From an optimization exercise on the open Yosys and OpenROAD flow, aimed at small area and few clock cycles; shortcuts taken in it are not production practice. Only simulation tests tie the RTL to the original design; equivalence was not proved. Not every run is shown, and edits may drop behaviour that the tests do not exercise. Power is estimated from default activity; no workload was simulated.

--- design/flow/design.v ---
`timescale 1ns/1ps
module d_cache #(
  parameter ADDR_WIDTH = 32,
  parameter DATA_WIDTH = 32,
  parameter NUM_SETS = 8,
  parameter ASSOC = 4,
  parameter LINE_WORDS = 1
)(
  input  logic                    clk,
  input  logic                    rst_n,
  input  logic [ADDR_WIDTH-1:0]   cpu_addr,
  input  logic                    cpu_rd,
  input  logic                    cpu_wr,
  input  logic [DATA_WIDTH-1:0]   cpu_wdata,
  output logic [DATA_WIDTH-1:0]   cpu_rdata,
  output logic                    cpu_ready,
  output logic [ADDR_WIDTH-1:0]   mem_addr,
  output logic                    mem_rd,
  output logic                    mem_wr,
  output logic [DATA_WIDTH-1:0]   mem_wdata,
  input  logic [DATA_WIDTH-1:0]   mem_rdata,
  input  logic                    mem_ready
);
  localparam SET_BITS = $clog2(NUM_SETS);
  localparam WAY_BITS = $clog2(ASSOC);
  localparam TAG_BITS = ADDR_WIDTH - SET_BITS;
  localparam LINES = NUM_SETS * ASSOC;
  wire [SET_BITS-1:0] set = cpu_addr[SET_BITS-1:0];
  wire [TAG_BITS-1:0] tag = cpu_addr[ADDR_WIDTH-1 -: TAG_BITS];
  logic [LINES-1:0]                 line_valid;
  logic [LINES-1:0]                 line_dirty;
  logic [LINES-1:0][TAG_BITS-1:0]   line_tag;
  logic [LINES-1:0][DATA_WIDTH-1:0] line_data;
  logic [LINES-1:0][WAY_BITS-1:0]   lru_age;
  function automatic [SET_BITS+WAY_BITS-1:0] idx(input [SET_BITS-1:0] s, input [WAY_BITS-1:0] w);
    idx = {s, w};
  endfunction
  logic hit;
  logic [WAY_BITS-1:0] hit_way;
  integer i;
  always_comb begin
    hit = 0;
    hit_way = '0;
    for (i=0;i<ASSOC;i=i+1) begin
      if (line_valid[idx(set, i)] && line_tag[idx(set, i)] == tag) begin
        hit = 1;
        hit_way = i;
      end
    end
  end
  logic pending_miss;
  logic pending_writeback;
  logic [WAY_BITS-1:0] repl_way;
  logic [WAY_BITS-1:0] wb_way;
  logic [WAY_BITS-1:0] victim;
  always_comb begin
    victim = 0;
    for (int w=0; w<ASSOC; w=w+1) begin
      if (lru_age[idx(set, w)] > lru_age[idx(set, victim)]) victim = w;
    end
  end
  always_ff @(posedge clk or negedge rst_n) begin
    if (!rst_n) begin
      cpu_ready <= 0;
      cpu_rdata <= '0;
      mem_rd <= 0;
      mem_wr <= 0;
      mem_addr <= '0;
      mem_wdata <= '0;
      pending_miss <= 0;
      pending_writeback <= 0;
      repl_way <= '0;
      wb_way <= '0;
      for (int s=0; s<NUM_SETS; s=s+1) begin
        for (int w=0; w<ASSOC; w=w+1) begin
          line_valid[idx(s, w)] <= 1'b0;
          line_dirty[idx(s, w)] <= 1'b0;
          line_tag[idx(s, w)] <= '0;
          line_data[idx(s, w)] <= '0;
          lru_age[idx(s, w)] <= w;
        end
      end
    end else begin
      cpu_ready <= 0;
      mem_rd <= 0;
      mem_wr <= 0;
      if (!pending_miss && !pending_writeback) begin
        if (cpu_rd || cpu_wr) begin
          if (hit) begin
            cpu_ready <= 1;
            if (cpu_rd) cpu_rdata <= line_data[idx(set, hit_way)];
            if (cpu_wr) begin
              line_data[idx(set, hit_way)] <= cpu_wdata;
              line_dirty[idx(set, hit_way)] <= 1;
            end
            for (int w=0; w<ASSOC; w=w+1) begin
              if (w==hit_way) lru_age[idx(set, w)] <= 0;
              else if (lru_age[idx(set, w)] < lru_age[idx(set, hit_way)]) lru_age[idx(set, w)] <= lru_age[idx(set, w)] + 1;
            end
          end else begin
            repl_way <= victim;
            if (line_valid[idx(set, victim)] && line_dirty[idx(set, victim)]) begin
              pending_writeback <= 1;
              wb_way <= victim;
              mem_addr <= {line_tag[idx(set, victim)], set};
              mem_wdata <= line_data[idx(set, victim)];
              mem_wr <= 1;
            end else begin
              pending_miss <= 1;
              mem_addr <= cpu_addr;
              mem_rd <= 1;
            end
          end
        end
      end else if (pending_writeback) begin
        if (mem_ready) begin
          pending_writeback <= 0;
          pending_miss <= 1;
          mem_addr <= cpu_addr;
          mem_rd <= 1;
        end
      end else if (pending_miss) begin
        if (mem_ready) begin
          line_data[idx(set, repl_way)] <= mem_rdata;
          line_tag[idx(set, repl_way)] <= tag;
          line_valid[idx(set, repl_way)] <= 1;
          line_dirty[idx(set, repl_way)] <= 0;
          for (int w=0; w<ASSOC; w=w+1) begin
            if (w==repl_way) lru_age[idx(set, w)] <= 0;
            else lru_age[idx(set, w)] <= lru_age[idx(set, w)] + 1;
          end
          cpu_ready <= 1;
          if (cpu_rd) cpu_rdata <= mem_rdata;
          else if (cpu_wr) begin
            line_data[idx(set, repl_way)] <= cpu_wdata;
            line_dirty[idx(set, repl_way)] <= 1;
          end
          pending_miss <= 0;
        end
      end
    end
  end
endmodule
--- design/flow/run.sh ---
#!/bin/bash
# synth_recipe.tcl (not shown) runs the flow's synth.tcl, then flattens the netlist and writes it again
# the make line also repeats each setting of config.mk as NAME=value (left out here)
make -C /OpenROAD-flow-scripts/flow DESIGN_CONFIG=/design/flow/config.mk WORK_HOME=/design/flow/orfs CLKGATE_MAP_FILE= SYNTH_SCRIPT=/design/flow/synth_recipe.tcl finish
--- design/flow/config.mk ---
export PLATFORM = sky130hd
export DESIGN_NAME = d_cache
export DESIGN_NICKNAME = d_cache
export VERILOG_FILES = /design/flow/design.v
export SDC_FILE = /design/flow/constraint.sdc
export NUM_CORES = 4
export LEC_CHECK = 0
export CAP_MARGIN = 20
export CORE_MARGIN = 2
export CORE_UTILIZATION = 45
export SLEW_MARGIN = 20
--- design/flow/constraint.sdc ---
create_clock -name core_clock -period 9.0 [get_ports {clk}]
set_input_delay 1.8000 -clock core_clock [delete_from_list [all_inputs] [get_ports {clk}]]
set_output_delay 1.8000 -clock core_clock [all_outputs]
set_load 0.01 [all_outputs]
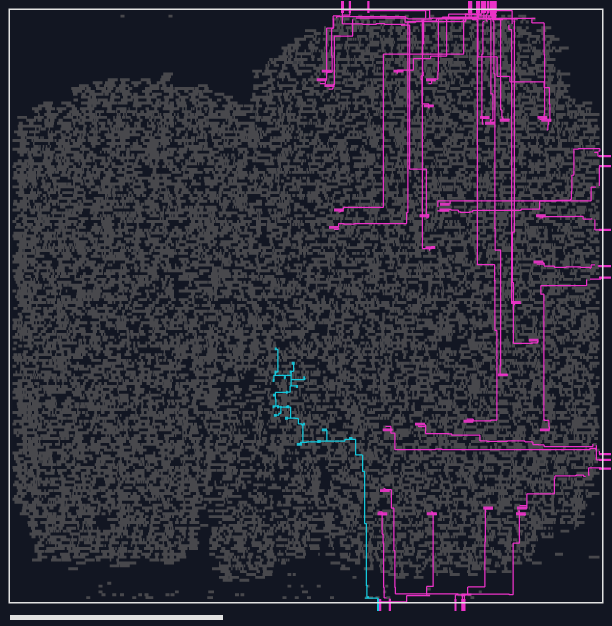
*Nets reached from selected ports, run 1*
The bar under the picture is 200 um long.
| port | colour | direction | end cells | buffers | wire |
|---|---|---|---|---|---|
| cpu_rd | cyan | input | 20 | 2 | 457 um |
| mem_wdata | magenta | output | 32 | 32 | 6420 um |

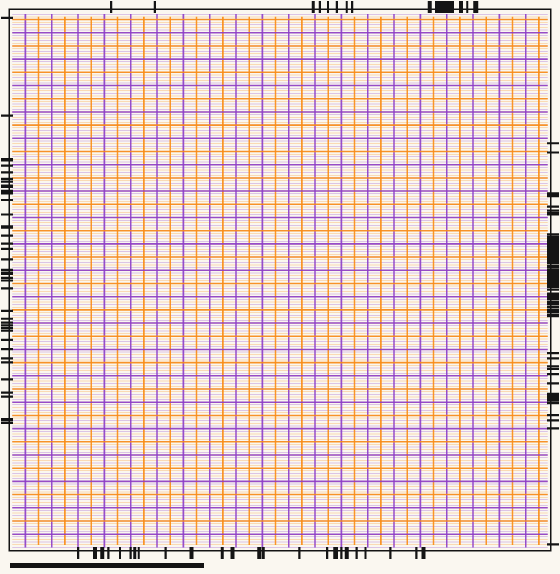
*PDN straps and rails, run 1*
The bar under the picture is 200 um long. Pins as bars on the die edge.
| net | colour |
|---|---|
| VSS | purple |
| VDD | orange |
met4 straps: 40
met1 rails: 203
met5 straps: 40
signal pins: 200
rows: 202

==> flow_summary.html, run 1 <==
<table>
<tr><th>Metric</th><th>Value</th></tr>
<tr><th colspan="2">Power and ir drop</th></tr>
<tr><td>PwrDens</td><td>408.3 mW/mm2</td></tr>
<tr><td>Combinational fraction of design power</td><td>0.555</td></tr>
<tr><td>Internal Dissipation</td><td>31.47 mW</td></tr>
<tr><td>Power share of the clock group</td><td>0.178</td></tr>
<tr><td>Worst IR Drop VDD</td><td>578.9 uV</td></tr>
<tr><td>Switching component of the power</td><td>31.47 mW</td></tr>
<tr><td>Sw Share</td><td>0.5000</td></tr>
<tr><td>Leakage power summed over all cells</td><td>63.92 nW</td></tr>
<tr><td>Share of total power in sequential cells</td><td>0.268</td></tr>
<tr><th colspan="2">Synthesis</th></tr>
<tr><td>Cell count after synthesis</td><td>16030</td></tr>
<tr><td>Register bit total from synthesis</td><td>2183</td></tr>
<tr><td>Simple-gate portion of the synthesized area</td><td>0.1466</td></tr>
<tr><td>Largest area contributor in the synthesized netlist</td><td>sky130_fd_sc_hd__dfrtp_1</td></tr>
<tr><td>Complex-gate fraction of the synthesized area</td><td>0.2745</td></tr>
<tr><td>Top cells by area in the synthesized netlist</td><td>sky130_fd_sc_hd__dfrtp_1, sky130_fd_sc_hd__nand2_1, sky130_fd_sc_hd__o21ai_0</td></tr>
<tr><td>Main flop type after synthesis</td><td>sky130_fd_sc_hd__dfrtp_1</td></tr>
<tr><td>Most frequent cell after synthesis</td><td>sky130_fd_sc_hd__nand2_1</td></tr>
<tr><td>EDFF count, synth</td><td>0</td></tr>
<tr><td>Average size of a mapped cell</td><td>8.571 um2</td></tr>
<tr><td>Post-Syn Nets</td><td>16160</td></tr>
<tr><td>Area share of fa/ha/maj cells after synthesis</td><td>0.002550</td></tr>
<tr><td>Sequential share of the synthesized area</td><td>0.3979</td></tr>
<tr><td>Ranking of synthesized cells by instance count</td><td>sky130_fd_sc_hd__nand2_1, sky130_fd_sc_hd__dfrtp_1, sky130_fd_sc_hd__nor2_1</td></tr>
<tr><td>XOR/XNOR Fraction of Synth Area</td><td>0.005291</td></tr>
<tr><td>Total number of yosys warnings</td><td>1</td></tr>
<tr><td>Async set-or-reset flop fraction in the synthesized netlist</td><td>1.000</td></tr>
<tr><td>Area share of the largest cell type after synthesis</td><td>0.3917</td></tr>
<tr><td>Largest family of logic cells by synthesized area</td><td>compound AO/OA/AOI/OAI gates</td></tr>
<tr><td>Synthesized cell area</td><td>0.1374 mm2</td></tr>
<tr><td>Yosys cell types</td><td>98</td></tr>
<tr><td>Portion of netlist area occupied by mux cells</td><td>0.1198</td></tr>
<tr><th colspan="2">GRT</th></tr>
<tr><td>Residual overflow from global routing</td><td>0</td></tr>
<tr><td>Number of antenna violations at the first check in global routing</td><td>75</td></tr>
<tr><td>Overall Global Routing Usage</td><td>0.4584</td></tr>
<tr><td>Wire length of the first global-routing pass</td><td>1024 mm</td></tr>
<tr><td>Vias in the first global route</td><td>131300</td></tr>
<tr><td>Pin count of the biggest net entering global routing</td><td>207</td></tr>
<tr><th colspan="2">Timing</th></tr>
<tr><td>Unrepaired setup endpoints after global routing</td><td>no</td></tr>
<tr><td>Setup TNS Final</td><td>0 ns</td></tr>
<tr><td>Final-report setup violation count</td><td>0</td></tr>
<tr><td>Post-Route Skew</td><td>0.04647 ns</td></tr>
<tr><td>WHS</td><td>0.4807 ns</td></tr>
<tr><td>Final slew viol count</td><td>0</td></tr>
<tr><td>Final Critical Period</td><td>8.292 ns</td></tr>
<tr><td>Tightest Pin Transition</td><td>1.322 ns</td></tr>
<tr><td>Portion of the clock cycle consumed by the worst path in the final layout</td><td>0.9213</td></tr>
<tr><td>Slew headroom</td><td>0.1184</td></tr>
<tr><th colspan="2">Worst setup path</th></tr>
<tr><td>Required @ worst endpoint</td><td>9.83 ns</td></tr>
<tr><td>Startpoint types</td><td>input pin</td></tr>
<tr><td>Arrival @ worst endpoint</td><td>9.12 ns</td></tr>
<tr><td>Maximum net fanout on the critical path</td><td>50</td></tr>
<tr><td>Most frequent cell on the critical path</td><td>sky130_fd_sc_hd__mux4_2</td></tr>
<tr><td>Bufs and invs on worst path</td><td>6</td></tr>
<tr><td>Worst setup EP type</td><td>register</td></tr>
<tr><td>Critical Path Max Stage Delay</td><td>0.71 ns</td></tr>
<tr><td>Crit Path Class</td><td>input pin to register</td></tr>
<tr><td>Slowest CP cell</td><td>sky130_fd_sc_hd__a211oi_1</td></tr>
<tr><td>Delay-heaviest family, CP</td><td>compound AO/OA/AOI/OAI gates</td></tr>
<tr><th colspan="2">Die</th></tr>
<tr><td>Area of the die</td><td>0.3098 mm2</td></tr>
<tr><td>DIE HEIGHT</td><td>556.6 um</td></tr>
<tr><td>Std-Cell Rows</td><td>202</td></tr>
<tr><td>Die width</td><td>556.6 um</td></tr>
<tr><td>Io pins</td><td>200</td></tr>
<tr><td>Initial core utilization</td><td>0.4530</td></tr>
<tr><td>Core area</td><td>0.3033 mm2</td></tr>
<tr><th colspan="2">Clock tree</th></tr>
<tr><td>Maximum clock insertion buffer count</td><td>4</td></tr>
<tr><td>Clock Sink Count</td><td>2183</td></tr>
<tr><td>CTS buffer count</td><td>267</td></tr>
<tr><td>Resized cells post-CTS</td><td>0</td></tr>
<tr><td>Hold buffers post-CTS</td><td>0</td></tr>
<tr><td>Clock-pin transition on the worst setup and hold timing paths</td><td>0.06 ns</td></tr>
<tr><td>Worst-skew pair later-pin latency</td><td>0.97 ns</td></tr>
<tr><td>Clock H-tree levels</td><td>5</td></tr>
<tr><td>CTS Root Cell</td><td>sky130_fd_sc_hd__clkbuf_16</td></tr>
<tr><td>Clock tree from TritonCTS</td><td>built</td></tr>
<tr><th colspan="2">Layout</th></tr>
<tr><td>P&amp;R area growth vs syn</td><td>12.18%</td></tr>
<tr><td>Filler Cell Count</td><td>28230</td></tr>
<tr><td>Number of standard cells in the final layout excluding fillers</td><td>19570</td></tr>
<tr><td>Post-layout utilization of the core</td><td>0.5082</td></tr>
<tr><td>Share of final-layout standard cells stronger than drive strength 1</td><td>0.1403</td></tr>
<tr><th colspan="2">Placed design</th></tr>
<tr><td>Total of buffers placed on input and output ports</td><td>199</td></tr>
<tr><td>Total placed cells including tap cells</td><td>19030</td></tr>
<tr><td>Half-perimeter wire length after detailed placement</td><td>433.0 mm</td></tr>
<tr><td>Routability congestion estimate</td><td>0.9880</td></tr>
<tr><th colspan="2">Detailed routing</th></tr>
<tr><td>Per-cell routed wire length</td><td>37.35 um</td></tr>
<tr><td>DRC errors left</td><td>0</td></tr>
<tr><td>Via count</td><td>144100</td></tr>
<tr><td>Starting DRT DRC Count</td><td>24000</td></tr>
<tr><td>Post-detailed-route via-to-cell ratio</td><td>7.362</td></tr>
<tr><td>Antenna Violating Nets Remaining</td><td>0</td></tr>
<tr><td>Detailed-route wire length</td><td>731.1 mm</td></tr>
<tr><td>Router iterations before antenna repair</td><td>9</td></tr>
<tr><th colspan="2">Min path</th></tr>
<tr><td>Worst hold path type</td><td>register to register</td></tr>
<tr><th colspan="2">Outcome</th></tr>
<tr><td>Outcome</td><td>no timing/DRC/antenna violations</td></tr>
<tr><th colspan="2">Job</th></tr>
<tr><td>Count of max-cap constraint violations</td><td>0</td></tr>
</table>
Testbench counts for the RTL of run 1, summed over its fixed seeds: cycles 80,897.
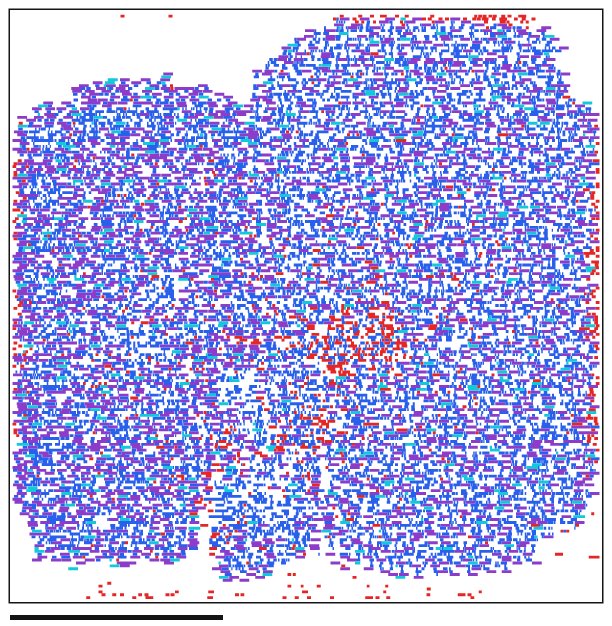
*Cells coloured by class, run 1*
The bar under the picture is 200 um long.
| class | colour | cells | share of their area |
|---|---|---|---|
| clock drivers and dummy loads | cyan | 473 | 5.8% |
| other buffers and delay cells | red | 866 | 5.8% |
| combinational and other logic | blue | 12012 | 52% |
| flops | purple | 2183 | 37% |

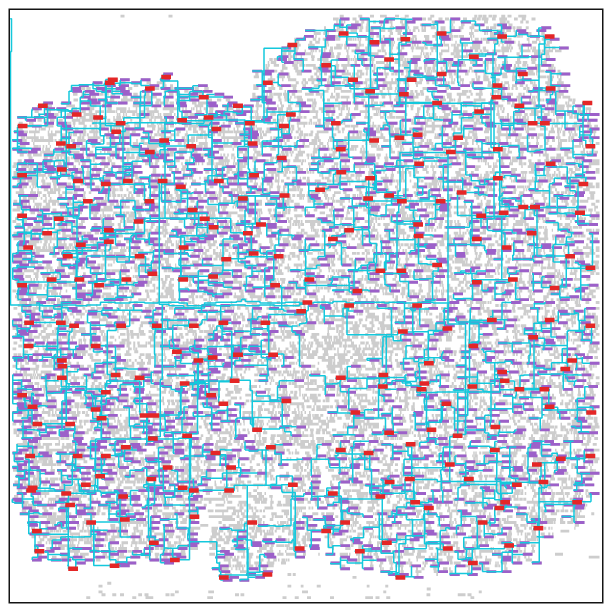
*Clock wires, drivers and flops, run 1*
[flip-flops] purple | count: 2183
[clock drivers] red | count: 267
[clock wires] cyan | length: 34.0 mm
routed clock nets: 268
flops lie: spread over the die

## run 1: stage by stage
step | area [um2] | setup WS (ns) | total power, mW
floorplan | 138000 | -1.145 | 38.31
global placement | 145100 | -0.07073 | 49.75
detailed placement | 145200 | -0.09485 | 50.00
CTS | 153800 | 0.8371 | 61.10
global route | 154000 | 0.5012 | 65.20
finish | 154100 | 0.7079 | 62.93
## run 1: routing by layer
| layer | track usage | up-vias | routed length (um) |
|---|---|---|---|
| met4 | 0.4040 | 46 | 76900 |
| met2 | 0.6249 | 12520 | 291800 |
| met1 | 0.5614 | 70140 | 254200 |
| met3 | 0.1737 | 3645 | 107800 |
| li1 | - | 57750 | - |
| met5 | 0.0001563 | - | 355 |
## run 1: final timing paths
check,from,end,slack (ns),depth (start not counted)
max,cpu_addr[0],mem_wdata[0],0.71,27
min,cpu_rdata[5],cpu_rdata[5],0.48,2
max reg2reg,lru_age[51],mem_wdata[0],1.22,26
min reg2reg,cpu_rdata[5],cpu_rdata[5],0.48,2
max in group asynchronous,rst_n,line_tag[139],6.04,3
min in group asynchronous,rst_n,line_data[284],0.81,1
## run 1: flip-flops by register name, summed over array words and instances, names as in the netlist, named ones only
signal / count
cpu_rdata: 32
cpu_ready: 1
line_data: 1024
line_tag: 928
line_valid: 32
lru_age: 64
mem_addr: 32
mem_rd: 1
mem_wdata: 32
mem_wr: 1
pending_miss: 1
pending_writeback: 1
repl_way: 2
## run 1: final cells by class
class	count	area, um2	share of cell area
multi-input combinational	11980	76900	0.4989
sequential	2183	54670	0.3547
inverter	36	147.6	0.0009579
clock inverter	79	824.5	0.005349
clock buffer	394	7828	0.05078
timing repair buffer	866	8638	0.05604
tap	3978	4977	0.03229
antenna	62	155.1	0.001007
## run 1: power by group through the flow
stage               clock network (mW)  logic [mW]  registers (mW)
global placement                     0        33.0            16.7
CTS                               11.1        33.3            16.7
finish                            11.2        34.9            16.9
global route                      11.5        36.5            17.2
floorplan                            0        22.8            15.5
detailed placement                   0        33.2            16.8
## run 1: cell usage in the layout, fill, tap and decap left out, drive strengths merged, types with 62 or more instances in the layout
cell           count
mux2i            396
a21oi           1200
a311oi           378
nor3             134
a211oi           597
clkdlybuf4s50    195
mux4             308
nand3            299
o22ai            335
a31oi            186
dfrtp           2151
buf              670
o211ai           190
nand2           2597
nor2            1634
o21ai           1528
mux2             494
a22o             420
clkbuf           395
diode             62
xnor2             72
a32o             480
a22oi            115
### Worst path highlighted, run 1

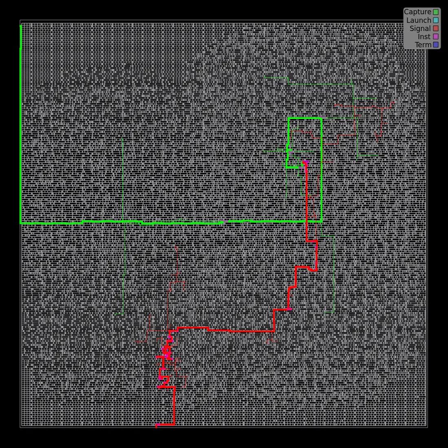

--- run 2 (changed files replaced; the others as in run 1) ---
==> design/flow/design.v <==
`timescale 1ns/1ps
module d_cache #(
  parameter ADDR_WIDTH = 32,
  parameter DATA_WIDTH = 32,
  parameter NUM_SETS = 8,
  parameter ASSOC = 4,
  parameter LINE_WORDS = 1
)(
  input  logic                    clk,
  input  logic                    rst_n,
  input  logic [ADDR_WIDTH-1:0]   cpu_addr,
  input  logic                    cpu_rd,
  input  logic                    cpu_wr,
  input  logic [DATA_WIDTH-1:0]   cpu_wdata,
  output logic [DATA_WIDTH-1:0]   cpu_rdata,
  output logic                    cpu_ready,
  output logic [ADDR_WIDTH-1:0]   mem_addr,
  output logic                    mem_rd,
  output logic                    mem_wr,
  output logic [DATA_WIDTH-1:0]   mem_wdata,
  input  logic [DATA_WIDTH-1:0]   mem_rdata,
  input  logic                    mem_ready
);
  localparam SET_BITS = 3;
  localparam WAY_BITS = 2;
  localparam TAG_BITS = ADDR_WIDTH - SET_BITS;
  localparam LINES = NUM_SETS * ASSOC;
  wire [SET_BITS-1:0] set = cpu_addr[SET_BITS-1:0];
  wire [TAG_BITS-1:0] tag = cpu_addr[ADDR_WIDTH-1 -: TAG_BITS];
  logic [LINES-1:0]                 line_dirty;
  logic [LINES-1:0][TAG_BITS-1:0]   line_tag;
  logic [LINES-1:0][DATA_WIDTH-1:0] line_data;
  logic [NUM_SETS-1:0][5:0] mru;
  logic [NUM_SETS-1:0]      v0;
  logic st_wb;     
  logic st_rd;     
  logic [SET_BITS+WAY_BITS-1:0] ridx;   
  logic [5:0] m;
  logic [3:0] valid;
  logic [ASSOC-1:0][TAG_BITS-1:0] stag;
  logic [ASSOC-1:0] sdirty;
  always_comb begin
    m = mru[set];
    valid[0] = v0[set];
    valid[1] = v0[set] | m[0];
    valid[2] = v0[set] | m[1];
    valid[3] = v0[set] | m[2];
    stag = '0;
    sdirty = '0;
    for (int s = 0; s < NUM_SETS; s++)
      for (int w = 0; w < ASSOC; w++) begin
        stag[w] = stag[w] | (line_tag[s*ASSOC+w] & {TAG_BITS{set == s}});
        sdirty[w] = sdirty[w] | (line_dirty[s*ASSOC+w] & (set == s));
      end
  end
  logic hit;
  logic [WAY_BITS-1:0] hit_way;
  always_comb begin
    hit = 0;
    hit_way = '0;
    for (int w = 0; w < ASSOC; w++) begin
      if (valid[w] && stag[w] == tag) begin
        hit = 1;
        hit_way = w;
      end
    end
  end
  logic [WAY_BITS-1:0] victim;
  always_comb begin
    if (m[0] && m[1] && m[2])         victim = 2'd0;
    else if (!m[0] && m[3] && m[4])   victim = 2'd1;
    else if (!m[1] && !m[3] && m[5])  victim = 2'd2;
    else                              victim = 2'd3;
  end
  wire idle = !st_wb && !st_rd;
  wire req  = cpu_rd || cpu_wr;
  wire miss_start = idle && req && !hit;
  wire victim_dirty = valid[victim] && sdirty[victim];
  wire fill = st_rd && mem_ready;
  wire hit_wr = idle && cpu_wr && hit;
  wire touch = (idle && req && hit) || fill;
  wire [WAY_BITS-1:0] tway = fill ? ridx[1:0] : hit_way;
  logic [5:0] mnew;
  always_comb begin
    mnew = m;
    case (tway)
      2'd0: begin mnew[0] = 0; mnew[1] = 0; mnew[2] = 0; end
      2'd1: begin mnew[0] = 1; mnew[3] = 0; mnew[4] = 0; end
      2'd2: begin mnew[1] = 1; mnew[3] = 1; mnew[5] = 0; end
      2'd3: begin mnew[2] = 1; mnew[4] = 1; mnew[5] = 1; end
    endcase
  end
  always_ff @(posedge clk or negedge rst_n) begin
    if (!rst_n) begin
      cpu_ready <= 0;
      mem_rd <= 0;
      mem_wr <= 0;
      st_wb <= 0;
      st_rd <= 0;
      ridx <= '0;
      mru <= '0;
      v0 <= '0;
    end else begin
      cpu_ready <= (idle && req && hit) || fill;
      mem_wr <= miss_start && victim_dirty;
      mem_rd <= (miss_start && !victim_dirty) || (st_wb && mem_ready);
      if (miss_start && victim_dirty) st_wb <= 1;
      else if (mem_ready) st_wb <= 0;
      if ((miss_start && !victim_dirty) || (st_wb && mem_ready)) st_rd <= 1;
      else if (mem_ready) st_rd <= 0;
      if (idle) ridx <= {set, hit ? hit_way : victim};
      if (touch) mru[set] <= mnew;
      if (fill && ridx[1:0] == 2'd0) v0[set] <= 1;
    end
  end
  wire [SET_BITS+WAY_BITS-1:0] widx = fill ? ridx : {set, hit_way};
  wire [DATA_WIDTH-1:0] wdata = (fill && !cpu_wr) ? mem_rdata : cpu_wdata;
  wire data_we = fill || hit_wr;
  always_ff @(posedge clk) begin
    for (int l = 0; l < LINES; l++) begin
      if (data_we && widx == l) begin
        line_data[l] <= wdata;
        line_dirty[l] <= cpu_wr;
      end
      if (fill && ridx == l) line_tag[l] <= tag;
    end
  end
  logic [DATA_WIDTH-1:0] rdata;
  always_comb begin
    rdata = '0;
    for (int l = 0; l < LINES; l++)
      rdata = rdata | (line_data[l] & {DATA_WIDTH{ridx == l}});
  end
  assign cpu_rdata = rdata;
  assign mem_wdata = rdata;
  assign mem_addr  = mem_wr ? {stag[ridx[1:0]], set} : cpu_addr;
endmodule
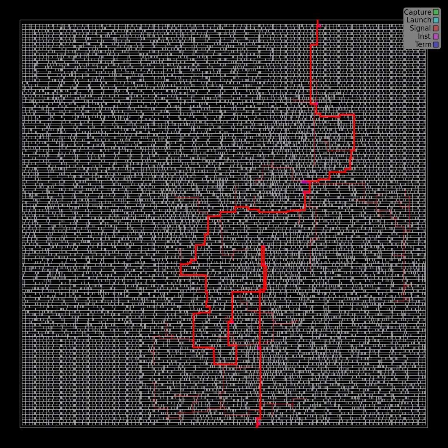
*Worst path highlighted, run 2*
Final Critical Period: 8.253 ns
number of standard cells in the final layout excluding fillers: 7672
Setup TNS Final: 0 ns

==> run 2 against run 1 <==
Against the previous run:
- still clean
- final cell count is 61% lower
- via count decreased by 64%
- first-iteration DRC count down 61%
- power fell by 61%
- die area fell by 41%
- count of clock-buffer cells in the layout shrank 149
- maximum frequency grew 0.47%
- synthesized cell count fell by 70%
- critical path depth is 16 lower
==> flow_summary.html, run 2 <==
<table>
<tr><th>Metric</th><th>Value</th></tr>
<tr><th colspan="2">Layout</th></tr>
<tr><td>P&amp;R area growth vs syn</td><td>16.07%</td></tr>
<tr><td>Most frequent cells in the layout</td><td>sky130_fd_sc_hd__edfxtp_1, sky130_fd_sc_hd__a22oi_1, sky130_fd_sc_hd__buf_4</td></tr>
<tr><td>Most common cell after layout, fill and taps aside</td><td>sky130_fd_sc_hd__edfxtp_1</td></tr>
<tr><td>Share of final-layout standard cells stronger than drive strength 1</td><td>0.1420 (+0.001689)</td></tr>
<tr><td>Largest registers</td><td>line_data: 1024 flops, line_tag: 928 flops, mru: 48 flops</td></tr>
<tr><td>Design area</td><td>0.09309 mm2 (-40%)</td></tr>
<tr><td>Filler Cell Count</td><td>14140 (-50%)</td></tr>
<tr><td>Register name with the most flops</td><td>line_data</td></tr>
<tr><td>Post-layout utilization of the core</td><td>0.5268 (+0.01863)</td></tr>
<tr><td>Max FFs per register</td><td>1024 (unchanged)</td></tr>
<tr><td>Final nets</td><td>5277</td></tr>
<tr><th colspan="2">Detailed routing</th></tr>
<tr><td>Router iterations before antenna repair</td><td>8 (-1)</td></tr>
<tr><td>Starting DRT DRC Count</td><td>9295 (-61%)</td></tr>
<tr><td>Detailed-route wire length</td><td>281.7 mm (-61%)</td></tr>
<tr><td>Via count</td><td>51870 (-64%)</td></tr>
<tr><td>Antenna Violating Nets Remaining</td><td>0 (unchanged)</td></tr>
<tr><td>Post-detailed-route via-to-cell ratio</td><td>6.761 (-8.2%)</td></tr>
<tr><td>Per-cell routed wire length</td><td>36.72 um (-1.7%)</td></tr>
<tr><td>DRC errors left</td><td>0 (unchanged)</td></tr>
<tr><th colspan="2">Clock tree</th></tr>
<tr><td>Clock Sink Count</td><td>2050 (-6.1%)</td></tr>
<tr><td>Clock-pin transition on the worst setup and hold timing paths</td><td>0.06 ns (about the same)</td></tr>
<tr><td>Worst-skew pair later-pin latency</td><td>0.88 ns (-0.09 ns)</td></tr>
<tr><td>CTS Root Cell</td><td>sky130_fd_sc_hd__clkbuf_16</td></tr>
<tr><td>Clock tree from TritonCTS</td><td>built</td></tr>
<tr><td>Clock H-tree levels</td><td>4 (-1)</td></tr>
<tr><td>Hold buffers post-CTS</td><td>0 (unchanged)</td></tr>
<tr><td>CTS buffer count</td><td>203 (-24%)</td></tr>
<tr><td>Number of buffers inserted to repair setup after CTS</td><td>0</td></tr>
<tr><td>Maximum clock insertion buffer count</td><td>3 (-1)</td></tr>
<tr><td>Resized cells post-CTS</td><td>0 (unchanged)</td></tr>
<tr><th colspan="2">Timing</th></tr>
<tr><td>Post-Route Skew</td><td>0.05014 ns (+0.003662 ns)</td></tr>
<tr><td>Post-layout worst setup margin</td><td>0.7465 ns (+0.03865 ns)</td></tr>
<tr><td>Unrepaired setup endpoints after global routing</td><td>no</td></tr>
<tr><td>Achievable Freq</td><td>121.2 MHz</td></tr>
<tr><td>WHS</td><td>0.4567 ns (-0.02407 ns)</td></tr>
<tr><td>Final slew viol count</td><td>0 (unchanged)</td></tr>
<tr><td>Final-report setup violation count</td><td>0 (unchanged)</td></tr>
<tr><td>Final hold violations</td><td>0</td></tr>
<tr><td>Portion of the clock cycle consumed by the worst path in the final layout</td><td>0.9171 (-0.004294)</td></tr>
<tr><td>Tightest Pin Transition</td><td>1.196 ns (-0.1265 ns)</td></tr>
<tr><td>Slew headroom</td><td>0.1799 (+0.06151)</td></tr>
<tr><th colspan="2">Synthesis</th></tr>
<tr><td>Largest area contributor in the synthesized netlist</td><td>sky130_fd_sc_hd__edfxtp_1</td></tr>
<tr><td>Synthesized cell area</td><td>0.08020 mm2 (-42%)</td></tr>
<tr><td>Ranking of synthesized cells by instance count</td><td>sky130_fd_sc_hd__edfxtp_1, sky130_fd_sc_hd__a22oi_1, sky130_fd_sc_hd__nor2_1</td></tr>
<tr><td>Cell count after synthesis</td><td>4825 (-70%)</td></tr>
<tr><td>Most frequent cell after synthesis</td><td>sky130_fd_sc_hd__edfxtp_1</td></tr>
<tr><td>Area share of the largest cell type after synthesis</td><td>0.7429 (+0.3511)</td></tr>
<tr><td>Async set-or-reset flop fraction in the synthesized netlist</td><td>0.03220 (-0.9678)</td></tr>
<tr><td>Sequential share of the synthesized area</td><td>0.7635 (+0.3656)</td></tr>
<tr><td>Post-Syn Nets</td><td>4944 (-69%)</td></tr>
<tr><td>Yosys cell types</td><td>91 (-7.1%)</td></tr>
<tr><td>Top cells by area in the synthesized netlist</td><td>sky130_fd_sc_hd__edfxtp_1, sky130_fd_sc_hd__a22oi_1, sky130_fd_sc_hd__dfrtp_1</td></tr>
<tr><td>Main flop type after synthesis</td><td>sky130_fd_sc_hd__edfxtp_1</td></tr>
<tr><td>Total number of yosys warnings</td><td>1 (unchanged)</td></tr>
<tr><td>EDFF count, synth</td><td>1984 (+1984)</td></tr>
<tr><td>Average size of a mapped cell</td><td>16.62 um2 (+94%)</td></tr>
<tr><td>Register bit total from synthesis</td><td>2050 (-6.1%)</td></tr>
<tr><th colspan="2">Placed design</th></tr>
<tr><td>Routability congestion estimate</td><td>0.9789 (-0.92%)</td></tr>
<tr><td>Dpl ws</td><td>0.6945 ns (+0.7893 ns)</td></tr>
<tr><td>Post-placement cell area</td><td>0.08649 mm2 (-40%)</td></tr>
<tr><td>Total placed cells including tap cells</td><td>7292 (-62%)</td></tr>
<tr><td>Half-perimeter wire length after detailed placement</td><td>164.5 mm (-62%)</td></tr>
<tr><td>Total of buffers placed on input and output ports</td><td>199 (unchanged)</td></tr>
<tr><th colspan="2">Die</th></tr>
<tr><td>Std-Cell Rows</td><td>154 (-24%)</td></tr>
<tr><td>Io pins</td><td>200 (unchanged)</td></tr>
<tr><td>Initial core utilization</td><td>0.4539 (+0.0008435)</td></tr>
<tr><td>Area of the die</td><td>0.1816 mm2 (-41%)</td></tr>
<tr><td>Die width</td><td>426.2 um (-23%)</td></tr>
<tr><td>DIE HEIGHT</td><td>426.2 um (-23%)</td></tr>
<tr><td>Core area</td><td>0.1767 mm2 (-42%)</td></tr>
<tr><th colspan="2">Power and ir drop</th></tr>
<tr><td>Top contributor to total power</td><td>sequential cells</td></tr>
<tr><td>Power of the clock network</td><td>8.44 mW (-25%)</td></tr>
<tr><td>Power share of the clock group</td><td>0.344 (+0.166)</td></tr>
<tr><td>Power, Total</td><td>24.54 mW (-61%)</td></tr>
<tr><td>Worst IR Drop VDD</td><td>233.9 uV (-60%)</td></tr>
<tr><td>Switching component of the power</td><td>7.129 mW (-77%)</td></tr>
<tr><td>Internal Dissipation</td><td>17.41 mW (-45%)</td></tr>
<tr><td>Sw Share</td><td>0.2905 (-0.2095)</td></tr>
<tr><td>Share of total power in sequential cells</td><td>0.453 (+0.185)</td></tr>
<tr><td>Combinational fraction of design power</td><td>0.203 (-0.352)</td></tr>
<tr><td>Combinational logic power</td><td>4.99 mW (-86%)</td></tr>
<tr><td>PwrDens</td><td>263.6 mW/mm2 (-35%)</td></tr>
<tr><td>Leakage power summed over all cells</td><td>29.70 nW (-54%)</td></tr>
<tr><td>Power of the sequential group</td><td>11.1 mW (-34%)</td></tr>
<tr><th colspan="2">Worst setup path</th></tr>
<tr><td>Required @ worst endpoint</td><td>7.20 ns (-2.63 ns)</td></tr>
<tr><td>Critical Path Max Stage Delay</td><td>0.64 ns (-0.07 ns)</td></tr>
<tr><td>CP Cell Sequence</td><td>clkdlybuf4s50_1 -&gt; buf_4 -&gt; ha_4 -&gt; buf_12 -&gt; inv_1 -&gt; o22ai_1 -&gt; nor3_1 -&gt; a311oi_1 -&gt; a31oi_1 -&gt; a21oi_1 -&gt; clkdlybuf4s50_1</td></tr>
<tr><td>Crit Path Class</td><td>input pin to primary output</td></tr>
<tr><td>Slowest CP cell</td><td>sky130_fd_sc_hd__a311oi_1</td></tr>
<tr><td>Bufs and invs on worst path</td><td>5 (-1)</td></tr>
<tr><td>Startpoint types</td><td>input pin</td></tr>
<tr><td>Maximum net fanout on the critical path</td><td>71 (+42%)</td></tr>
<tr><td>Delay-heaviest family, CP</td><td>buffers and inverters</td></tr>
<tr><td>Worst setup EP type</td><td>primary output</td></tr>
<tr><td>Most frequent cell on the critical path</td><td>sky130_fd_sc_hd__clkdlybuf4s50_1</td></tr>
<tr><td>Arrival @ worst endpoint</td><td>6.45 ns (-2.67 ns)</td></tr>
<tr><th colspan="2">GRT</th></tr>
<tr><td>Pin count of the biggest net entering global routing</td><td>93 (-55%)</td></tr>
<tr><td>Overall Global Routing Usage</td><td>0.3065 (-0.1518)</td></tr>
<tr><td>Residual overflow from global routing</td><td>0 (unchanged)</td></tr>
<tr><td>Number of antenna violations at the first check in global routing</td><td>5 (-93%)</td></tr>
<tr><td>Vias in the first global route</td><td>49040 (-63%)</td></tr>
<tr><td>Wire length of the first global-routing pass</td><td>389.6 mm (-62%)</td></tr>
<tr><th colspan="2">Outcome</th></tr>
<tr><td>Outcome</td><td>no timing/DRC/antenna violations</td></tr>
<tr><th colspan="2">Min path</th></tr>
<tr><td>Worst hold path type</td><td>register to register</td></tr>
<tr><th colspan="2">Job</th></tr>
<tr><td>Count of max-cap constraint violations</td><td>0 (unchanged)</td></tr>
</table>
Testbench counts for the RTL of run 2, summed over its fixed seeds: cycles 80,897.
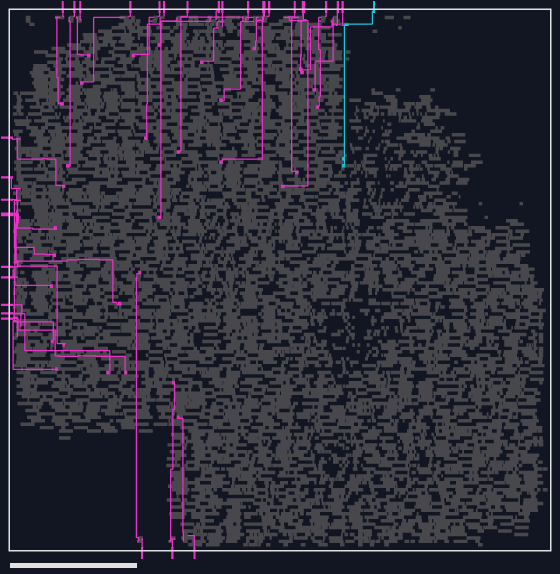
*Nets reached from selected ports, run 2*
The bar under the picture is 100 um long.
| port | colour | direction | end cells | buffers | wire |
|---|---|---|---|---|---|
| cpu_rd | cyan | input | 2 | 1 | 149 um |
| mem_wdata | magenta | output | 32 | 32 | 3520 um |

==> run 2: final timing paths <==
| path | cells after the start | to | slack [ns] | startpoint |
|---|---|---|---|---|
| min reg2reg | 1 | v0[4] | 0.46 | v0[4] |
| min in group asynchronous | 1 | mru[26] | 1.08 | rst_n |
| min | 1 | v0[4] | 0.46 | v0[4] |
| max | 11 | mem_addr[4] | 0.75 | cpu_addr[1] |
| max reg2reg | 12 | line_data[600] | 3.45 | v0[1] |
| max in group asynchronous | 1 | ridx[4] | 7.23 | rst_n |
==> run 2: layout make-up <==
cell class / instances / area [um2] / share of cell area
diodes: 2 / 5.005 / 0.00005376
clock buffers: 245 / 5259 / 0.05649
clock inverters: 132 / 1318 / 0.01415
inverters: 41 / 153.9 / 0.001653
multi-input cells: 2406 / 17910 / 0.1924
flip-flops and latches: 2050 / 61230 / 0.6578
well taps: 2340 / 2928 / 0.03145
repair buffers: 456 / 4284 / 0.04602
==> run 2: metal layers <==
layer  vias to the layer above  global-route usage  share of wire
met5                         -                   0              0
met4                         0              0.1124          0.040
met3                       551             0.06174           0.12
met2                      3748              0.4767           0.46
met1                     26740              0.4292           0.38
li1                      20830                   -              -
==> run 2: worst register-to-register path, stage by stage (launching register included) <==
cell and delay, ns:
sky130_fd_sc_hd__dfrtp_1 0.39, sky130_fd_sc_hd__mux4_2 0.46, sky130_fd_sc_hd__mux2i_1 0.93, sky130_fd_sc_hd__nand2_1 0.51
sky130_fd_sc_hd__nand3_1 0.24, sky130_fd_sc_hd__nor4_1 0.07, sky130_fd_sc_hd__and4_1 0.28, sky130_fd_sc_hd__a2111oi_1 0.74
sky130_fd_sc_hd__o21ai_0 0.35, sky130_fd_sc_hd__nand2_1 0.60, sky130_fd_sc_hd__buf_4 0.29, sky130_fd_sc_hd__nor2_4 0.05
sky130_fd_sc_hd__buf_4 0.30
==> run 2: cells by family (layout without fill, tap and decap cells) <==
kind of cell / count (synthesis) / after routing / share of synthesized area
flops: 2050 / 2050 / 0.7635
other cells: 0 / 2 / 0
fa+ha+maj: 18 / 18 / 0.002902
buf+inv: 369 / 874 / 0.02251
mux: 123 / 123 / 0.01930
xor+xnor: 25 / 25 / 0.002730
compound gates: 1367 / 1367 / 0.1327
simple gates: 873 / 873 / 0.05637
### Cells coloured by class, run 2

The bar under the picture is 100 um long.
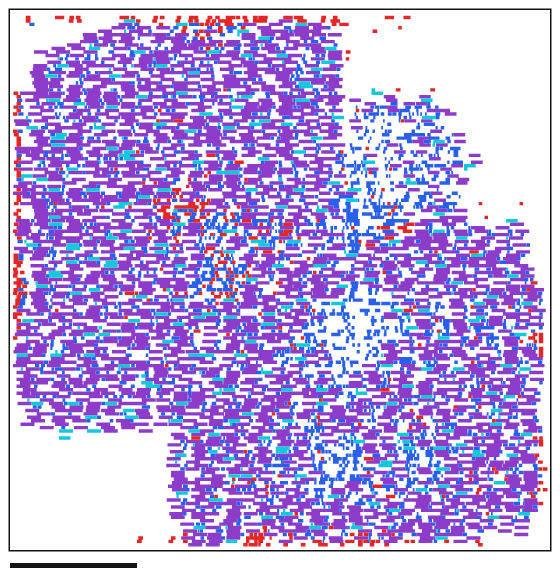

==> run 3: changes to the inputs <==
--- a/design/flow/design.v
+++ b/design/flow/design.v
@@ -133,5 +133,11 @@
   end
   assign cpu_rdata = rdata;
   assign mem_wdata = rdata;
-  assign mem_addr  = mem_wr ? {stag[ridx[1:0]], set} : cpu_addr;
+  logic [TAG_BITS-1:0] atag;
+  always_comb begin
+    atag = tag & {TAG_BITS{!mem_wr}};
+    for (int w = 0; w < ASSOC; w++)
+      atag = atag | (stag[w] & {TAG_BITS{mem_wr && ridx[1:0] == w}});
+  end
+  assign mem_addr = {atag, set};
 endmodule
==> design/flow/flow/run.sh (new file) <==
#!/bin/bash
# The standard layout, with two changes: synthesis maps the logic with an
# area-recovery ABC script (flow/area.abc), and the layout uses small port
# buffers and a clock tree of clkbuf_16 leaf clusters of up to 20 sinks without dummy loads.
# make's output goes to flow_make.log; each tool's log is under orfs/logs.
set -euo pipefail
W=$(pwd)
ORFS=$W/orfs
RES=$ORFS/results/$FLOW_PLATFORM/d_cache/base
export AREA_ABC_SCRIPT=$W/flow/area.abc
{ echo "source $W/flow/abc_wrap.tcl"; cat $W/synth_recipe.tcl; } > $W/flow_synth.tcl
export BUFFER_PORTS_ARGS="-buffer_cell sky130_fd_sc_hd__buf_1"
export CTS_ARGS="-sink_clustering_enable -repair_clock_nets -sink_clustering_size 20 -sink_clustering_max_diameter 80 -buf_list sky130_fd_sc_hd__clkbuf_16 -dont_use_dummy_load"
make -C $FLOW_HOME DESIGN_CONFIG=$FLOW_CONFIG WORK_HOME=$ORFS CLKGATE_MAP_FILE= \
  SYNTH_SCRIPT=$W/flow_synth.tcl finish > $W/flow_make.log 2>&1
: # left out here: write the final layout as DEF
==> design/flow/flow/abc_wrap.tcl (new file) <==
# Run ABC with the area-recovery mapping script beside this file instead of
# the one the synthesis script names. Registers are mapped before this step,
# so they stay exactly as the standard synthesis makes them.
proc abc {args} {
  set i [lsearch -exact $args -script]
  if {$i >= 0} { lset args [expr {$i + 1}] $::env(AREA_ABC_SCRIPT) }
  yosys abc {*}$args
}
==> design/flow/flow/area.abc (new file) <==
strash
&get -n
&st
&dch
&nf -R 1000
&put
==> design/flow/standard.sh (new file) <==
#!/bin/bash
# synth_recipe.tcl (not shown) runs the flow's synth.tcl, then flattens the netlist and writes it again
# the make line also repeats each setting of config.mk as NAME=value (left out here)
make -C /OpenROAD-flow-scripts/flow DESIGN_CONFIG=/design/flow/config.mk WORK_HOME=/design/flow/orfs CLKGATE_MAP_FILE= SYNTH_SCRIPT=/design/flow/synth_recipe.tcl "${@:-finish}"
removed: design/flow/run.sh
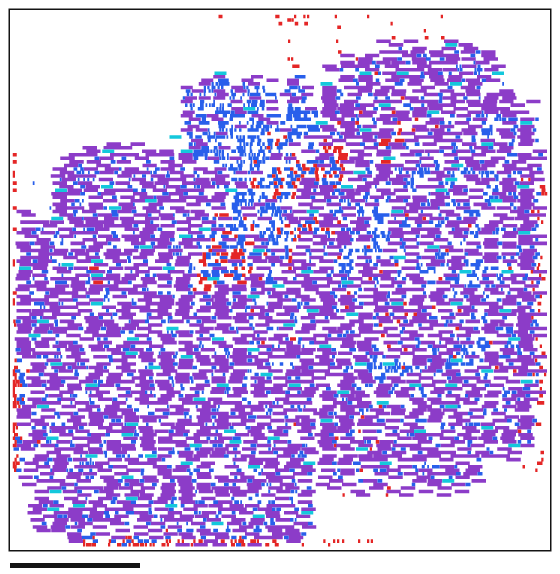
*Cells coloured by class, run 3*
The bar under the picture is 100 um long.
post-layout utilization of the core: 0.5042
core area: 0.1672 mm2
Std-Cell Rows: 150

==> run 3 against run 2 <==
Against the previous run:
- critical path type is now input pin to register
- hold slack improved by 0.018 ns
- sequential power hardly changed
- sequential share of layout area rose by 6.8 points
- maximum frequency is 2.1% higher
- wire length decreased by 18%
- clock power decreased by 39%
==> flow_summary.html, run 3 <==
<table>
<tr><th>Metric</th><th>Value</th></tr>
<tr><th colspan="2">Outcome</th></tr>
<tr><td>Outcome</td><td>no timing/DRC/antenna violations</td></tr>
<tr><th colspan="2">Timing</th></tr>
<tr><td>Unrepaired setup endpoints after global routing</td><td>no</td></tr>
<tr><td>Final slew viol count</td><td>0 (unchanged)</td></tr>
<tr><td>Post-layout worst setup margin</td><td>0.9153 ns (+0.1688 ns)</td></tr>
<tr><td>WHS</td><td>0.4748 ns (+0.01812 ns)</td></tr>
<tr><td>Achievable Freq</td><td>123.7 MHz (+2.1%)</td></tr>
<tr><td>Final hold violations</td><td>0 (unchanged)</td></tr>
<tr><td>Tightest Pin Transition</td><td>1.167 ns (-0.02936 ns)</td></tr>
<tr><td>Portion of the clock cycle consumed by the worst path in the final layout</td><td>0.8983 (-0.01875)</td></tr>
<tr><td>Final Critical Period</td><td>8.085 ns (-0.1688 ns)</td></tr>
<tr><th colspan="2">Worst setup path</th></tr>
<tr><td>Depth of the worst register-to-register path</td><td>15 (+3)</td></tr>
<tr><td>Critical Path Max Stage Delay</td><td>0.91 ns (+0.27 ns)</td></tr>
<tr><td>Crit Path Class</td><td>input pin to register</td></tr>
<tr><td>Total number of cells along the worst setup path</td><td>21 (+10)</td></tr>
<tr><td>Delay-heaviest family, CP</td><td>simple AND/OR/NAND/NOR gates</td></tr>
<tr><td>Most frequent cell on the critical path</td><td>sky130_fd_sc_hd__nand2_1</td></tr>
<tr><td>Worst setup EP type</td><td>register</td></tr>
<tr><td>Arrival @ worst endpoint</td><td>8.47 ns (+2.02 ns)</td></tr>
<tr><td>Startpoint types</td><td>input pin</td></tr>
<tr><td>Required @ worst endpoint</td><td>9.38 ns (+2.18 ns)</td></tr>
<tr><td>Slowest CP cell</td><td>sky130_fd_sc_hd__nor4_1</td></tr>
<tr><td>CP Cell Sequence</td><td>buf_1 -&gt; clkinv_1 -&gt; ha_1 -&gt; ha_4 -&gt; buf_4 -&gt; a222oi_1 -&gt; clkinv_1 -&gt; a221oi_1 -&gt; nand2_1 -&gt; xor2_1 -&gt; nor4_1 -&gt; nand4_1 -&gt; nor4_1 -&gt; nand2_1 -&gt; nand2_1 -&gt; mux2i_1 -&gt; clkinv_1 -&gt; ha_1 -&gt; nand2_1 -&gt; nor3_4 -&gt; buf_4</td></tr>
<tr><th colspan="2">Clock tree</th></tr>
<tr><td>Hold buffers post-CTS</td><td>0 (unchanged)</td></tr>
<tr><td>Worst-skew pair later-pin latency</td><td>0.79 ns (-0.09 ns)</td></tr>
<tr><td>Clock-pin transition on the worst setup and hold timing paths</td><td>0.08 ns (+0.02 ns)</td></tr>
<tr><td>Number of buffers inserted to repair setup after CTS</td><td>0 (unchanged)</td></tr>
<tr><td>Resized cells post-CTS</td><td>0 (unchanged)</td></tr>
<tr><td>Clock H-tree levels</td><td>3 (-1)</td></tr>
<tr><td>CTS Root Cell</td><td>sky130_fd_sc_hd__clkbuf_16</td></tr>
<tr><th colspan="2">Die</th></tr>
<tr><td>Initial core utilization</td><td>0.4532 (-0.0006961)</td></tr>
<tr><td>DIE HEIGHT</td><td>414.4 um (-2.8%)</td></tr>
<tr><td>Area of the die</td><td>0.1717 mm2 (-5.5%)</td></tr>
<tr><td>Die width</td><td>414.4 um (-2.8%)</td></tr>
<tr><th colspan="2">Detailed routing</th></tr>
<tr><td>Met3 wire length</td><td>21.18 mm (-35%)</td></tr>
<tr><td>Starting DRT DRC Count</td><td>7772 (-16%)</td></tr>
<tr><td>Met2 wire length</td><td>113.1 mm (-13%)</td></tr>
<tr><td>DRC errors left</td><td>0 (unchanged)</td></tr>
<tr><td>Antenna Violating Nets Remaining</td><td>0 (unchanged)</td></tr>
<tr><td>Per-cell routed wire length</td><td>33.59 um (-8.5%)</td></tr>
<tr><td>Detailed-route wire length</td><td>230.1 mm (-18%)</td></tr>
<tr><td>Post-Route M1 WL</td><td>85.87 mm (-20%)</td></tr>
<tr><th colspan="2">Synthesis</th></tr>
<tr><td>Synthesized cell area</td><td>0.07578 mm2 (-5.5%)</td></tr>
<tr><td>Average size of a mapped cell</td><td>18.22 um2 (+9.6%)</td></tr>
<tr><td>Complex-gate fraction of the synthesized area</td><td>0.1057 (-0.02696)</td></tr>
<tr><td>Register bit total from synthesis</td><td>2050 (unchanged)</td></tr>
<tr><td>EDFF count, synth</td><td>1984 (unchanged)</td></tr>
<tr><td>Main flop type after synthesis</td><td>sky130_fd_sc_hd__edfxtp_1</td></tr>
<tr><td>Async set-or-reset flop fraction in the synthesized netlist</td><td>0.03220 (unchanged)</td></tr>
<tr><td>Post-Syn Nets</td><td>4281 (-13%)</td></tr>
<tr><td>XOR/XNOR Fraction of Synth Area</td><td>0.01179 (+0.009058)</td></tr>
<tr><td>Area share of fa/ha/maj cells after synthesis</td><td>0.003401 (+0.0004992)</td></tr>
<tr><td>Sequential share of the synthesized area</td><td>0.8080 (+0.04447)</td></tr>
<tr><td>Most frequent cell after synthesis</td><td>sky130_fd_sc_hd__edfxtp_1</td></tr>
<tr><td>Area share of the largest cell type after synthesis</td><td>0.7862 (+0.04327)</td></tr>
<tr><td>Yosys cell types</td><td>55 (-40%)</td></tr>
<tr><td>Total number of yosys warnings</td><td>1 (unchanged)</td></tr>
<tr><td>Ranking of synthesized cells by instance count</td><td>sky130_fd_sc_hd__edfxtp_1, sky130_fd_sc_hd__a222oi_1, sky130_fd_sc_hd__nand2_1</td></tr>
<tr><td>Simple-gate portion of the synthesized area</td><td>0.05612 (-0.0002498)</td></tr>
<tr><th colspan="2">Job</th></tr>
<tr><td>Count of max-cap constraint violations</td><td>0 (unchanged)</td></tr>
<tr><th colspan="2">GRT</th></tr>
<tr><td>GR Layer Usage met3</td><td>0.03446 (-0.02728)</td></tr>
<tr><td>Pin count of the biggest net entering global routing</td><td>67 (-28%)</td></tr>
<tr><td>Number of antenna violations at the first check in global routing</td><td>7 (+2)</td></tr>
<tr><td>Vias in the first global route</td><td>43810 (-11%)</td></tr>
<tr><td>Overall Global Routing Usage</td><td>0.2614 (-0.04510)</td></tr>
<tr><td>Global routing met2 resource utilization</td><td>0.4419 (-0.03475)</td></tr>
<tr><td>Residual overflow from global routing</td><td>0 (unchanged)</td></tr>
<tr><td>Layer with the highest usage after global routing</td><td>met2</td></tr>
<tr><th colspan="2">Layout</th></tr>
<tr><td>Filler Cell Count</td><td>13590 (-3.9%)</td></tr>
<tr><td>Share of final-layout standard cells stronger than drive strength 1</td><td>0.1001 (-0.04192)</td></tr>
<tr><td>Max FFs per register</td><td>1024 (unchanged)</td></tr>
<tr><td>Register name with the most flops</td><td>line_data</td></tr>
<tr><td>Most frequent cells in the layout</td><td>sky130_fd_sc_hd__edfxtp_1, sky130_fd_sc_hd__a222oi_1, sky130_fd_sc_hd__nand2_1</td></tr>
<tr><td>Number of standard cells in the final layout excluding fillers</td><td>6851 (-11%)</td></tr>
<tr><td>Multi-input gate area</td><td>0.01482 mm2 (-17%)</td></tr>
<tr><td>Sequential cell area</td><td>0.06123 mm2 (about the same)</td></tr>
<tr><td>Most common cell after layout, fill and taps aside</td><td>sky130_fd_sc_hd__edfxtp_1</td></tr>
<tr><td>Final nets</td><td>4768 (-9.6%)</td></tr>
<tr><td>Largest registers</td><td>line_data: 1024 flops, line_tag: 928 flops, mru: 48 flops</td></tr>
<tr><th colspan="2">Power and ir drop</th></tr>
<tr><td>Power, Total</td><td>20.10 mW (-18%)</td></tr>
<tr><td>Sw Share</td><td>0.2920 (+0.001530)</td></tr>
<tr><td>Internal Dissipation</td><td>14.23 mW (-18%)</td></tr>
<tr><td>Switching component of the power</td><td>5.869 mW (-18%)</td></tr>
<tr><td>Combinational fraction of design power</td><td>0.192 (-0.011)</td></tr>
<tr><td>Share of total power in sequential cells</td><td>0.553 (+0.100)</td></tr>
<tr><td>Power share of the clock group</td><td>0.255 (-0.089)</td></tr>
<tr><th colspan="2">Placed design</th></tr>
<tr><td>Dpl ws</td><td>0.2342 ns (-0.4603 ns)</td></tr>
<tr><td>Routability congestion estimate</td><td>0.8769 (-10%)</td></tr>
<tr><td>Total placed cells including tap cells</td><td>6734 (-7.7%)</td></tr>
<tr><th colspan="2">Min path</th></tr>
<tr><td>Worst hold path type</td><td>register to register</td></tr>
<tr><td>Hold Path Depth</td><td>2 (+1)</td></tr>
</table>
Testbench counts for the RTL of run 3, summed over its fixed seeds: cycles 80,897.
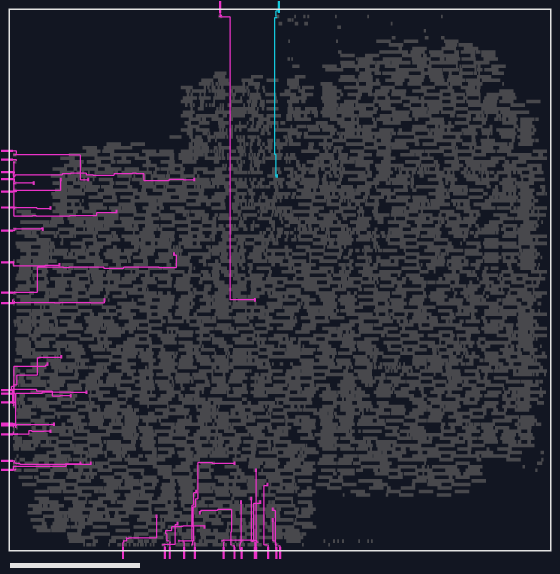
*Nets reached from selected ports, run 3*
The bar under the picture is 100 um long.
io pins: 200
total of buffers placed on input and output ports: 199

-- run 3: changes by cell type after synthesis, moves of 89 or more --
cell / before / now
sky130_fd_sc_hd__a221oi_1: 124 / 35
sky130_fd_sc_hd__a222oi_1: 71 / 443
sky130_fd_sc_hd__a22o_1: 162 / 19
sky130_fd_sc_hd__a22oi_1: 477 / 219
sky130_fd_sc_hd__clkbuf_1: 137 / 0
sky130_fd_sc_hd__nand2_1: 153 / 347
-- run 3: worst min-delay path: stages, from the launching register on --
cell and delay [ns]:
sky130_fd_sc_hd__dfrtp_1 0.34, sky130_fd_sc_hd__nand2_1 0.04, sky130_fd_sc_hd__o21ai_0 0.06
-- run 3: area by class of cell --
class | instances | area share
timing repair buffer | 405 | 0.02989
tap | 2204 | 0.03270
sequential | 2050 | 0.7262
multi-input combinational | 2047 | 0.1758
antenna | 2 | 0.00005936
inverter | 28 | 0.001246
clock buffer | 115 | 0.03413
-- run 3: final timing paths --
kind / end / slack, ns / startpoint
worst max-delay path: line_data[252] / 0.92 / cpu_addr[1]
worst min-delay path: mru[40] / 0.47 / mru[40]
worst max register to register: line_data[252] / 3.15 / mru[0]
worst min register to register: mru[40] / 0.47 / mru[40]
max in group asynchronous: ridx[4] / 7.11 / rst_n
min in group asynchronous: mru[18] / 1.22 / rst_n
-- run 3: cell families (layout without fill, tap and decap cells) --
family | Yosys count | after routing
AOI/OAI and AO/OA | 951 | 951
adders and majority gates | 20 | 20
xor gates and xnor gates | 102 | 102
and+or+nand+nor | 919 | 919
DFF | 2050 | 2050
other | 0 | 2
muxes | 55 | 55
buffers and inverters | 63 | 548
-- run 3: through the flow --
step / instance area (um2) / setup TNS (ns)
detailed placement: 81440 / 0
global placement: 81440 / 0
floorplan: 75890 / -140.63
finish: 84320 / 0
CTS: 84310 / 0
global route: 84320 / 0
-- run 3: power groups by stage --
stage | logic [mW] | clock network (mW) | registers [mW]
6_report | 3.85 | 5.13 | 11.1
5_1_grt | 4.08 | 5.50 | 11.1
4_1_cts | 3.84 | 5.18 | 11.1
3_5_place_dp | 3.83 | 0 | 11.3
3_3_place_gp | 3.82 | 0 | 11.3
2_1_floorplan | 2.20 | 0 | 11.3
### Clock wires, drivers and flops, run 3

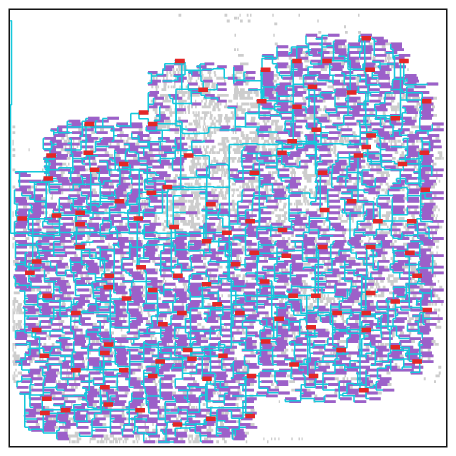

==> run 4: changes to the inputs <==
==> design/flow/flow/run.sh (replaced) <==
#!/bin/bash
# The standard layout, with two changes: synthesis maps the logic with an
# area-recovery ABC script (flow/area.abc), and the layout uses small port
# buffers and a clock tree of clkbuf_16 leaf clusters of up to 25 sinks without dummy loads.
# make's output goes to flow_make.log; each tool's log is under orfs/logs.
set -euo pipefail
W=$(pwd)
ORFS=$W/orfs
RES=$ORFS/results/$FLOW_PLATFORM/d_cache/base
export AREA_ABC_SCRIPT=$W/flow/area.abc
{ echo "source $W/flow/abc_wrap.tcl"; cat $W/synth_recipe.tcl; } > $W/flow_synth.tcl
export BUFFER_PORTS_ARGS="-buffer_cell sky130_fd_sc_hd__buf_1"
export CTS_ARGS="-sink_clustering_enable -repair_clock_nets -sink_clustering_size 25 -sink_clustering_max_diameter 80 -buf_list sky130_fd_sc_hd__clkbuf_16 -dont_use_dummy_load"
make -C $FLOW_HOME DESIGN_CONFIG=$FLOW_CONFIG WORK_HOME=$ORFS CLKGATE_MAP_FILE= \
  SYNTH_SCRIPT=$W/flow_synth.tcl finish > $W/flow_make.log 2>&1
: # left out here: write the final layout as DEF
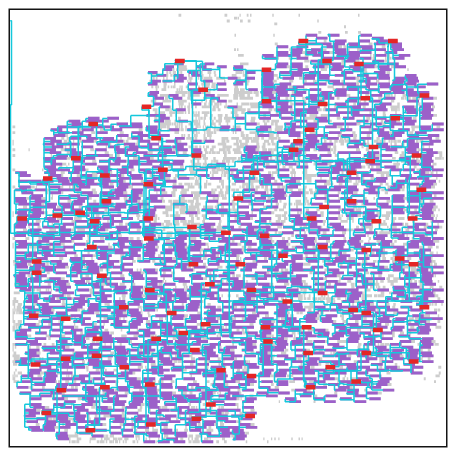
*Clock wires, drivers and flops, run 4*
power of the clock network: 4.76 mW
power share of the clock group: 0.241
worst-skew pair later-pin latency: 0.77 ns
Post-Route Skew: 0.08533 ns

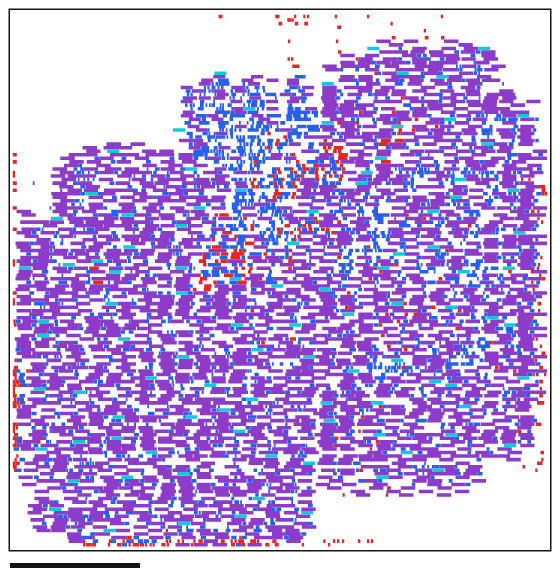
*Cells coloured by class, run 4*
The bar under the picture is 100 um long.
| class | colour | cells | share of their area |
|---|---|---|---|
| other buffers and delay cells | red | 405 | 3.1% |
| combinational and other logic | blue | 2075 | 18% |
| clock drivers | cyan | 99 | 3.1% |
| flops | purple | 2050 | 75% |

==> run 4 against run 3 <==
Against the previous run:
- clock skew down 0.017 ns
- final area down 0.47%
- maximum frequency down 0.44%
- register-to-register slack better by 0.04 ns
- first-iteration DRC count down 3.6%
- worst setup slack worse by 0.036 ns
- final cell count down 0.23%
- non-clock buffer count unchanged
- global-route usage about the same
- sequential cell count unchanged
- highest routed layer is now met4
==> flow_summary.html, run 4 <==
<table>
<tr><th>Metric</th><th>Value</th></tr>
<tr><th colspan="2">Clock tree</th></tr>
<tr><td>Maximum clock insertion buffer count</td><td>3</td></tr>
<tr><td>Clock Sink Count</td><td>2050</td></tr>
<tr><td>Hold buffers post-CTS</td><td>0 (unchanged)</td></tr>
<tr><td>Clock H-tree levels</td><td>3 (unchanged)</td></tr>
<tr><td>CTS buffer count</td><td>99</td></tr>
<tr><td>CTS Root Cell</td><td>sky130_fd_sc_hd__clkbuf_16</td></tr>
<tr><td>Number of buffers inserted to repair setup after CTS</td><td>0 (unchanged)</td></tr>
<tr><td>Resized cells post-CTS</td><td>0 (unchanged)</td></tr>
<tr><td>Clock tree from TritonCTS</td><td>built</td></tr>
<tr><td>Clock-pin transition on the worst setup and hold timing paths</td><td>0.10 ns (+0.02 ns)</td></tr>
<tr><th colspan="2">Synthesis</th></tr>
<tr><td>EDFF count, synth</td><td>1984 (unchanged)</td></tr>
<tr><td>Largest area contributor in the synthesized netlist</td><td>sky130_fd_sc_hd__edfxtp_1</td></tr>
<tr><td>Ranking of synthesized cells by instance count</td><td>sky130_fd_sc_hd__edfxtp_1, sky130_fd_sc_hd__a222oi_1, sky130_fd_sc_hd__nand2_1</td></tr>
<tr><td>Most frequent cell after synthesis</td><td>sky130_fd_sc_hd__edfxtp_1</td></tr>
<tr><td>Async set-or-reset flop fraction in the synthesized netlist</td><td>0.03220 (unchanged)</td></tr>
<tr><td>Area share of the largest cell type after synthesis</td><td>0.7862 (unchanged)</td></tr>
<tr><td>Average size of a mapped cell</td><td>18.22 um2 (unchanged)</td></tr>
<tr><td>Sequential share of the synthesized area</td><td>0.8080 (unchanged)</td></tr>
<tr><td>Total number of yosys warnings</td><td>1 (unchanged)</td></tr>
<tr><td>Top cells by area in the synthesized netlist</td><td>sky130_fd_sc_hd__edfxtp_1, sky130_fd_sc_hd__a222oi_1, sky130_fd_sc_hd__dfrtp_1</td></tr>
<tr><td>Register bit total from synthesis</td><td>2050 (unchanged)</td></tr>
<tr><td>Synthesized cell area</td><td>0.07578 mm2 (unchanged)</td></tr>
<tr><td>Yosys cell types</td><td>55 (unchanged)</td></tr>
<tr><td>Main flop type after synthesis</td><td>sky130_fd_sc_hd__edfxtp_1</td></tr>
<tr><td>Cell count after synthesis</td><td>4160</td></tr>
<tr><td>Post-Syn Nets</td><td>4281 (unchanged)</td></tr>
<tr><th colspan="2">Layout</th></tr>
<tr><td>Final nets</td><td>4752 (-0.34%)</td></tr>
<tr><td>Largest registers</td><td>line_data: 1024 flops, line_tag: 928 flops, mru: 48 flops</td></tr>
<tr><td>Post-layout utilization of the core</td><td>0.5018 (-0.002394)</td></tr>
<tr><td>Filler Cell Count</td><td>13610 (+0.12%)</td></tr>
<tr><td>Multi-input gate area</td><td>0.01482 mm2 (unchanged)</td></tr>
<tr><td>Number of standard cells in the final layout excluding fillers</td><td>6835 (-0.23%)</td></tr>
<tr><td>P&amp;R area growth vs syn</td><td>10.74%</td></tr>
<tr><td>Register name with the most flops</td><td>line_data</td></tr>
<tr><td>Most frequent cells in the layout</td><td>sky130_fd_sc_hd__edfxtp_1, sky130_fd_sc_hd__a222oi_1, sky130_fd_sc_hd__nand2_1</td></tr>
<tr><td>Max FFs per register</td><td>1024 (unchanged)</td></tr>
<tr><td>Sequential cell area</td><td>0.06123 mm2 (unchanged)</td></tr>
<tr><td>Design area</td><td>0.08392 mm2 (-0.47%)</td></tr>
<tr><td>Share of final-layout standard cells stronger than drive strength 1</td><td>0.09700 (-0.003110)</td></tr>
<tr><td>Most common cell after layout, fill and taps aside</td><td>sky130_fd_sc_hd__edfxtp_1</td></tr>
<tr><th colspan="2">Worst setup path</th></tr>
<tr><td>Maximum net fanout on the critical path</td><td>31</td></tr>
<tr><td>Startpoint types</td><td>input pin</td></tr>
<tr><td>Required @ worst endpoint</td><td>9.60 ns (+0.22 ns)</td></tr>
<tr><td>Crit Path Class</td><td>input pin to register</td></tr>
<tr><td>Bufs and invs on worst path</td><td>4</td></tr>
<tr><td>Delay-heaviest family, CP</td><td>simple AND/OR/NAND/NOR gates</td></tr>
<tr><td>Arrival @ worst endpoint</td><td>8.72 ns (+0.25 ns)</td></tr>
<tr><td>Critical Path Max Stage Delay</td><td>0.62 ns (-0.29 ns)</td></tr>
<tr><td>Slowest CP cell</td><td>sky130_fd_sc_hd__a221oi_1</td></tr>
<tr><td>Worst setup EP type</td><td>register</td></tr>
<tr><th colspan="2">Timing</th></tr>
<tr><td>Portion of the clock cycle consumed by the worst path in the final layout</td><td>0.9023 (+0.003970)</td></tr>
<tr><td>Final slew viol count</td><td>0 (unchanged)</td></tr>
<tr><td>Post-layout worst setup margin</td><td>0.8796 ns (-0.03573 ns)</td></tr>
<tr><td>WHS</td><td>0.4744 ns (-0.0003760 ns)</td></tr>
<tr><td>Final Critical Period</td><td>8.120 ns (+0.03573 ns)</td></tr>
<tr><td>Setup TNS Final</td><td>0 ns (unchanged)</td></tr>
<tr><td>Tightest Pin Transition</td><td>1.166 ns (-0.0005696 ns)</td></tr>
<tr><td>Slew headroom</td><td>0.2198</td></tr>
<tr><td>Final hold violations</td><td>0 (unchanged)</td></tr>
<tr><td>Unrepaired setup endpoints after global routing</td><td>no</td></tr>
<tr><td>Final-report setup violation count</td><td>0</td></tr>
<tr><td>Achievable Freq</td><td>123.1 MHz (-0.44%)</td></tr>
<tr><th colspan="2">Power and ir drop</th></tr>
<tr><td>Worst IR Drop VDD</td><td>255.6 uV</td></tr>
<tr><td>Power, Total</td><td>19.73 mW (-1.8%)</td></tr>
<tr><td>PwrDens</td><td>235.1 mW/mm2</td></tr>
<tr><td>Leakage power summed over all cells</td><td>26.03 nW</td></tr>
<tr><th colspan="2">Job</th></tr>
<tr><td>Count of max-cap constraint violations</td><td>0 (unchanged)</td></tr>
<tr><th colspan="2">Detailed routing</th></tr>
<tr><td>DRC errors left</td><td>0 (unchanged)</td></tr>
<tr><td>Router iterations before antenna repair</td><td>8</td></tr>
<tr><td>Per-cell routed wire length</td><td>33.61 um (about the same)</td></tr>
<tr><td>Detailed-route wire length</td><td>229.8 mm (-0.15%)</td></tr>
<tr><td>Starting DRT DRC Count</td><td>7494 (-3.6%)</td></tr>
<tr><td>Antenna Violating Nets Remaining</td><td>0 (unchanged)</td></tr>
<tr><td>Post-detailed-route via-to-cell ratio</td><td>6.603</td></tr>
<tr><td>Via count</td><td>45130</td></tr>
<tr><th colspan="2">Die</th></tr>
<tr><td>Std-Cell Rows</td><td>150 (unchanged)</td></tr>
<tr><td>Core area</td><td>0.1672 mm2 (unchanged)</td></tr>
<tr><td>Io pins</td><td>200 (unchanged)</td></tr>
<tr><td>Area of the die</td><td>0.1717 mm2 (unchanged)</td></tr>
<tr><td>Initial core utilization</td><td>0.4532 (unchanged)</td></tr>
<tr><td>Die width</td><td>414.4 um (unchanged)</td></tr>
<tr><td>DIE HEIGHT</td><td>414.4 um (unchanged)</td></tr>
<tr><th colspan="2">Placed design</th></tr>
<tr><td>Total of buffers placed on input and output ports</td><td>199 (unchanged)</td></tr>
<tr><td>Half-perimeter wire length after detailed placement</td><td>128.8 mm</td></tr>
<tr><td>Total placed cells including tap cells</td><td>6734 (unchanged)</td></tr>
<tr><td>Routability congestion estimate</td><td>0.8769 (unchanged)</td></tr>
<tr><td>Dpl ws</td><td>0.2342 ns (unchanged)</td></tr>
<tr><td>Post-placement cell area</td><td>0.08144 mm2 (unchanged)</td></tr>
<tr><th colspan="2">GRT</th></tr>
<tr><td>Vias in the first global route</td><td>43620 (-0.43%)</td></tr>
<tr><td>Overall Global Routing Usage</td><td>0.2612 (-0.0002665)</td></tr>
<tr><td>Residual overflow from global routing</td><td>0 (unchanged)</td></tr>
<tr><td>Pin count of the biggest net entering global routing</td><td>67 (unchanged)</td></tr>
<tr><td>Wire length of the first global-routing pass</td><td>323.1 mm</td></tr>
<tr><td>Number of antenna violations at the first check in global routing</td><td>6 (-1)</td></tr>
<tr><th colspan="2">Min path</th></tr>
<tr><td>Worst hold path type</td><td>register to register</td></tr>
<tr><th colspan="2">Outcome</th></tr>
<tr><td>Outcome</td><td>no timing/DRC/antenna violations</td></tr>
</table>
[run 4: report_power, final]
group / switching (mW) / internal, mW
Clock: 2.80 / 1.96
Combinational: 2.82 / 1.03
Sequential: 0.172 / 10.9
[run 4: kinds of logic (layout without fill, tap and decap cells)]
logic type | Yosys count | in the layout | synth area share
other cells | 0 | 2 | 0
buf+inv | 63 | 532 | 0.004854
simple gates | 919 | 919 | 0.05612
fa+ha+maj | 20 | 20 | 0.003401
xor+xnor | 102 | 102 | 0.01179
flops | 2050 | 2050 | 0.8080
compound gates | 951 | 951 | 0.1057
mux | 55 | 55 | 0.01014
[run 4: worst paths after layout]
check                                 start             end  slack (ns)  cells past startpoint
worst max-delay path            cpu_addr[1]         mru[10]        0.88                     26
worst min-delay path                mru[40]         mru[40]        0.47                      2
worst max register to register       mru[0]  line_data[237]        3.19                     15
worst min register to register      mru[40]         mru[40]        0.47                      2
max in group asynchronous             rst_n         mru[41]        7.07                      2
min in group asynchronous             rst_n           v0[7]        1.25                      2
[run 4: layer usage]
layer | GRT usage | wire (um) | vias to the layer above
met2 | 0.4401 | 112800 | 2753
met3 | 0.03685 | 21300 | 411
met4 | 0.09840 | 9988 | 0
met1 | 0.3454 | 85700 | 23250
li1 | - | - | 18710
met5 | 0 | 0 | -
[run 4: layout make-up]
cell class,instances,share of cell area
diodes,2,0.00005964
clock buffers,99,0.02952
inverters,28,0.001252
multi-input cells,2047,0.1766
flip-flops and latches,2050,0.7296
well taps,2204,0.03286
repair buffers,405,0.03003
[run 4: worst register-to-register path: stages (launching register included)]
cell and delay, ns:
sky130_fd_sc_hd__dfrtp_1 0.44, sky130_fd_sc_hd__mux4_2 0.25, sky130_fd_sc_hd__nor2_1 0.04, sky130_fd_sc_hd__nor2_1 0.53
sky130_fd_sc_hd__o21ai_0 0.25, sky130_fd_sc_hd__nor3_1 0.56, sky130_fd_sc_hd__nand4_1 0.31, sky130_fd_sc_hd__nor4_1 0.89
sky130_fd_sc_hd__nand2_1 0.13, sky130_fd_sc_hd__nand2_1 0.13, sky130_fd_sc_hd__mux2i_1 0.22, sky130_fd_sc_hd__clkinv_1 0.17
sky130_fd_sc_hd__ha_1 0.24, sky130_fd_sc_hd__nand2_1 0.41, sky130_fd_sc_hd__nor3_4 0.33, sky130_fd_sc_hd__buf_4 0.55
### Nets reached from selected ports, run 4

The bar under the picture is 100 um long.
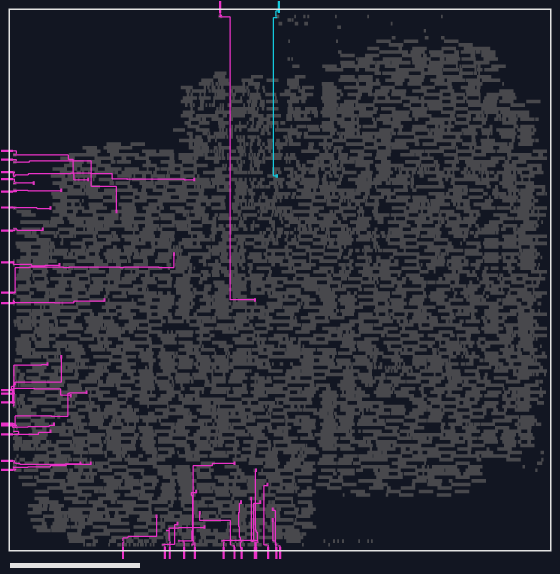

==> run 5: changes to the inputs <==
==> design/flow/config.mk (replaced) <==
export PLATFORM = sky130hd
export DESIGN_NAME = d_cache
export DESIGN_NICKNAME = d_cache
export VERILOG_FILES = /design/flow/design.v
export SDC_FILE = /design/flow/constraint.sdc
export NUM_CORES = 4
export LEC_CHECK = 0
export CAP_MARGIN = 0
export CORE_MARGIN = 2
export CORE_UTILIZATION = 60
export SLEW_MARGIN = 0
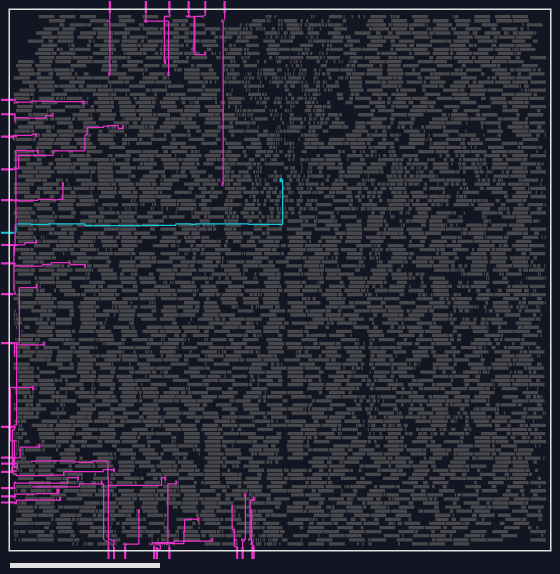
*Nets reached from selected ports, run 5*
The bar under the picture is 100 um long.
| port | colour | direction | end cells | buffers | wire |
|---|---|---|---|---|---|
| cpu_rd | cyan | input | 1 | 1 | 220 um |
| mem_wdata | magenta | output | 32 | 32 | 1870 um |

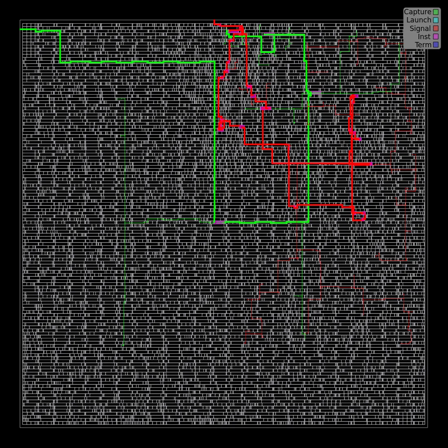
*Worst path highlighted, run 5*
post-layout worst setup margin: 1.234 ns
post-layout utilization of the core: 0.6652

==> run 5 against run 4 <==
Against the previous run:
- still clean
- final area fell by 0.60%
- hold slack got worse by 0.0020 ns
- register-to-register slack better by 0.17 ns
- worst setup slack better by 0.35 ns
- global-route usage up 7.7 points
- synthesized cell count did not move
- clock power decreased by 3%
- wire length decreased by 3.6%
==> flow_summary.html, run 5 <==
<table>
<tr><th>Metric</th><th>Value</th></tr>
<tr><th colspan="2">Clock tree</th></tr>
<tr><td>Resized cells post-CTS</td><td>0 (unchanged)</td></tr>
<tr><td>CTS Root Cell</td><td>sky130_fd_sc_hd__clkbuf_16</td></tr>
<tr><td>Clock Sink Count</td><td>2050 (unchanged)</td></tr>
<tr><td>Hold buffers post-CTS</td><td>0 (unchanged)</td></tr>
<tr><td>Clock tree from TritonCTS</td><td>built</td></tr>
<tr><td>Worst-skew pair later-pin latency</td><td>0.73 ns (-0.04 ns)</td></tr>
<tr><td>Maximum clock insertion buffer count</td><td>3 (unchanged)</td></tr>
<tr><td>Clock H-tree levels</td><td>3 (unchanged)</td></tr>
<tr><td>Number of buffers inserted to repair setup after CTS</td><td>0 (unchanged)</td></tr>
<tr><td>CTS buffer count</td><td>95 (-4.0%)</td></tr>
<tr><td>Clock-pin transition on the worst setup and hold timing paths</td><td>0.10 ns (about the same)</td></tr>
<tr><th colspan="2">GRT</th></tr>
<tr><td>Overall Global Routing Usage</td><td>0.3384 (+0.07726)</td></tr>
<tr><td>Number of antenna violations at the first check in global routing</td><td>2 (-4)</td></tr>
<tr><td>Wire length of the first global-routing pass</td><td>312.8 mm (-3.2%)</td></tr>
<tr><td>Vias in the first global route</td><td>42840 (-1.8%)</td></tr>
<tr><td>Pin count of the biggest net entering global routing</td><td>67 (unchanged)</td></tr>
<tr><td>Residual overflow from global routing</td><td>0 (unchanged)</td></tr>
<tr><th colspan="2">Worst setup path</th></tr>
<tr><td>Arrival @ worst endpoint</td><td>8.37 ns (-0.35 ns)</td></tr>
<tr><td>Most frequent cell on the critical path</td><td>sky130_fd_sc_hd__nor2_1</td></tr>
<tr><td>Startpoint types</td><td>input pin</td></tr>
<tr><td>Crit Path Class</td><td>input pin to register</td></tr>
<tr><td>Slowest CP cell</td><td>sky130_fd_sc_hd__nor4_1</td></tr>
<tr><td>Critical Path Max Stage Delay</td><td>0.56 ns (-0.06 ns)</td></tr>
<tr><td>Worst setup EP type</td><td>register</td></tr>
<tr><td>Maximum net fanout on the critical path</td><td>41 (+32%)</td></tr>
<tr><td>Required @ worst endpoint</td><td>9.60 ns (about the same)</td></tr>
<tr><th colspan="2">Layout</th></tr>
<tr><td>Sequential cell area</td><td>0.06123 mm2 (unchanged)</td></tr>
<tr><td>Share of final-layout standard cells stronger than drive strength 1</td><td>0.09620 (-0.0007936)</td></tr>
<tr><td>Filler Cell Count</td><td>8586 (-37%)</td></tr>
<tr><td>Final nets</td><td>4759 (+0.15%)</td></tr>
<tr><td>Most common cell after layout, fill and taps aside</td><td>sky130_fd_sc_hd__edfxtp_1</td></tr>
<tr><td>Largest registers</td><td>line_data: 1024 flops, line_tag: 928 flops, mru: 48 flops</td></tr>
<tr><td>Most frequent cells in the layout</td><td>sky130_fd_sc_hd__edfxtp_1, sky130_fd_sc_hd__a222oi_1, sky130_fd_sc_hd__nand2_1</td></tr>
<tr><td>Multi-input gate area</td><td>0.01484 mm2 (about the same)</td></tr>
<tr><td>Antenna diodes</td><td>0 (-2)</td></tr>
<tr><td>Number of standard cells in the final layout excluding fillers</td><td>6286 (-8.0%)</td></tr>
<tr><td>Register name with the most flops</td><td>line_data</td></tr>
<tr><td>Max FFs per register</td><td>1024 (unchanged)</td></tr>
<tr><td>P&amp;R area growth vs syn</td><td>10.07%</td></tr>
<tr><th colspan="2">Timing</th></tr>
<tr><td>Final hold violations</td><td>0 (unchanged)</td></tr>
<tr><td>Post-Route Skew</td><td>0.05854 ns (-0.02678 ns)</td></tr>
<tr><td>Final-report setup violation count</td><td>0 (unchanged)</td></tr>
<tr><td>Portion of the clock cycle consumed by the worst path in the final layout</td><td>0.8629 (-0.03934)</td></tr>
<tr><td>Setup TNS Final</td><td>0 ns (unchanged)</td></tr>
<tr><td>Final slew viol count</td><td>0 (unchanged)</td></tr>
<tr><td>Achievable Freq</td><td>128.8 MHz (+4.6%)</td></tr>
<tr><td>Slew headroom</td><td>0.1059 (-0.1139)</td></tr>
<tr><td>Final Critical Period</td><td>7.766 ns (-0.3540 ns)</td></tr>
<tr><td>Tightest Pin Transition</td><td>1.337 ns (+0.1714 ns)</td></tr>
<tr><td>Unrepaired setup endpoints after global routing</td><td>no</td></tr>
<tr><th colspan="2">Power and ir drop</th></tr>
<tr><td>Leakage power summed over all cells</td><td>26.09 nW (+0.25%)</td></tr>
<tr><td>PwrDens</td><td>234.3 mW/mm2 (-0.34%)</td></tr>
<tr><td>Power, Total</td><td>19.54 mW (-0.94%)</td></tr>
<tr><td>Worst IR Drop VDD</td><td>269.3 uV (+5.4%)</td></tr>
<tr><th colspan="2">Outcome</th></tr>
<tr><td>Outcome</td><td>no timing/DRC/antenna violations</td></tr>
<tr><th colspan="2">Synthesis</th></tr>
<tr><td>Largest family of logic cells by synthesized area</td><td>compound AO/OA/AOI/OAI gates</td></tr>
<tr><td>Post-Syn Nets</td><td>4281 (unchanged)</td></tr>
<tr><td>Yosys cell types</td><td>55 (unchanged)</td></tr>
<tr><td>Sequential share of the synthesized area</td><td>0.8080 (unchanged)</td></tr>
<tr><td>Largest area contributor in the synthesized netlist</td><td>sky130_fd_sc_hd__edfxtp_1</td></tr>
<tr><td>Register bit total from synthesis</td><td>2050 (unchanged)</td></tr>
<tr><td>Portion of netlist area occupied by mux cells</td><td>0.01014 (unchanged)</td></tr>
<tr><td>Area share of the largest cell type after synthesis</td><td>0.7862 (unchanged)</td></tr>
<tr><td>Main flop type after synthesis</td><td>sky130_fd_sc_hd__edfxtp_1</td></tr>
<tr><td>Most frequent cell after synthesis</td><td>sky130_fd_sc_hd__edfxtp_1</td></tr>
<tr><td>Ranking of synthesized cells by instance count</td><td>sky130_fd_sc_hd__edfxtp_1, sky130_fd_sc_hd__a222oi_1, sky130_fd_sc_hd__nand2_1</td></tr>
<tr><td>Total number of yosys warnings</td><td>1 (unchanged)</td></tr>
<tr><td>Simple-gate portion of the synthesized area</td><td>0.05612 (unchanged)</td></tr>
<tr><td>Synthesized cell area</td><td>0.07578 mm2 (unchanged)</td></tr>
<tr><td>Complex-gate fraction of the synthesized area</td><td>0.1057 (unchanged)</td></tr>
<tr><td>Average size of a mapped cell</td><td>18.22 um2 (unchanged)</td></tr>
<tr><td>XOR/XNOR Fraction of Synth Area</td><td>0.01179 (unchanged)</td></tr>
<tr><td>Async set-or-reset flop fraction in the synthesized netlist</td><td>0.03220 (unchanged)</td></tr>
<tr><td>EDFF count, synth</td><td>1984 (unchanged)</td></tr>
<tr><td>Top cells by area in the synthesized netlist</td><td>sky130_fd_sc_hd__edfxtp_1, sky130_fd_sc_hd__a222oi_1, sky130_fd_sc_hd__dfrtp_1</td></tr>
<tr><td>Area share of fa/ha/maj cells after synthesis</td><td>0.003401 (unchanged)</td></tr>
<tr><td>Cell count after synthesis</td><td>4160 (unchanged)</td></tr>
<tr><th colspan="2">Detailed routing</th></tr>
<tr><td>Starting DRT DRC Count</td><td>7695 (+2.7%)</td></tr>
<tr><td>Via count</td><td>44910 (-0.48%)</td></tr>
<tr><td>Detailed-route wire length</td><td>221.4 mm (-3.6%)</td></tr>
<tr><td>Antenna Violating Nets Remaining</td><td>0 (unchanged)</td></tr>
<tr><td>Router iterations before antenna repair</td><td>8 (unchanged)</td></tr>
<tr><td>Per-cell routed wire length</td><td>35.22 um (+4.8%)</td></tr>
<tr><td>DRC errors left</td><td>0 (unchanged)</td></tr>
<tr><td>Post-detailed-route via-to-cell ratio</td><td>7.145 (+8.2%)</td></tr>
<tr><th colspan="2">Die</th></tr>
<tr><td>Core area</td><td>0.1254 mm2 (-25%)</td></tr>
<tr><td>Area of the die</td><td>0.1292 mm2 (-25%)</td></tr>
<tr><td>Io pins</td><td>200 (unchanged)</td></tr>
<tr><td>Std-Cell Rows</td><td>130 (-13%)</td></tr>
<tr><td>Die width</td><td>359.4 um (-13%)</td></tr>
<tr><td>DIE HEIGHT</td><td>359.4 um (-13%)</td></tr>
<tr><td>Initial core utilization</td><td>0.6043 (+0.1511)</td></tr>
<tr><th colspan="2">Job</th></tr>
<tr><td>Count of max-cap constraint violations</td><td>0 (unchanged)</td></tr>
<tr><th colspan="2">Placed design</th></tr>
<tr><td>Total of buffers placed on input and output ports</td><td>199 (unchanged)</td></tr>
<tr><td>Routability congestion estimate</td><td>0.9051 (+3.2%)</td></tr>
<tr><td>Total placed cells including tap cells</td><td>6191 (-8.1%)</td></tr>
<tr><td>Half-perimeter wire length after detailed placement</td><td>128.5 mm (-0.20%)</td></tr>
<tr><th colspan="2">Min path</th></tr>
<tr><td>Worst hold path type</td><td>register to register</td></tr>
</table>
run 5: path summary, 6_finish.rpt:
check / start / endpoint / slack [ns] / cells after the start
hold / removal: v0[7] / v0[7] / 0.47 / 1
max in group asynchronous: rst_n / ridx[4] / 7.09 / 2
setup / recovery: cpu_addr[1] / mru[7] / 1.23 / 29
min in group asynchronous: rst_n / mru[46] / 1.28 / 2
hold reg to reg: v0[7] / v0[7] / 0.47 / 1
setup reg to reg: v0[5] / mru[7] / 3.36 / 23
run 5: stage by stage:
step                      hold slack, ns  area (um2)  setup WS, ns
after CTS                         0.4756       83420         1.383
after global placement            0.4448       81040        0.7600
final                             0.4724       83420         1.234
after global routing              0.4950       83420        0.9554
after detailed placement          0.4532       81040        0.6140
after floorplan                   0.4320       75890       -0.7285
run 5: where the power goes:
part,switching [mW],internal [mW]
Sequential,0.218,10.9
Combinational,2.72,1.04
Clock,2.73,1.89
run 5: metal layers:
| metal | wire length, um | track usage |
|---|---|---|
| met3 | 20410 | 0.04529 |
| met1 | 81960 | 0.4568 |
| met2 | 109400 | 0.5642 |
| met4 | 9573 | 0.1370 |
| met5 | 13 | 0 |
run 5: critical path: cells and delay by family:
family                   cells  cell delay, ns
buffers and inverters        7            1.50
multiplexers                 1            0.30
AND/OR/NAND/NOR             12            2.29
AO/OA/AOI/OAI                5            1.31
adder cells (fa/ha/maj)      3            1.01
XOR/XNOR                     1            0.12
run 5: logic make-up (layout without fill, tap and decap cells):
group / after synthesis / after routing
AOI/OAI and AO/OA: 951 / 951
and+or+nand+nor: 919 / 919
xor gates and xnor gates: 102 / 102
adders and majority gates: 20 / 20
muxes: 55 / 55
buffers and inverters: 63 / 539
DFF: 2050 / 2050
run 5: area by class of cell:
| cell class | instances | share of cell area |
|---|---|---|
| Clock buffer | 95 | 0.02850 |
| Inverter | 28 | 0.001260 |
| Multi-Input combinational cell | 2047 | 0.1778 |
| Sequential cell | 2050 | 0.7340 |
| Tap cell | 1650 | 0.02475 |
| Timing Repair Buffer | 416 | 0.03363 |
### Clock wires, drivers and flops, run 5

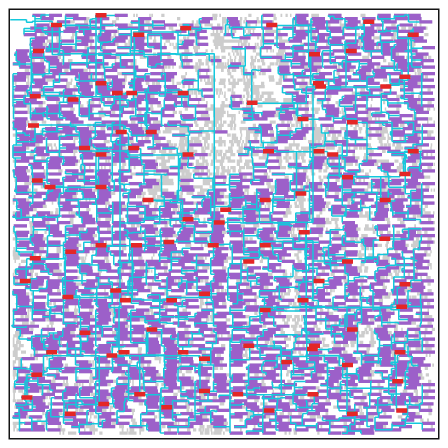

==> run 6: changes to the inputs <==
==> design/flow/flow/run.sh (replaced) <==
#!/bin/bash
# The standard layout, with two changes: synthesis maps the logic with an
# area-recovery ABC script (flow/area.abc), and the layout uses small port
# buffers and a clock tree of clkbuf_16 leaf clusters of up to 30 sinks without dummy loads.
# make's output goes to flow_make.log; each tool's log is under orfs/logs.
set -euo pipefail
W=$(pwd)
ORFS=$W/orfs
RES=$ORFS/results/$FLOW_PLATFORM/d_cache/base
export AREA_ABC_SCRIPT=$W/flow/area.abc
{ echo "source $W/flow/abc_wrap.tcl"; cat $W/synth_recipe.tcl; } > $W/flow_synth.tcl
export BUFFER_PORTS_ARGS="-buffer_cell sky130_fd_sc_hd__buf_1"
export CTS_ARGS="-sink_clustering_enable -repair_clock_nets -sink_clustering_size 30 -sink_clustering_max_diameter 60 -buf_list sky130_fd_sc_hd__clkbuf_16 -dont_use_dummy_load"
make -C $FLOW_HOME DESIGN_CONFIG=$FLOW_CONFIG WORK_HOME=$ORFS CLKGATE_MAP_FILE= \
  SYNTH_SCRIPT=$W/flow_synth.tcl finish > $W/flow_make.log 2>&1
: # left out here: write the final layout as DEF
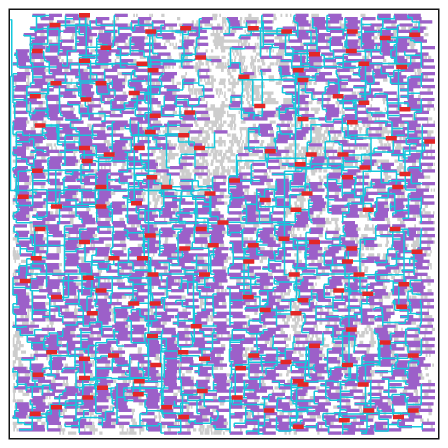
*Clock wires, drivers and flops, run 6*
worst-skew pair later-pin latency: 0.80 ns
power share of the clock group: 0.276

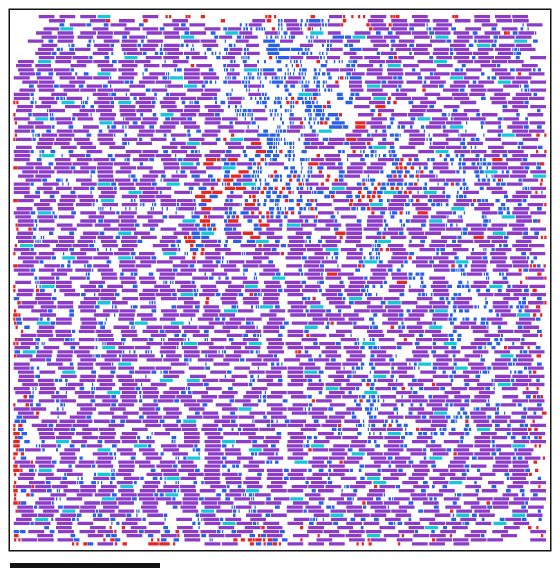
*Cells coloured by class, run 6*
The bar under the picture is 100 um long.
| class | colour | cells | share of their area |
|---|---|---|---|
| clock drivers | cyan | 141 | 4.3% |
| flops | purple | 2050 | 74% |
| other buffers and delay cells | red | 416 | 3.4% |
| combinational and other logic | blue | 2075 | 18% |

==> run 6 against run 5 <==
Against the previous run:
- sequential share of layout area fell by 1.0 points
- count of clock-buffer cells in the layout rose by 46
- sequential power barely moved
- final cell count rose by 0.75%
- synthesized cell count did not move
- clock skew fell by 0.0016 ns
- die area did not move
- non-clock buffer count did not move
- worst setup slack got worse by 0.11 ns
- sequential cell count did not move
- critical path depth fell by 3
- hold slack got worse by 0.0060 ns
==> flow_summary.html, run 6 <==
<table>
<tr><th>Metric</th><th>Value</th></tr>
<tr><th colspan="2">Timing</th></tr>
<tr><td>Unrepaired setup endpoints after global routing</td><td>no</td></tr>
<tr><td>Tightest Pin Transition</td><td>1.363 ns (+0.02528 ns)</td></tr>
<tr><td>Achievable Freq</td><td>126.9 MHz (-1.4%)</td></tr>
<tr><td>Portion of the clock cycle consumed by the worst path in the final layout</td><td>0.8756 (+0.01264)</td></tr>
<tr><td>Final Critical Period</td><td>7.880 ns (+0.1137 ns)</td></tr>
<tr><td>Final hold violations</td><td>0 (unchanged)</td></tr>
<tr><td>Final slew viol count</td><td>0 (unchanged)</td></tr>
<tr><td>Slew headroom</td><td>0.08902 (-0.01690)</td></tr>
<tr><td>Final-report setup violation count</td><td>0 (unchanged)</td></tr>
<tr><td>Post-Route Skew</td><td>0.05698 ns (-0.001562 ns)</td></tr>
<tr><th colspan="2">Placed design</th></tr>
<tr><td>Routability congestion estimate</td><td>0.9051 (unchanged)</td></tr>
<tr><td>Post-placement cell area</td><td>0.08104 mm2 (unchanged)</td></tr>
<tr><td>Half-perimeter wire length after detailed placement</td><td>128.5 mm (unchanged)</td></tr>
<tr><td>Total of buffers placed on input and output ports</td><td>199 (unchanged)</td></tr>
<tr><th colspan="2">Layout</th></tr>
<tr><td>Design area</td><td>0.08457 mm2 (+1.4%)</td></tr>
<tr><td>Sequential cell area</td><td>0.06123 mm2 (unchanged)</td></tr>
<tr><td>Most frequent cells in the layout</td><td>sky130_fd_sc_hd__edfxtp_1, sky130_fd_sc_hd__a222oi_1, sky130_fd_sc_hd__nand2_1</td></tr>
<tr><td>Share of final-layout standard cells stronger than drive strength 1</td><td>0.1051 (+0.008880)</td></tr>
<tr><td>Largest registers</td><td>line_data: 1024 flops, line_tag: 928 flops, mru: 48 flops</td></tr>
<tr><td>Multi-input gate area</td><td>0.01484 mm2 (unchanged)</td></tr>
<tr><td>Filler Cell Count</td><td>8488 (-1.1%)</td></tr>
<tr><td>P&amp;R area growth vs syn</td><td>11.60%</td></tr>
<tr><td>Register name with the most flops</td><td>line_data</td></tr>
<tr><td>Final nets</td><td>4805 (+0.97%)</td></tr>
<tr><td>Max FFs per register</td><td>1024 (unchanged)</td></tr>
<tr><td>Most common cell after layout, fill and taps aside</td><td>sky130_fd_sc_hd__edfxtp_1</td></tr>
<tr><th colspan="2">GRT</th></tr>
<tr><td>Pin count of the biggest net entering global routing</td><td>67 (unchanged)</td></tr>
<tr><td>Vias in the first global route</td><td>43230 (+0.89%)</td></tr>
<tr><td>Wire length of the first global-routing pass</td><td>314.8 mm (+0.66%)</td></tr>
<tr><td>Number of antenna violations at the first check in global routing</td><td>2 (unchanged)</td></tr>
<tr><td>Overall Global Routing Usage</td><td>0.3422 (+0.003782)</td></tr>
<tr><td>Residual overflow from global routing</td><td>0 (unchanged)</td></tr>
<tr><th colspan="2">Worst setup path</th></tr>
<tr><td>Arrival @ worst endpoint</td><td>8.53 ns (+0.16 ns)</td></tr>
<tr><td>Maximum net fanout on the critical path</td><td>36 (-12%)</td></tr>
<tr><td>Critical Path Max Stage Delay</td><td>1.12 ns (+0.56 ns)</td></tr>
<tr><td>Bufs and invs on worst path</td><td>5 (-2)</td></tr>
<tr><td>Startpoint types</td><td>input pin</td></tr>
<tr><td>Worst setup EP type</td><td>register</td></tr>
<tr><td>Depth of the worst register-to-register path</td><td>20 (-13%)</td></tr>
<tr><td>Total number of cells along the worst setup path</td><td>26 (-10%)</td></tr>
<tr><td>Slowest CP cell</td><td>sky130_fd_sc_hd__nor4_1</td></tr>
<tr><td>Most frequent cell on the critical path</td><td>sky130_fd_sc_hd__nor2_1</td></tr>
<tr><td>Delay-heaviest family, CP</td><td>simple AND/OR/NAND/NOR gates</td></tr>
<tr><td>Crit Path Class</td><td>input pin to register</td></tr>
<tr><td>Required @ worst endpoint</td><td>9.65 ns (+0.05 ns)</td></tr>
<tr><th colspan="2">Synthesis</th></tr>
<tr><td>Ranking of synthesized cells by instance count</td><td>sky130_fd_sc_hd__edfxtp_1, sky130_fd_sc_hd__a222oi_1, sky130_fd_sc_hd__nand2_1</td></tr>
<tr><td>Cell count after synthesis</td><td>4160 (unchanged)</td></tr>
<tr><td>Average size of a mapped cell</td><td>18.22 um2 (unchanged)</td></tr>
<tr><td>Synthesized cell area</td><td>0.07578 mm2 (unchanged)</td></tr>
<tr><td>Post-Syn Nets</td><td>4281 (unchanged)</td></tr>
<tr><td>Most frequent cell after synthesis</td><td>sky130_fd_sc_hd__edfxtp_1</td></tr>
<tr><td>EDFF count, synth</td><td>1984 (unchanged)</td></tr>
<tr><td>Total number of yosys warnings</td><td>1 (unchanged)</td></tr>
<tr><td>Yosys cell types</td><td>55 (unchanged)</td></tr>
<tr><td>Area share of the largest cell type after synthesis</td><td>0.7862 (unchanged)</td></tr>
<tr><td>Sequential share of the synthesized area</td><td>0.8080 (unchanged)</td></tr>
<tr><td>Async set-or-reset flop fraction in the synthesized netlist</td><td>0.03220 (unchanged)</td></tr>
<tr><td>Top cells by area in the synthesized netlist</td><td>sky130_fd_sc_hd__edfxtp_1, sky130_fd_sc_hd__a222oi_1, sky130_fd_sc_hd__dfrtp_1</td></tr>
<tr><td>Register bit total from synthesis</td><td>2050 (unchanged)</td></tr>
<tr><td>Largest area contributor in the synthesized netlist</td><td>sky130_fd_sc_hd__edfxtp_1</td></tr>
<tr><td>Main flop type after synthesis</td><td>sky130_fd_sc_hd__edfxtp_1</td></tr>
<tr><th colspan="2">Clock tree</th></tr>
<tr><td>Maximum clock insertion buffer count</td><td>3 (unchanged)</td></tr>
<tr><td>Number of buffers inserted to repair setup after CTS</td><td>0 (unchanged)</td></tr>
<tr><td>Clock tree from TritonCTS</td><td>built</td></tr>
<tr><td>CTS buffer count</td><td>141 (+48%)</td></tr>
<tr><td>CTS Root Cell</td><td>sky130_fd_sc_hd__clkbuf_16</td></tr>
<tr><td>Clock Sink Count</td><td>2050 (unchanged)</td></tr>
<tr><td>Clock-pin transition on the worst setup and hold timing paths</td><td>0.07 ns (-0.03 ns)</td></tr>
<tr><td>Clock H-tree levels</td><td>4 (+1)</td></tr>
<tr><td>Hold buffers post-CTS</td><td>0 (unchanged)</td></tr>
<tr><td>Resized cells post-CTS</td><td>0 (unchanged)</td></tr>
<tr><th colspan="2">Detailed routing</th></tr>
<tr><td>Per-cell routed wire length</td><td>35.14 um (-0.23%)</td></tr>
<tr><td>Antenna Violating Nets Remaining</td><td>0 (unchanged)</td></tr>
<tr><td>Post-detailed-route via-to-cell ratio</td><td>7.137 (-0.11%)</td></tr>
<tr><td>Via count</td><td>45200 (+0.64%)</td></tr>
<tr><td>Starting DRT DRC Count</td><td>7691 (-0.052%)</td></tr>
<tr><td>Detailed-route wire length</td><td>222.5 mm (+0.51%)</td></tr>
<tr><td>DRC errors left</td><td>0 (unchanged)</td></tr>
<tr><td>Router iterations before antenna repair</td><td>8 (unchanged)</td></tr>
<tr><th colspan="2">Power and ir drop</th></tr>
<tr><td>Leakage power summed over all cells</td><td>26.66 nW (+2.2%)</td></tr>
<tr><td>Combinational fraction of design power</td><td>0.182 (-0.010)</td></tr>
<tr><td>Switching component of the power</td><td>5.859 mW (+3.3%)</td></tr>
<tr><td>Sw Share</td><td>0.2842 (-0.006133)</td></tr>
<tr><td>Power, Total</td><td>20.61 mW (+5.5%)</td></tr>
<tr><td>Internal Dissipation</td><td>14.75 mW (+6.4%)</td></tr>
<tr><td>Worst IR Drop VDD</td><td>260.7 uV (-3.2%)</td></tr>
<tr><td>PwrDens</td><td>243.7 mW/mm2 (+4.0%)</td></tr>
<tr><td>Share of total power in sequential cells</td><td>0.542 (-0.029)</td></tr>
<tr><th colspan="2">Die</th></tr>
<tr><td>DIE HEIGHT</td><td>359.4 um (unchanged)</td></tr>
<tr><td>Area of the die</td><td>0.1292 mm2 (unchanged)</td></tr>
<tr><td>Initial core utilization</td><td>0.6043 (unchanged)</td></tr>
<tr><td>Core area</td><td>0.1254 mm2 (unchanged)</td></tr>
<tr><td>Die width</td><td>359.4 um (unchanged)</td></tr>
<tr><td>Io pins</td><td>200 (unchanged)</td></tr>
<tr><td>Std-Cell Rows</td><td>130 (unchanged)</td></tr>
<tr><th colspan="2">Min path</th></tr>
<tr><td>Hold Path Depth</td><td>1 (unchanged)</td></tr>
<tr><td>Worst hold path type</td><td>register to register</td></tr>
<tr><th colspan="2">Job</th></tr>
<tr><td>Count of max-cap constraint violations</td><td>0 (unchanged)</td></tr>
<tr><th colspan="2">Outcome</th></tr>
<tr><td>Outcome</td><td>no timing/DRC/antenna violations</td></tr>
</table>
[run 6: kinds of logic after synthesis]
group / after synthesis / share of synthesized area
buffers and inverters: 63 / 0.004854
AND/OR/NAND/NOR: 919 / 0.05612
multiplexers: 55 / 0.01014
adder cells (fa/ha/maj): 20 / 0.003401
AO/OA/AOI/OAI: 951 / 0.1057
flip-flops: 2050 / 0.8080
XOR/XNOR: 102 / 0.01179
[run 6: per-layer routing]
layer	vias to the layer above	part of all wire	GRT usage	wire length, um
met5	-	0.000058	0	13
met1	23160	0.37	0.4592	81700
met2	2746	0.49	0.5666	109500
li1	18840	-	-	-
met3	456	0.096	0.05086	21250
met4	2	0.045	0.1448	10110
[run 6: worst paths after layout]
path | slack [ns] | from | to
worst min register to register | 0.47 | v0[7] | v0[7]
worst min-delay path | 0.47 | v0[7] | v0[7]
max in group asynchronous | 7.14 | rst_n | ridx[4]
worst max-delay path | 1.12 | cpu_addr[1] | mru[7]
min in group asynchronous | 1.24 | rst_n | v0[3]
worst max register to register | 3.29 | line_tag[76] | mru[7]
[run 6: through the flow]
| stage | util | worst slack [ns] | hold slack [ns] | TNS [ns] | std cells |
|---|---|---|---|---|---|
| detailed placement | 0.6462 | 0.6140 | 0.4532 | 0 | 6191 |
| global placement | 0.6462 | 0.7600 | 0.4448 | 0 | 6191 |
| finish | 0.6744 | 1.120 | 0.4664 | 0 | 6333 |
| CTS | 0.6743 | 1.439 | 0.4691 | 0 | 6332 |
| global route | 0.6743 | 0.9824 | 0.4864 | 0 | 6332 |
| floorplan | - | -0.7285 | 0.4320 | -140.63 | 4160 |
[run 6: area by class of cell]
| class | count | share of cell area |
|---|---|---|
| antenna | 1 | 0.00002959 |
| tap | 1650 | 0.02441 |
| clock buffer | 141 | 0.04172 |
| multi-input combinational | 2047 | 0.1754 |
| sequential | 2050 | 0.7240 |
| inverter | 28 | 0.001243 |
| timing repair buffer | 416 | 0.03317 |
[run 6: power by group through the flow]
stage	registers, mW	logic, mW	clock network, mW
2_1_floorplan	11.3	2.20	0
6_report	11.2	3.76	5.69
3_3_place_gp	11.4	3.72	0
4_1_cts	11.2	3.75	5.73
3_5_place_dp	11.4	3.74	0
5_1_grt	11.2	3.97	6.06
### Worst path highlighted, run 6

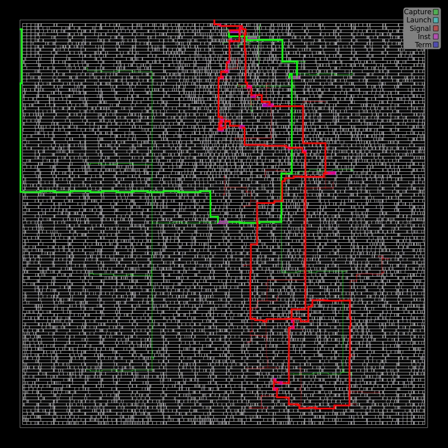

--- run 7 (changed files replaced; the others as in run 6) ---
==> design/flow/design.v <==
`timescale 1ns/1ps
module d_cache #(
  parameter ADDR_WIDTH = 32,
  parameter DATA_WIDTH = 32,
  parameter NUM_SETS = 8,
  parameter ASSOC = 4,
  parameter LINE_WORDS = 1
)(
  input  logic                    clk,
  input  logic                    rst_n,
  input  logic [ADDR_WIDTH-1:0]   cpu_addr,
  input  logic                    cpu_rd,
  input  logic                    cpu_wr,
  input  logic [DATA_WIDTH-1:0]   cpu_wdata,
  output logic [DATA_WIDTH-1:0]   cpu_rdata,
  output logic                    cpu_ready,
  output logic [ADDR_WIDTH-1:0]   mem_addr,
  output logic                    mem_rd,
  output logic                    mem_wr,
  output logic [DATA_WIDTH-1:0]   mem_wdata,
  input  logic [DATA_WIDTH-1:0]   mem_rdata,
  input  logic                    mem_ready
);
  localparam SET_BITS = 3;
  localparam WAY_BITS = 2;
  localparam TAG_BITS = ADDR_WIDTH - SET_BITS;
  localparam LINES = NUM_SETS * ASSOC;
  wire [SET_BITS-1:0] set = cpu_addr[SET_BITS-1:0];
  wire [TAG_BITS-1:0] tag = cpu_addr[ADDR_WIDTH-1 -: TAG_BITS];
  logic [LINES-1:0]                 line_dirty;
  logic [LINES-1:0][TAG_BITS-1:0]   line_tag;
  logic [LINES-1:0][DATA_WIDTH-1:0] line_data;
  logic [NUM_SETS-1:0][5:0] mru;
  logic [NUM_SETS-1:0]      v0;
  logic st_wb;     
  logic st_rd;     
  logic st_ww;     
  logic bg_wr;     
  logic bg_rd;     
  logic [SET_BITS+WAY_BITS-1:0] ridx;   
  logic [ADDR_WIDTH-1:0] maddr;
  logic [5:0] m;
  logic [3:0] valid;
  logic [ASSOC-1:0][TAG_BITS-1:0] stag;
  logic [ASSOC-1:0] sdirty;
  always_comb begin
    m = mru[set];
    valid[0] = v0[set];
    valid[1] = v0[set] | m[0];
    valid[2] = v0[set] | m[1];
    valid[3] = v0[set] | m[2];
    stag = '0;
    sdirty = '0;
    for (int s = 0; s < NUM_SETS; s++)
      for (int w = 0; w < ASSOC; w++) begin
        stag[w] = stag[w] | (line_tag[s*ASSOC+w] & {TAG_BITS{set == s}});
        sdirty[w] = sdirty[w] | (line_dirty[s*ASSOC+w] & (set == s));
      end
  end
  logic hit;
  logic [WAY_BITS-1:0] hit_way;
  always_comb begin
    hit = 0;
    hit_way = '0;
    for (int w = 0; w < ASSOC; w++) begin
      if (valid[w] && stag[w] == tag) begin
        hit = 1;
        hit_way = w;
      end
    end
  end
  logic [WAY_BITS-1:0] victim;
  always_comb begin
    if (m[0] && m[1] && m[2])         victim = 2'd0;
    else if (!m[0] && m[3] && m[4])   victim = 2'd1;
    else if (!m[1] && !m[3] && m[5])  victim = 2'd2;
    else                              victim = 2'd3;
  end
  wire req  = cpu_rd || cpu_wr;
  wire idle = !st_wb && !st_rd && !st_ww;
  wire mem_free = !bg_wr && (!bg_rd || mem_ready);
  wire victim_dirty = valid[victim] && sdirty[victim];
  wire hit_ok   = idle && req && hit;
  wire miss_go  = idle && req && !hit && mem_free;
  wire wm_clean = miss_go && cpu_wr && !victim_dirty;   
  wire ww_done  = st_ww;                                
  wire fill     = st_rd && mem_ready;
  wire hit_wr   = hit_ok && cpu_wr;
  wire alloc    = wm_clean || ww_done || fill;          
  wire [WAY_BITS-1:0] wway = idle ? (hit ? hit_way : victim) : ridx[1:0];
  wire touch = hit_ok || alloc;
  logic [5:0] mnew;
  always_comb begin
    mnew = m;
    case (wway)
      2'd0: begin mnew[0] = 0; mnew[1] = 0; mnew[2] = 0; end
      2'd1: begin mnew[0] = 1; mnew[3] = 0; mnew[4] = 0; end
      2'd2: begin mnew[1] = 1; mnew[3] = 1; mnew[5] = 0; end
      2'd3: begin mnew[2] = 1; mnew[4] = 1; mnew[5] = 1; end
    endcase
  end
  always_ff @(posedge clk or negedge rst_n) begin
    if (!rst_n) begin
      cpu_ready <= 0;
      mem_rd <= 0;
      mem_wr <= 0;
      st_wb <= 0;
      st_rd <= 0;
      st_ww <= 0;
      bg_wr <= 0;
      bg_rd <= 0;
      ridx <= '0;
      maddr <= '0;
      mru <= '0;
      v0 <= '0;
    end else begin
      cpu_ready <= hit_ok || alloc;
      mem_wr <= miss_go && victim_dirty;
      mem_rd <= (miss_go && !victim_dirty) || (st_wb && mem_ready) || (bg_wr && mem_ready);
      st_wb <= miss_go && victim_dirty && cpu_rd || st_wb && !mem_ready;
      st_rd <= miss_go && !victim_dirty && cpu_rd || st_wb && mem_ready || st_rd && !mem_ready;
      st_ww <= miss_go && victim_dirty && cpu_wr;
      bg_wr <= ww_done || bg_wr && !mem_ready;
      bg_rd <= wm_clean || bg_wr && mem_ready || bg_rd && !mem_ready;
      if (idle) ridx <= {set, wway};
      if (miss_go || ww_done || (st_wb && mem_ready))
        maddr <= (miss_go && victim_dirty) ? {stag[victim], set} : cpu_addr;
      if (touch) mru[set] <= mnew;
      if (alloc && wway == 2'd0) v0[set] <= 1;
    end
  end
  wire [SET_BITS+WAY_BITS-1:0] widx = {set, wway};
  wire [DATA_WIDTH-1:0] wdata = fill ? mem_rdata : cpu_wdata;
  wire data_we = hit_wr || alloc;
  always_ff @(posedge clk) begin
    for (int l = 0; l < LINES; l++) begin
      if (data_we && widx == l) begin
        line_data[l] <= wdata;
        line_dirty[l] <= !fill;
      end
      if (alloc && widx == l) line_tag[l] <= tag;
    end
  end
  logic [DATA_WIDTH-1:0] rdata;
  always_comb begin
    rdata = '0;
    for (int l = 0; l < LINES; l++)
      rdata = rdata | (line_data[l] & {DATA_WIDTH{ridx == l}});
  end
  assign cpu_rdata = rdata;
  assign mem_wdata = rdata;
  assign mem_addr  = maddr;
endmodule
==> design/flow/flow/run.sh <==
#!/bin/bash
# The standard layout, with two changes: synthesis maps the logic with an
# area-recovery ABC script (flow/area.abc), and the layout uses small port
# buffers and a clock tree of clkbuf_16 leaf clusters of up to 25 sinks without dummy loads.
# make's output goes to flow_make.log; each tool's log is under orfs/logs.
set -euo pipefail
W=$(pwd)
ORFS=$W/orfs
RES=$ORFS/results/$FLOW_PLATFORM/d_cache/base
export AREA_ABC_SCRIPT=$W/flow/area.abc
{ echo "source $W/flow/abc_wrap.tcl"; cat $W/synth_recipe.tcl; } > $W/flow_synth.tcl
export BUFFER_PORTS_ARGS="-buffer_cell sky130_fd_sc_hd__buf_1"
export CTS_ARGS="-sink_clustering_enable -repair_clock_nets -sink_clustering_size 25 -sink_clustering_max_diameter 80 -buf_list sky130_fd_sc_hd__clkbuf_16 -dont_use_dummy_load"
make -C $FLOW_HOME DESIGN_CONFIG=$FLOW_CONFIG WORK_HOME=$ORFS CLKGATE_MAP_FILE= \
  SYNTH_SCRIPT=$W/flow_synth.tcl finish > $W/flow_make.log 2>&1
: # left out here: write the final layout as DEF
==> design/flow/config.mk <==
export PLATFORM = sky130hd
export DESIGN_NAME = d_cache
export DESIGN_NICKNAME = d_cache
export VERILOG_FILES = /design/flow/design.v
export SDC_FILE = /design/flow/constraint.sdc
export NUM_CORES = 4
export LEC_CHECK = 0
export CAP_MARGIN = 20
export CORE_MARGIN = 2
export CORE_UTILIZATION = 45
export SLEW_MARGIN = 20
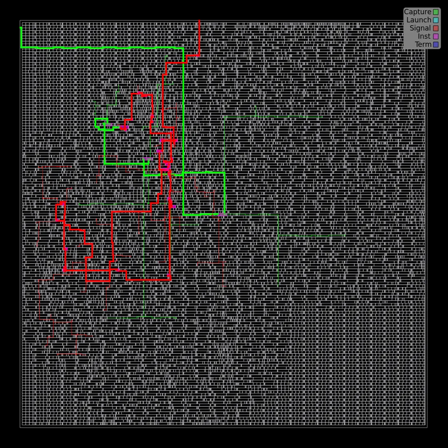
*Worst path highlighted, run 7*
post-layout utilization of the core: 0.5068
post-layout worst setup margin: 0.8888 ns
number of standard cells in the final layout excluding fillers: 7139
Final Critical Period: 8.111 ns

==> run 7 against run 6 <==
Against the previous run:
- wire length grew 0.70%
- first-iteration DRC count shrank 3.5%
- clock power shrank 14%
- via count grew 2.1%
- sequential power is essentially flat
- global-route usage shrank 9.0 points
- synthesized cell count grew 5.0%
- critical path type unchanged
- critical endpoint is now mru[13]
- highest routed layer unchanged
==> flow_summary.html, run 7 <==
<table>
<tr><th>Metric</th><th>Value</th></tr>
<tr><th colspan="2">Die</th></tr>
<tr><td>Std-Cell Rows</td><td>152 (+17%)</td></tr>
<tr><td>Io pins</td><td>200 (unchanged)</td></tr>
<tr><td>DIE HEIGHT</td><td>418.5 um (+16%)</td></tr>
<tr><td>Core area</td><td>0.1712 mm2 (+36%)</td></tr>
<tr><td>Area of the die</td><td>0.1751 mm2 (+36%)</td></tr>
<tr><th colspan="2">Synthesis</th></tr>
<tr><td>EDFF count, synth</td><td>1984 (unchanged)</td></tr>
<tr><td>Sequential share of the synthesized area</td><td>0.8034 (-0.004598)</td></tr>
<tr><td>Yosys cell types</td><td>52 (-5.5%)</td></tr>
<tr><td>Async set-or-reset flop fraction in the synthesized netlist</td><td>0.04844 (+0.01625)</td></tr>
<tr><td>Main flop type after synthesis</td><td>sky130_fd_sc_hd__edfxtp_1</td></tr>
<tr><td>Top cells by area in the synthesized netlist</td><td>sky130_fd_sc_hd__edfxtp_1, sky130_fd_sc_hd__a222oi_1, sky130_fd_sc_hd__dfrtp_1</td></tr>
<tr><td>Ranking of synthesized cells by instance count</td><td>sky130_fd_sc_hd__edfxtp_1, sky130_fd_sc_hd__nand2_1, sky130_fd_sc_hd__a222oi_1</td></tr>
<tr><td>Area share of the largest cell type after synthesis</td><td>0.7707 (-0.01550)</td></tr>
<tr><td>Average size of a mapped cell</td><td>17.70 um2 (-2.8%)</td></tr>
<tr><td>Post-Syn Nets</td><td>4485 (+4.8%)</td></tr>
<tr><td>Largest area contributor in the synthesized netlist</td><td>sky130_fd_sc_hd__edfxtp_1</td></tr>
<tr><td>Register bit total from synthesis</td><td>2085 (+1.7%)</td></tr>
<tr><td>Cell count after synthesis</td><td>4367 (+5.0%)</td></tr>
<tr><th colspan="2">Timing</th></tr>
<tr><td>Unrepaired setup endpoints after global routing</td><td>no</td></tr>
<tr><td>Post-Route Skew</td><td>0.1188 ns (+0.06186 ns)</td></tr>
<tr><td>WHS</td><td>0.4666 ns (+0.0001880 ns)</td></tr>
<tr><td>Final slew viol count</td><td>0 (unchanged)</td></tr>
<tr><td>Portion of the clock cycle consumed by the worst path in the final layout</td><td>0.9012 (+0.02568)</td></tr>
<tr><th colspan="2">Worst setup path</th></tr>
<tr><td>Critical Path Max Stage Delay</td><td>0.58 ns (-0.54 ns)</td></tr>
<tr><td>Most frequent cell on the critical path</td><td>sky130_fd_sc_hd__nor2_1</td></tr>
<tr><td>Slowest CP cell</td><td>sky130_fd_sc_hd__or4_1</td></tr>
<tr><td>Total number of cells along the worst setup path</td><td>29 (+12%)</td></tr>
<tr><td>Crit Path Class</td><td>input pin to register</td></tr>
<tr><td>Required @ worst endpoint</td><td>9.61 ns (-0.04 ns)</td></tr>
<tr><td>Arrival @ worst endpoint</td><td>8.72 ns (+0.19 ns)</td></tr>
<tr><td>Depth of the worst register-to-register path</td><td>18 (-10%)</td></tr>
<tr><td>Delay-heaviest family, CP</td><td>simple AND/OR/NAND/NOR gates</td></tr>
<tr><td>Setup slack on the worst flop-to-flop path</td><td>2.92 ns (-0.37 ns)</td></tr>
<tr><td>Startpoint types</td><td>input pin</td></tr>
<tr><th colspan="2">Power and ir drop</th></tr>
<tr><td>Worst IR Drop VDD</td><td>210.5 uV (-19%)</td></tr>
<tr><td>Power, Total</td><td>21.18 mW (+2.7%)</td></tr>
<tr><td>Leakage power summed over all cells</td><td>26.91 nW (+0.93%)</td></tr>
<tr><td>PwrDens</td><td>244.1 mW/mm2 (+0.15%)</td></tr>
<tr><th colspan="2">Placed design</th></tr>
<tr><td>Total of buffers placed on input and output ports</td><td>199 (unchanged)</td></tr>
<tr><td>Post-placement cell area</td><td>0.08414 mm2 (+3.8%)</td></tr>
<tr><td>Total placed cells including tap cells</td><td>7034 (+14%)</td></tr>
<tr><td>Half-perimeter wire length after detailed placement</td><td>132.4 mm (+3.0%)</td></tr>
<tr><th colspan="2">Clock tree</th></tr>
<tr><td>Maximum clock insertion buffer count</td><td>3 (unchanged)</td></tr>
<tr><td>Resized cells post-CTS</td><td>0 (unchanged)</td></tr>
<tr><td>CTS Root Cell</td><td>sky130_fd_sc_hd__clkbuf_16</td></tr>
<tr><td>Number of buffers inserted to repair setup after CTS</td><td>0 (unchanged)</td></tr>
<tr><td>Hold buffers post-CTS</td><td>0 (unchanged)</td></tr>
<tr><th colspan="2">GRT</th></tr>
<tr><td>Number of antenna violations at the first check in global routing</td><td>2 (unchanged)</td></tr>
<tr><td>Overall Global Routing Usage</td><td>0.2526 (-0.08958)</td></tr>
<tr><td>Residual overflow from global routing</td><td>0 (unchanged)</td></tr>
<tr><td>Pin count of the biggest net entering global routing</td><td>65 (-3.0%)</td></tr>
<tr><td>Vias in the first global route</td><td>44500 (+3.0%)</td></tr>
<tr><th colspan="2">Layout</th></tr>
<tr><td>Largest registers</td><td>line_data: 1024 flops, line_tag: 928 flops, mru: 48 flops</td></tr>
<tr><td>P&amp;R area growth vs syn</td><td>12.21%</td></tr>
<tr><td>Most common cell after layout, fill and taps aside</td><td>sky130_fd_sc_hd__edfxtp_1</td></tr>
<tr><td>Most frequent cells in the layout</td><td>sky130_fd_sc_hd__edfxtp_1, sky130_fd_sc_hd__nand2_1, sky130_fd_sc_hd__a222oi_1</td></tr>
<tr><td>Design area</td><td>0.08675 mm2 (+2.6%)</td></tr>
<tr><td>Max FFs per register</td><td>1024 (unchanged)</td></tr>
<tr><th colspan="2">Detailed routing</th></tr>
<tr><td>Per-cell routed wire length</td><td>31.39 um (-11%)</td></tr>
<tr><td>DRC errors left</td><td>0 (unchanged)</td></tr>
<tr><td>Detailed-route wire length</td><td>224.1 mm (+0.70%)</td></tr>
<tr><td>Antenna Violating Nets Remaining</td><td>0 (unchanged)</td></tr>
<tr><td>Router iterations before antenna repair</td><td>9 (+1)</td></tr>
<tr><td>Post-detailed-route via-to-cell ratio</td><td>6.464 (-9.4%)</td></tr>
<tr><td>Starting DRT DRC Count</td><td>7425 (-3.5%)</td></tr>
<tr><td>Via count</td><td>46150 (+2.1%)</td></tr>
<tr><th colspan="2">Job</th></tr>
<tr><td>Count of max-cap constraint violations</td><td>0 (unchanged)</td></tr>
<tr><th colspan="2">Outcome</th></tr>
<tr><td>Outcome</td><td>no timing/DRC/antenna violations</td></tr>
<tr><th colspan="2">Min path</th></tr>
<tr><td>Hold Crit Start</td><td>v0[5]</td></tr>
<tr><td>Worst hold path type</td><td>register to register</td></tr>
</table>
Testbench counts for the RTL of run 7, summed over its fixed seeds: cycles 74,111.
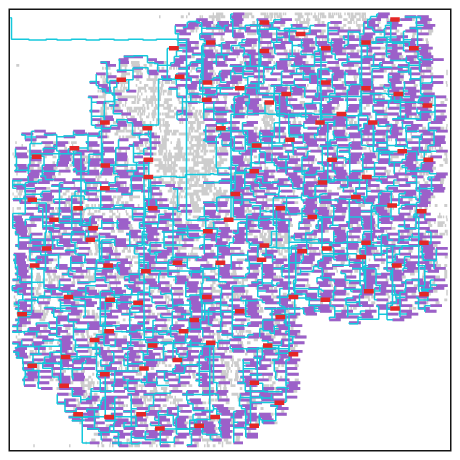
*Clock wires, drivers and flops, run 7*
[clock drivers] red | count: 103
[flip-flops] purple | count: 2085
[clock wires] cyan | length: 20.5 mm
flops lie: spread over the die
routed clock nets: 104

==> run 7: area by class of cell <==
cell class | instances | area, um2
clock buffers | 103 | 2577
fillers | 13990 | 84410
inverters | 13 | 48.80
multi-input cells | 2237 | 15630
flip-flops and latches | 2085 | 62100
well taps | 2233 | 2794
repair buffers | 468 | 3597
==> run 7: kinds of logic (layout without fill, tap and decap cells) <==
| family | after synthesis | after routing | synth area share |
|---|---|---|---|
| buffers and inverters | 45 | 584 | 0.003739 |
| AND/OR/NAND/NOR | 1082 | 1082 | 0.06312 |
| adder cells (fa/ha/maj) | 17 | 17 | 0.002849 |
| flip-flops | 2085 | 2085 | 0.8034 |
| multiplexers | 81 | 81 | 0.01377 |
| XOR/XNOR | 121 | 121 | 0.01371 |
| AO/OA/AOI/OAI | 936 | 936 | 0.09946 |
==> run 7: through the flow <==
step	utilization	TNS, ns	setup WS (ns)
finish	0.5068	0	0.8888
global route	0.5068	0	0.6021
CTS	0.5066	0	0.9235
detailed placement	0.4916	0	0.1554
global placement	0.4907	0	0.1832
floorplan	-	-452.65	-0.5135
==> run 7: path summary, 6_finish.rpt <==
| check | end |
|---|---|
| min reg2reg | v0[5] |
| max reg2reg | line_tag[167] |
| min in group asynchronous | mru[4] |
| max in group asynchronous | maddr[19] |
| max | mru[13] |
| min | v0[5] |
==> run 7: where the power goes <==
part	switching, mW	internal [mW]	total, mW	leakage [nW]
registers	0.221	11.3	11.5	19.1
clock network	2.86	2.03	4.89	1.27
logic	3.42	1.37	4.79	6.57
total	6.50	14.7	21.2	26.9
==> run 7: metal layers <==
layer  global-route usage  up-vias  share of wire
met5                    0        -       0.000058
met2               0.4191     2510           0.49
met1               0.3493    23900           0.39
met3              0.02926      310          0.086
met4              0.08291        2          0.034
li1                     -    19420              -

[afterwards: timing with drivers on the ports]
No port has a modelled driver above. Below, the same layouts with a new extraction and two added sets of constraints. Step 1, drivers: a clkbuf_16 drives clk and a buf_2 each remaining input, both assumed. Step 2 adds t to the input delays and takes it off the output delays; t is the mean of the earliest and latest rising clock arrival at the registers after step 1. Input paths then give back, and output paths get back, about the clock's delay inside the block. Slacks: ideal / step 1 / step 2; pairs: ideal / step 1.
run | shift t [ns] | slack for setup (ns) | slew at the worst register clock pin (ns)
run 1 | 1.058 | 0.708 / 0.773 / -0.286 | 0.07 / 0.07
run 2 | 0.943 | 0.747 / 0.724 / 0.353 | 0.07 / 0.07
run 3 | 0.822 | 0.915 / 0.943 / 0.121 | 0.10 / 0.10
run 4 | 0.808 | 0.880 / 0.907 / 0.099 | 0.10 / 0.10
run 5 | 0.784 | 1.234 / 1.290 / 0.505 | 0.10 / 0.10
run 6 | 0.853 | 1.120 / 1.172 / 0.319 | 0.09 / 0.09
run 7 | 0.833 | 0.889 / 0.923 / 0.090 | 0.10 / 0.10
Met with ideal ports but missed after step 2: setup timing in run 1. The setup slack of run 1, which loses most, moves by +0.065 ns with the drivers and by -0.994 ns with both steps.
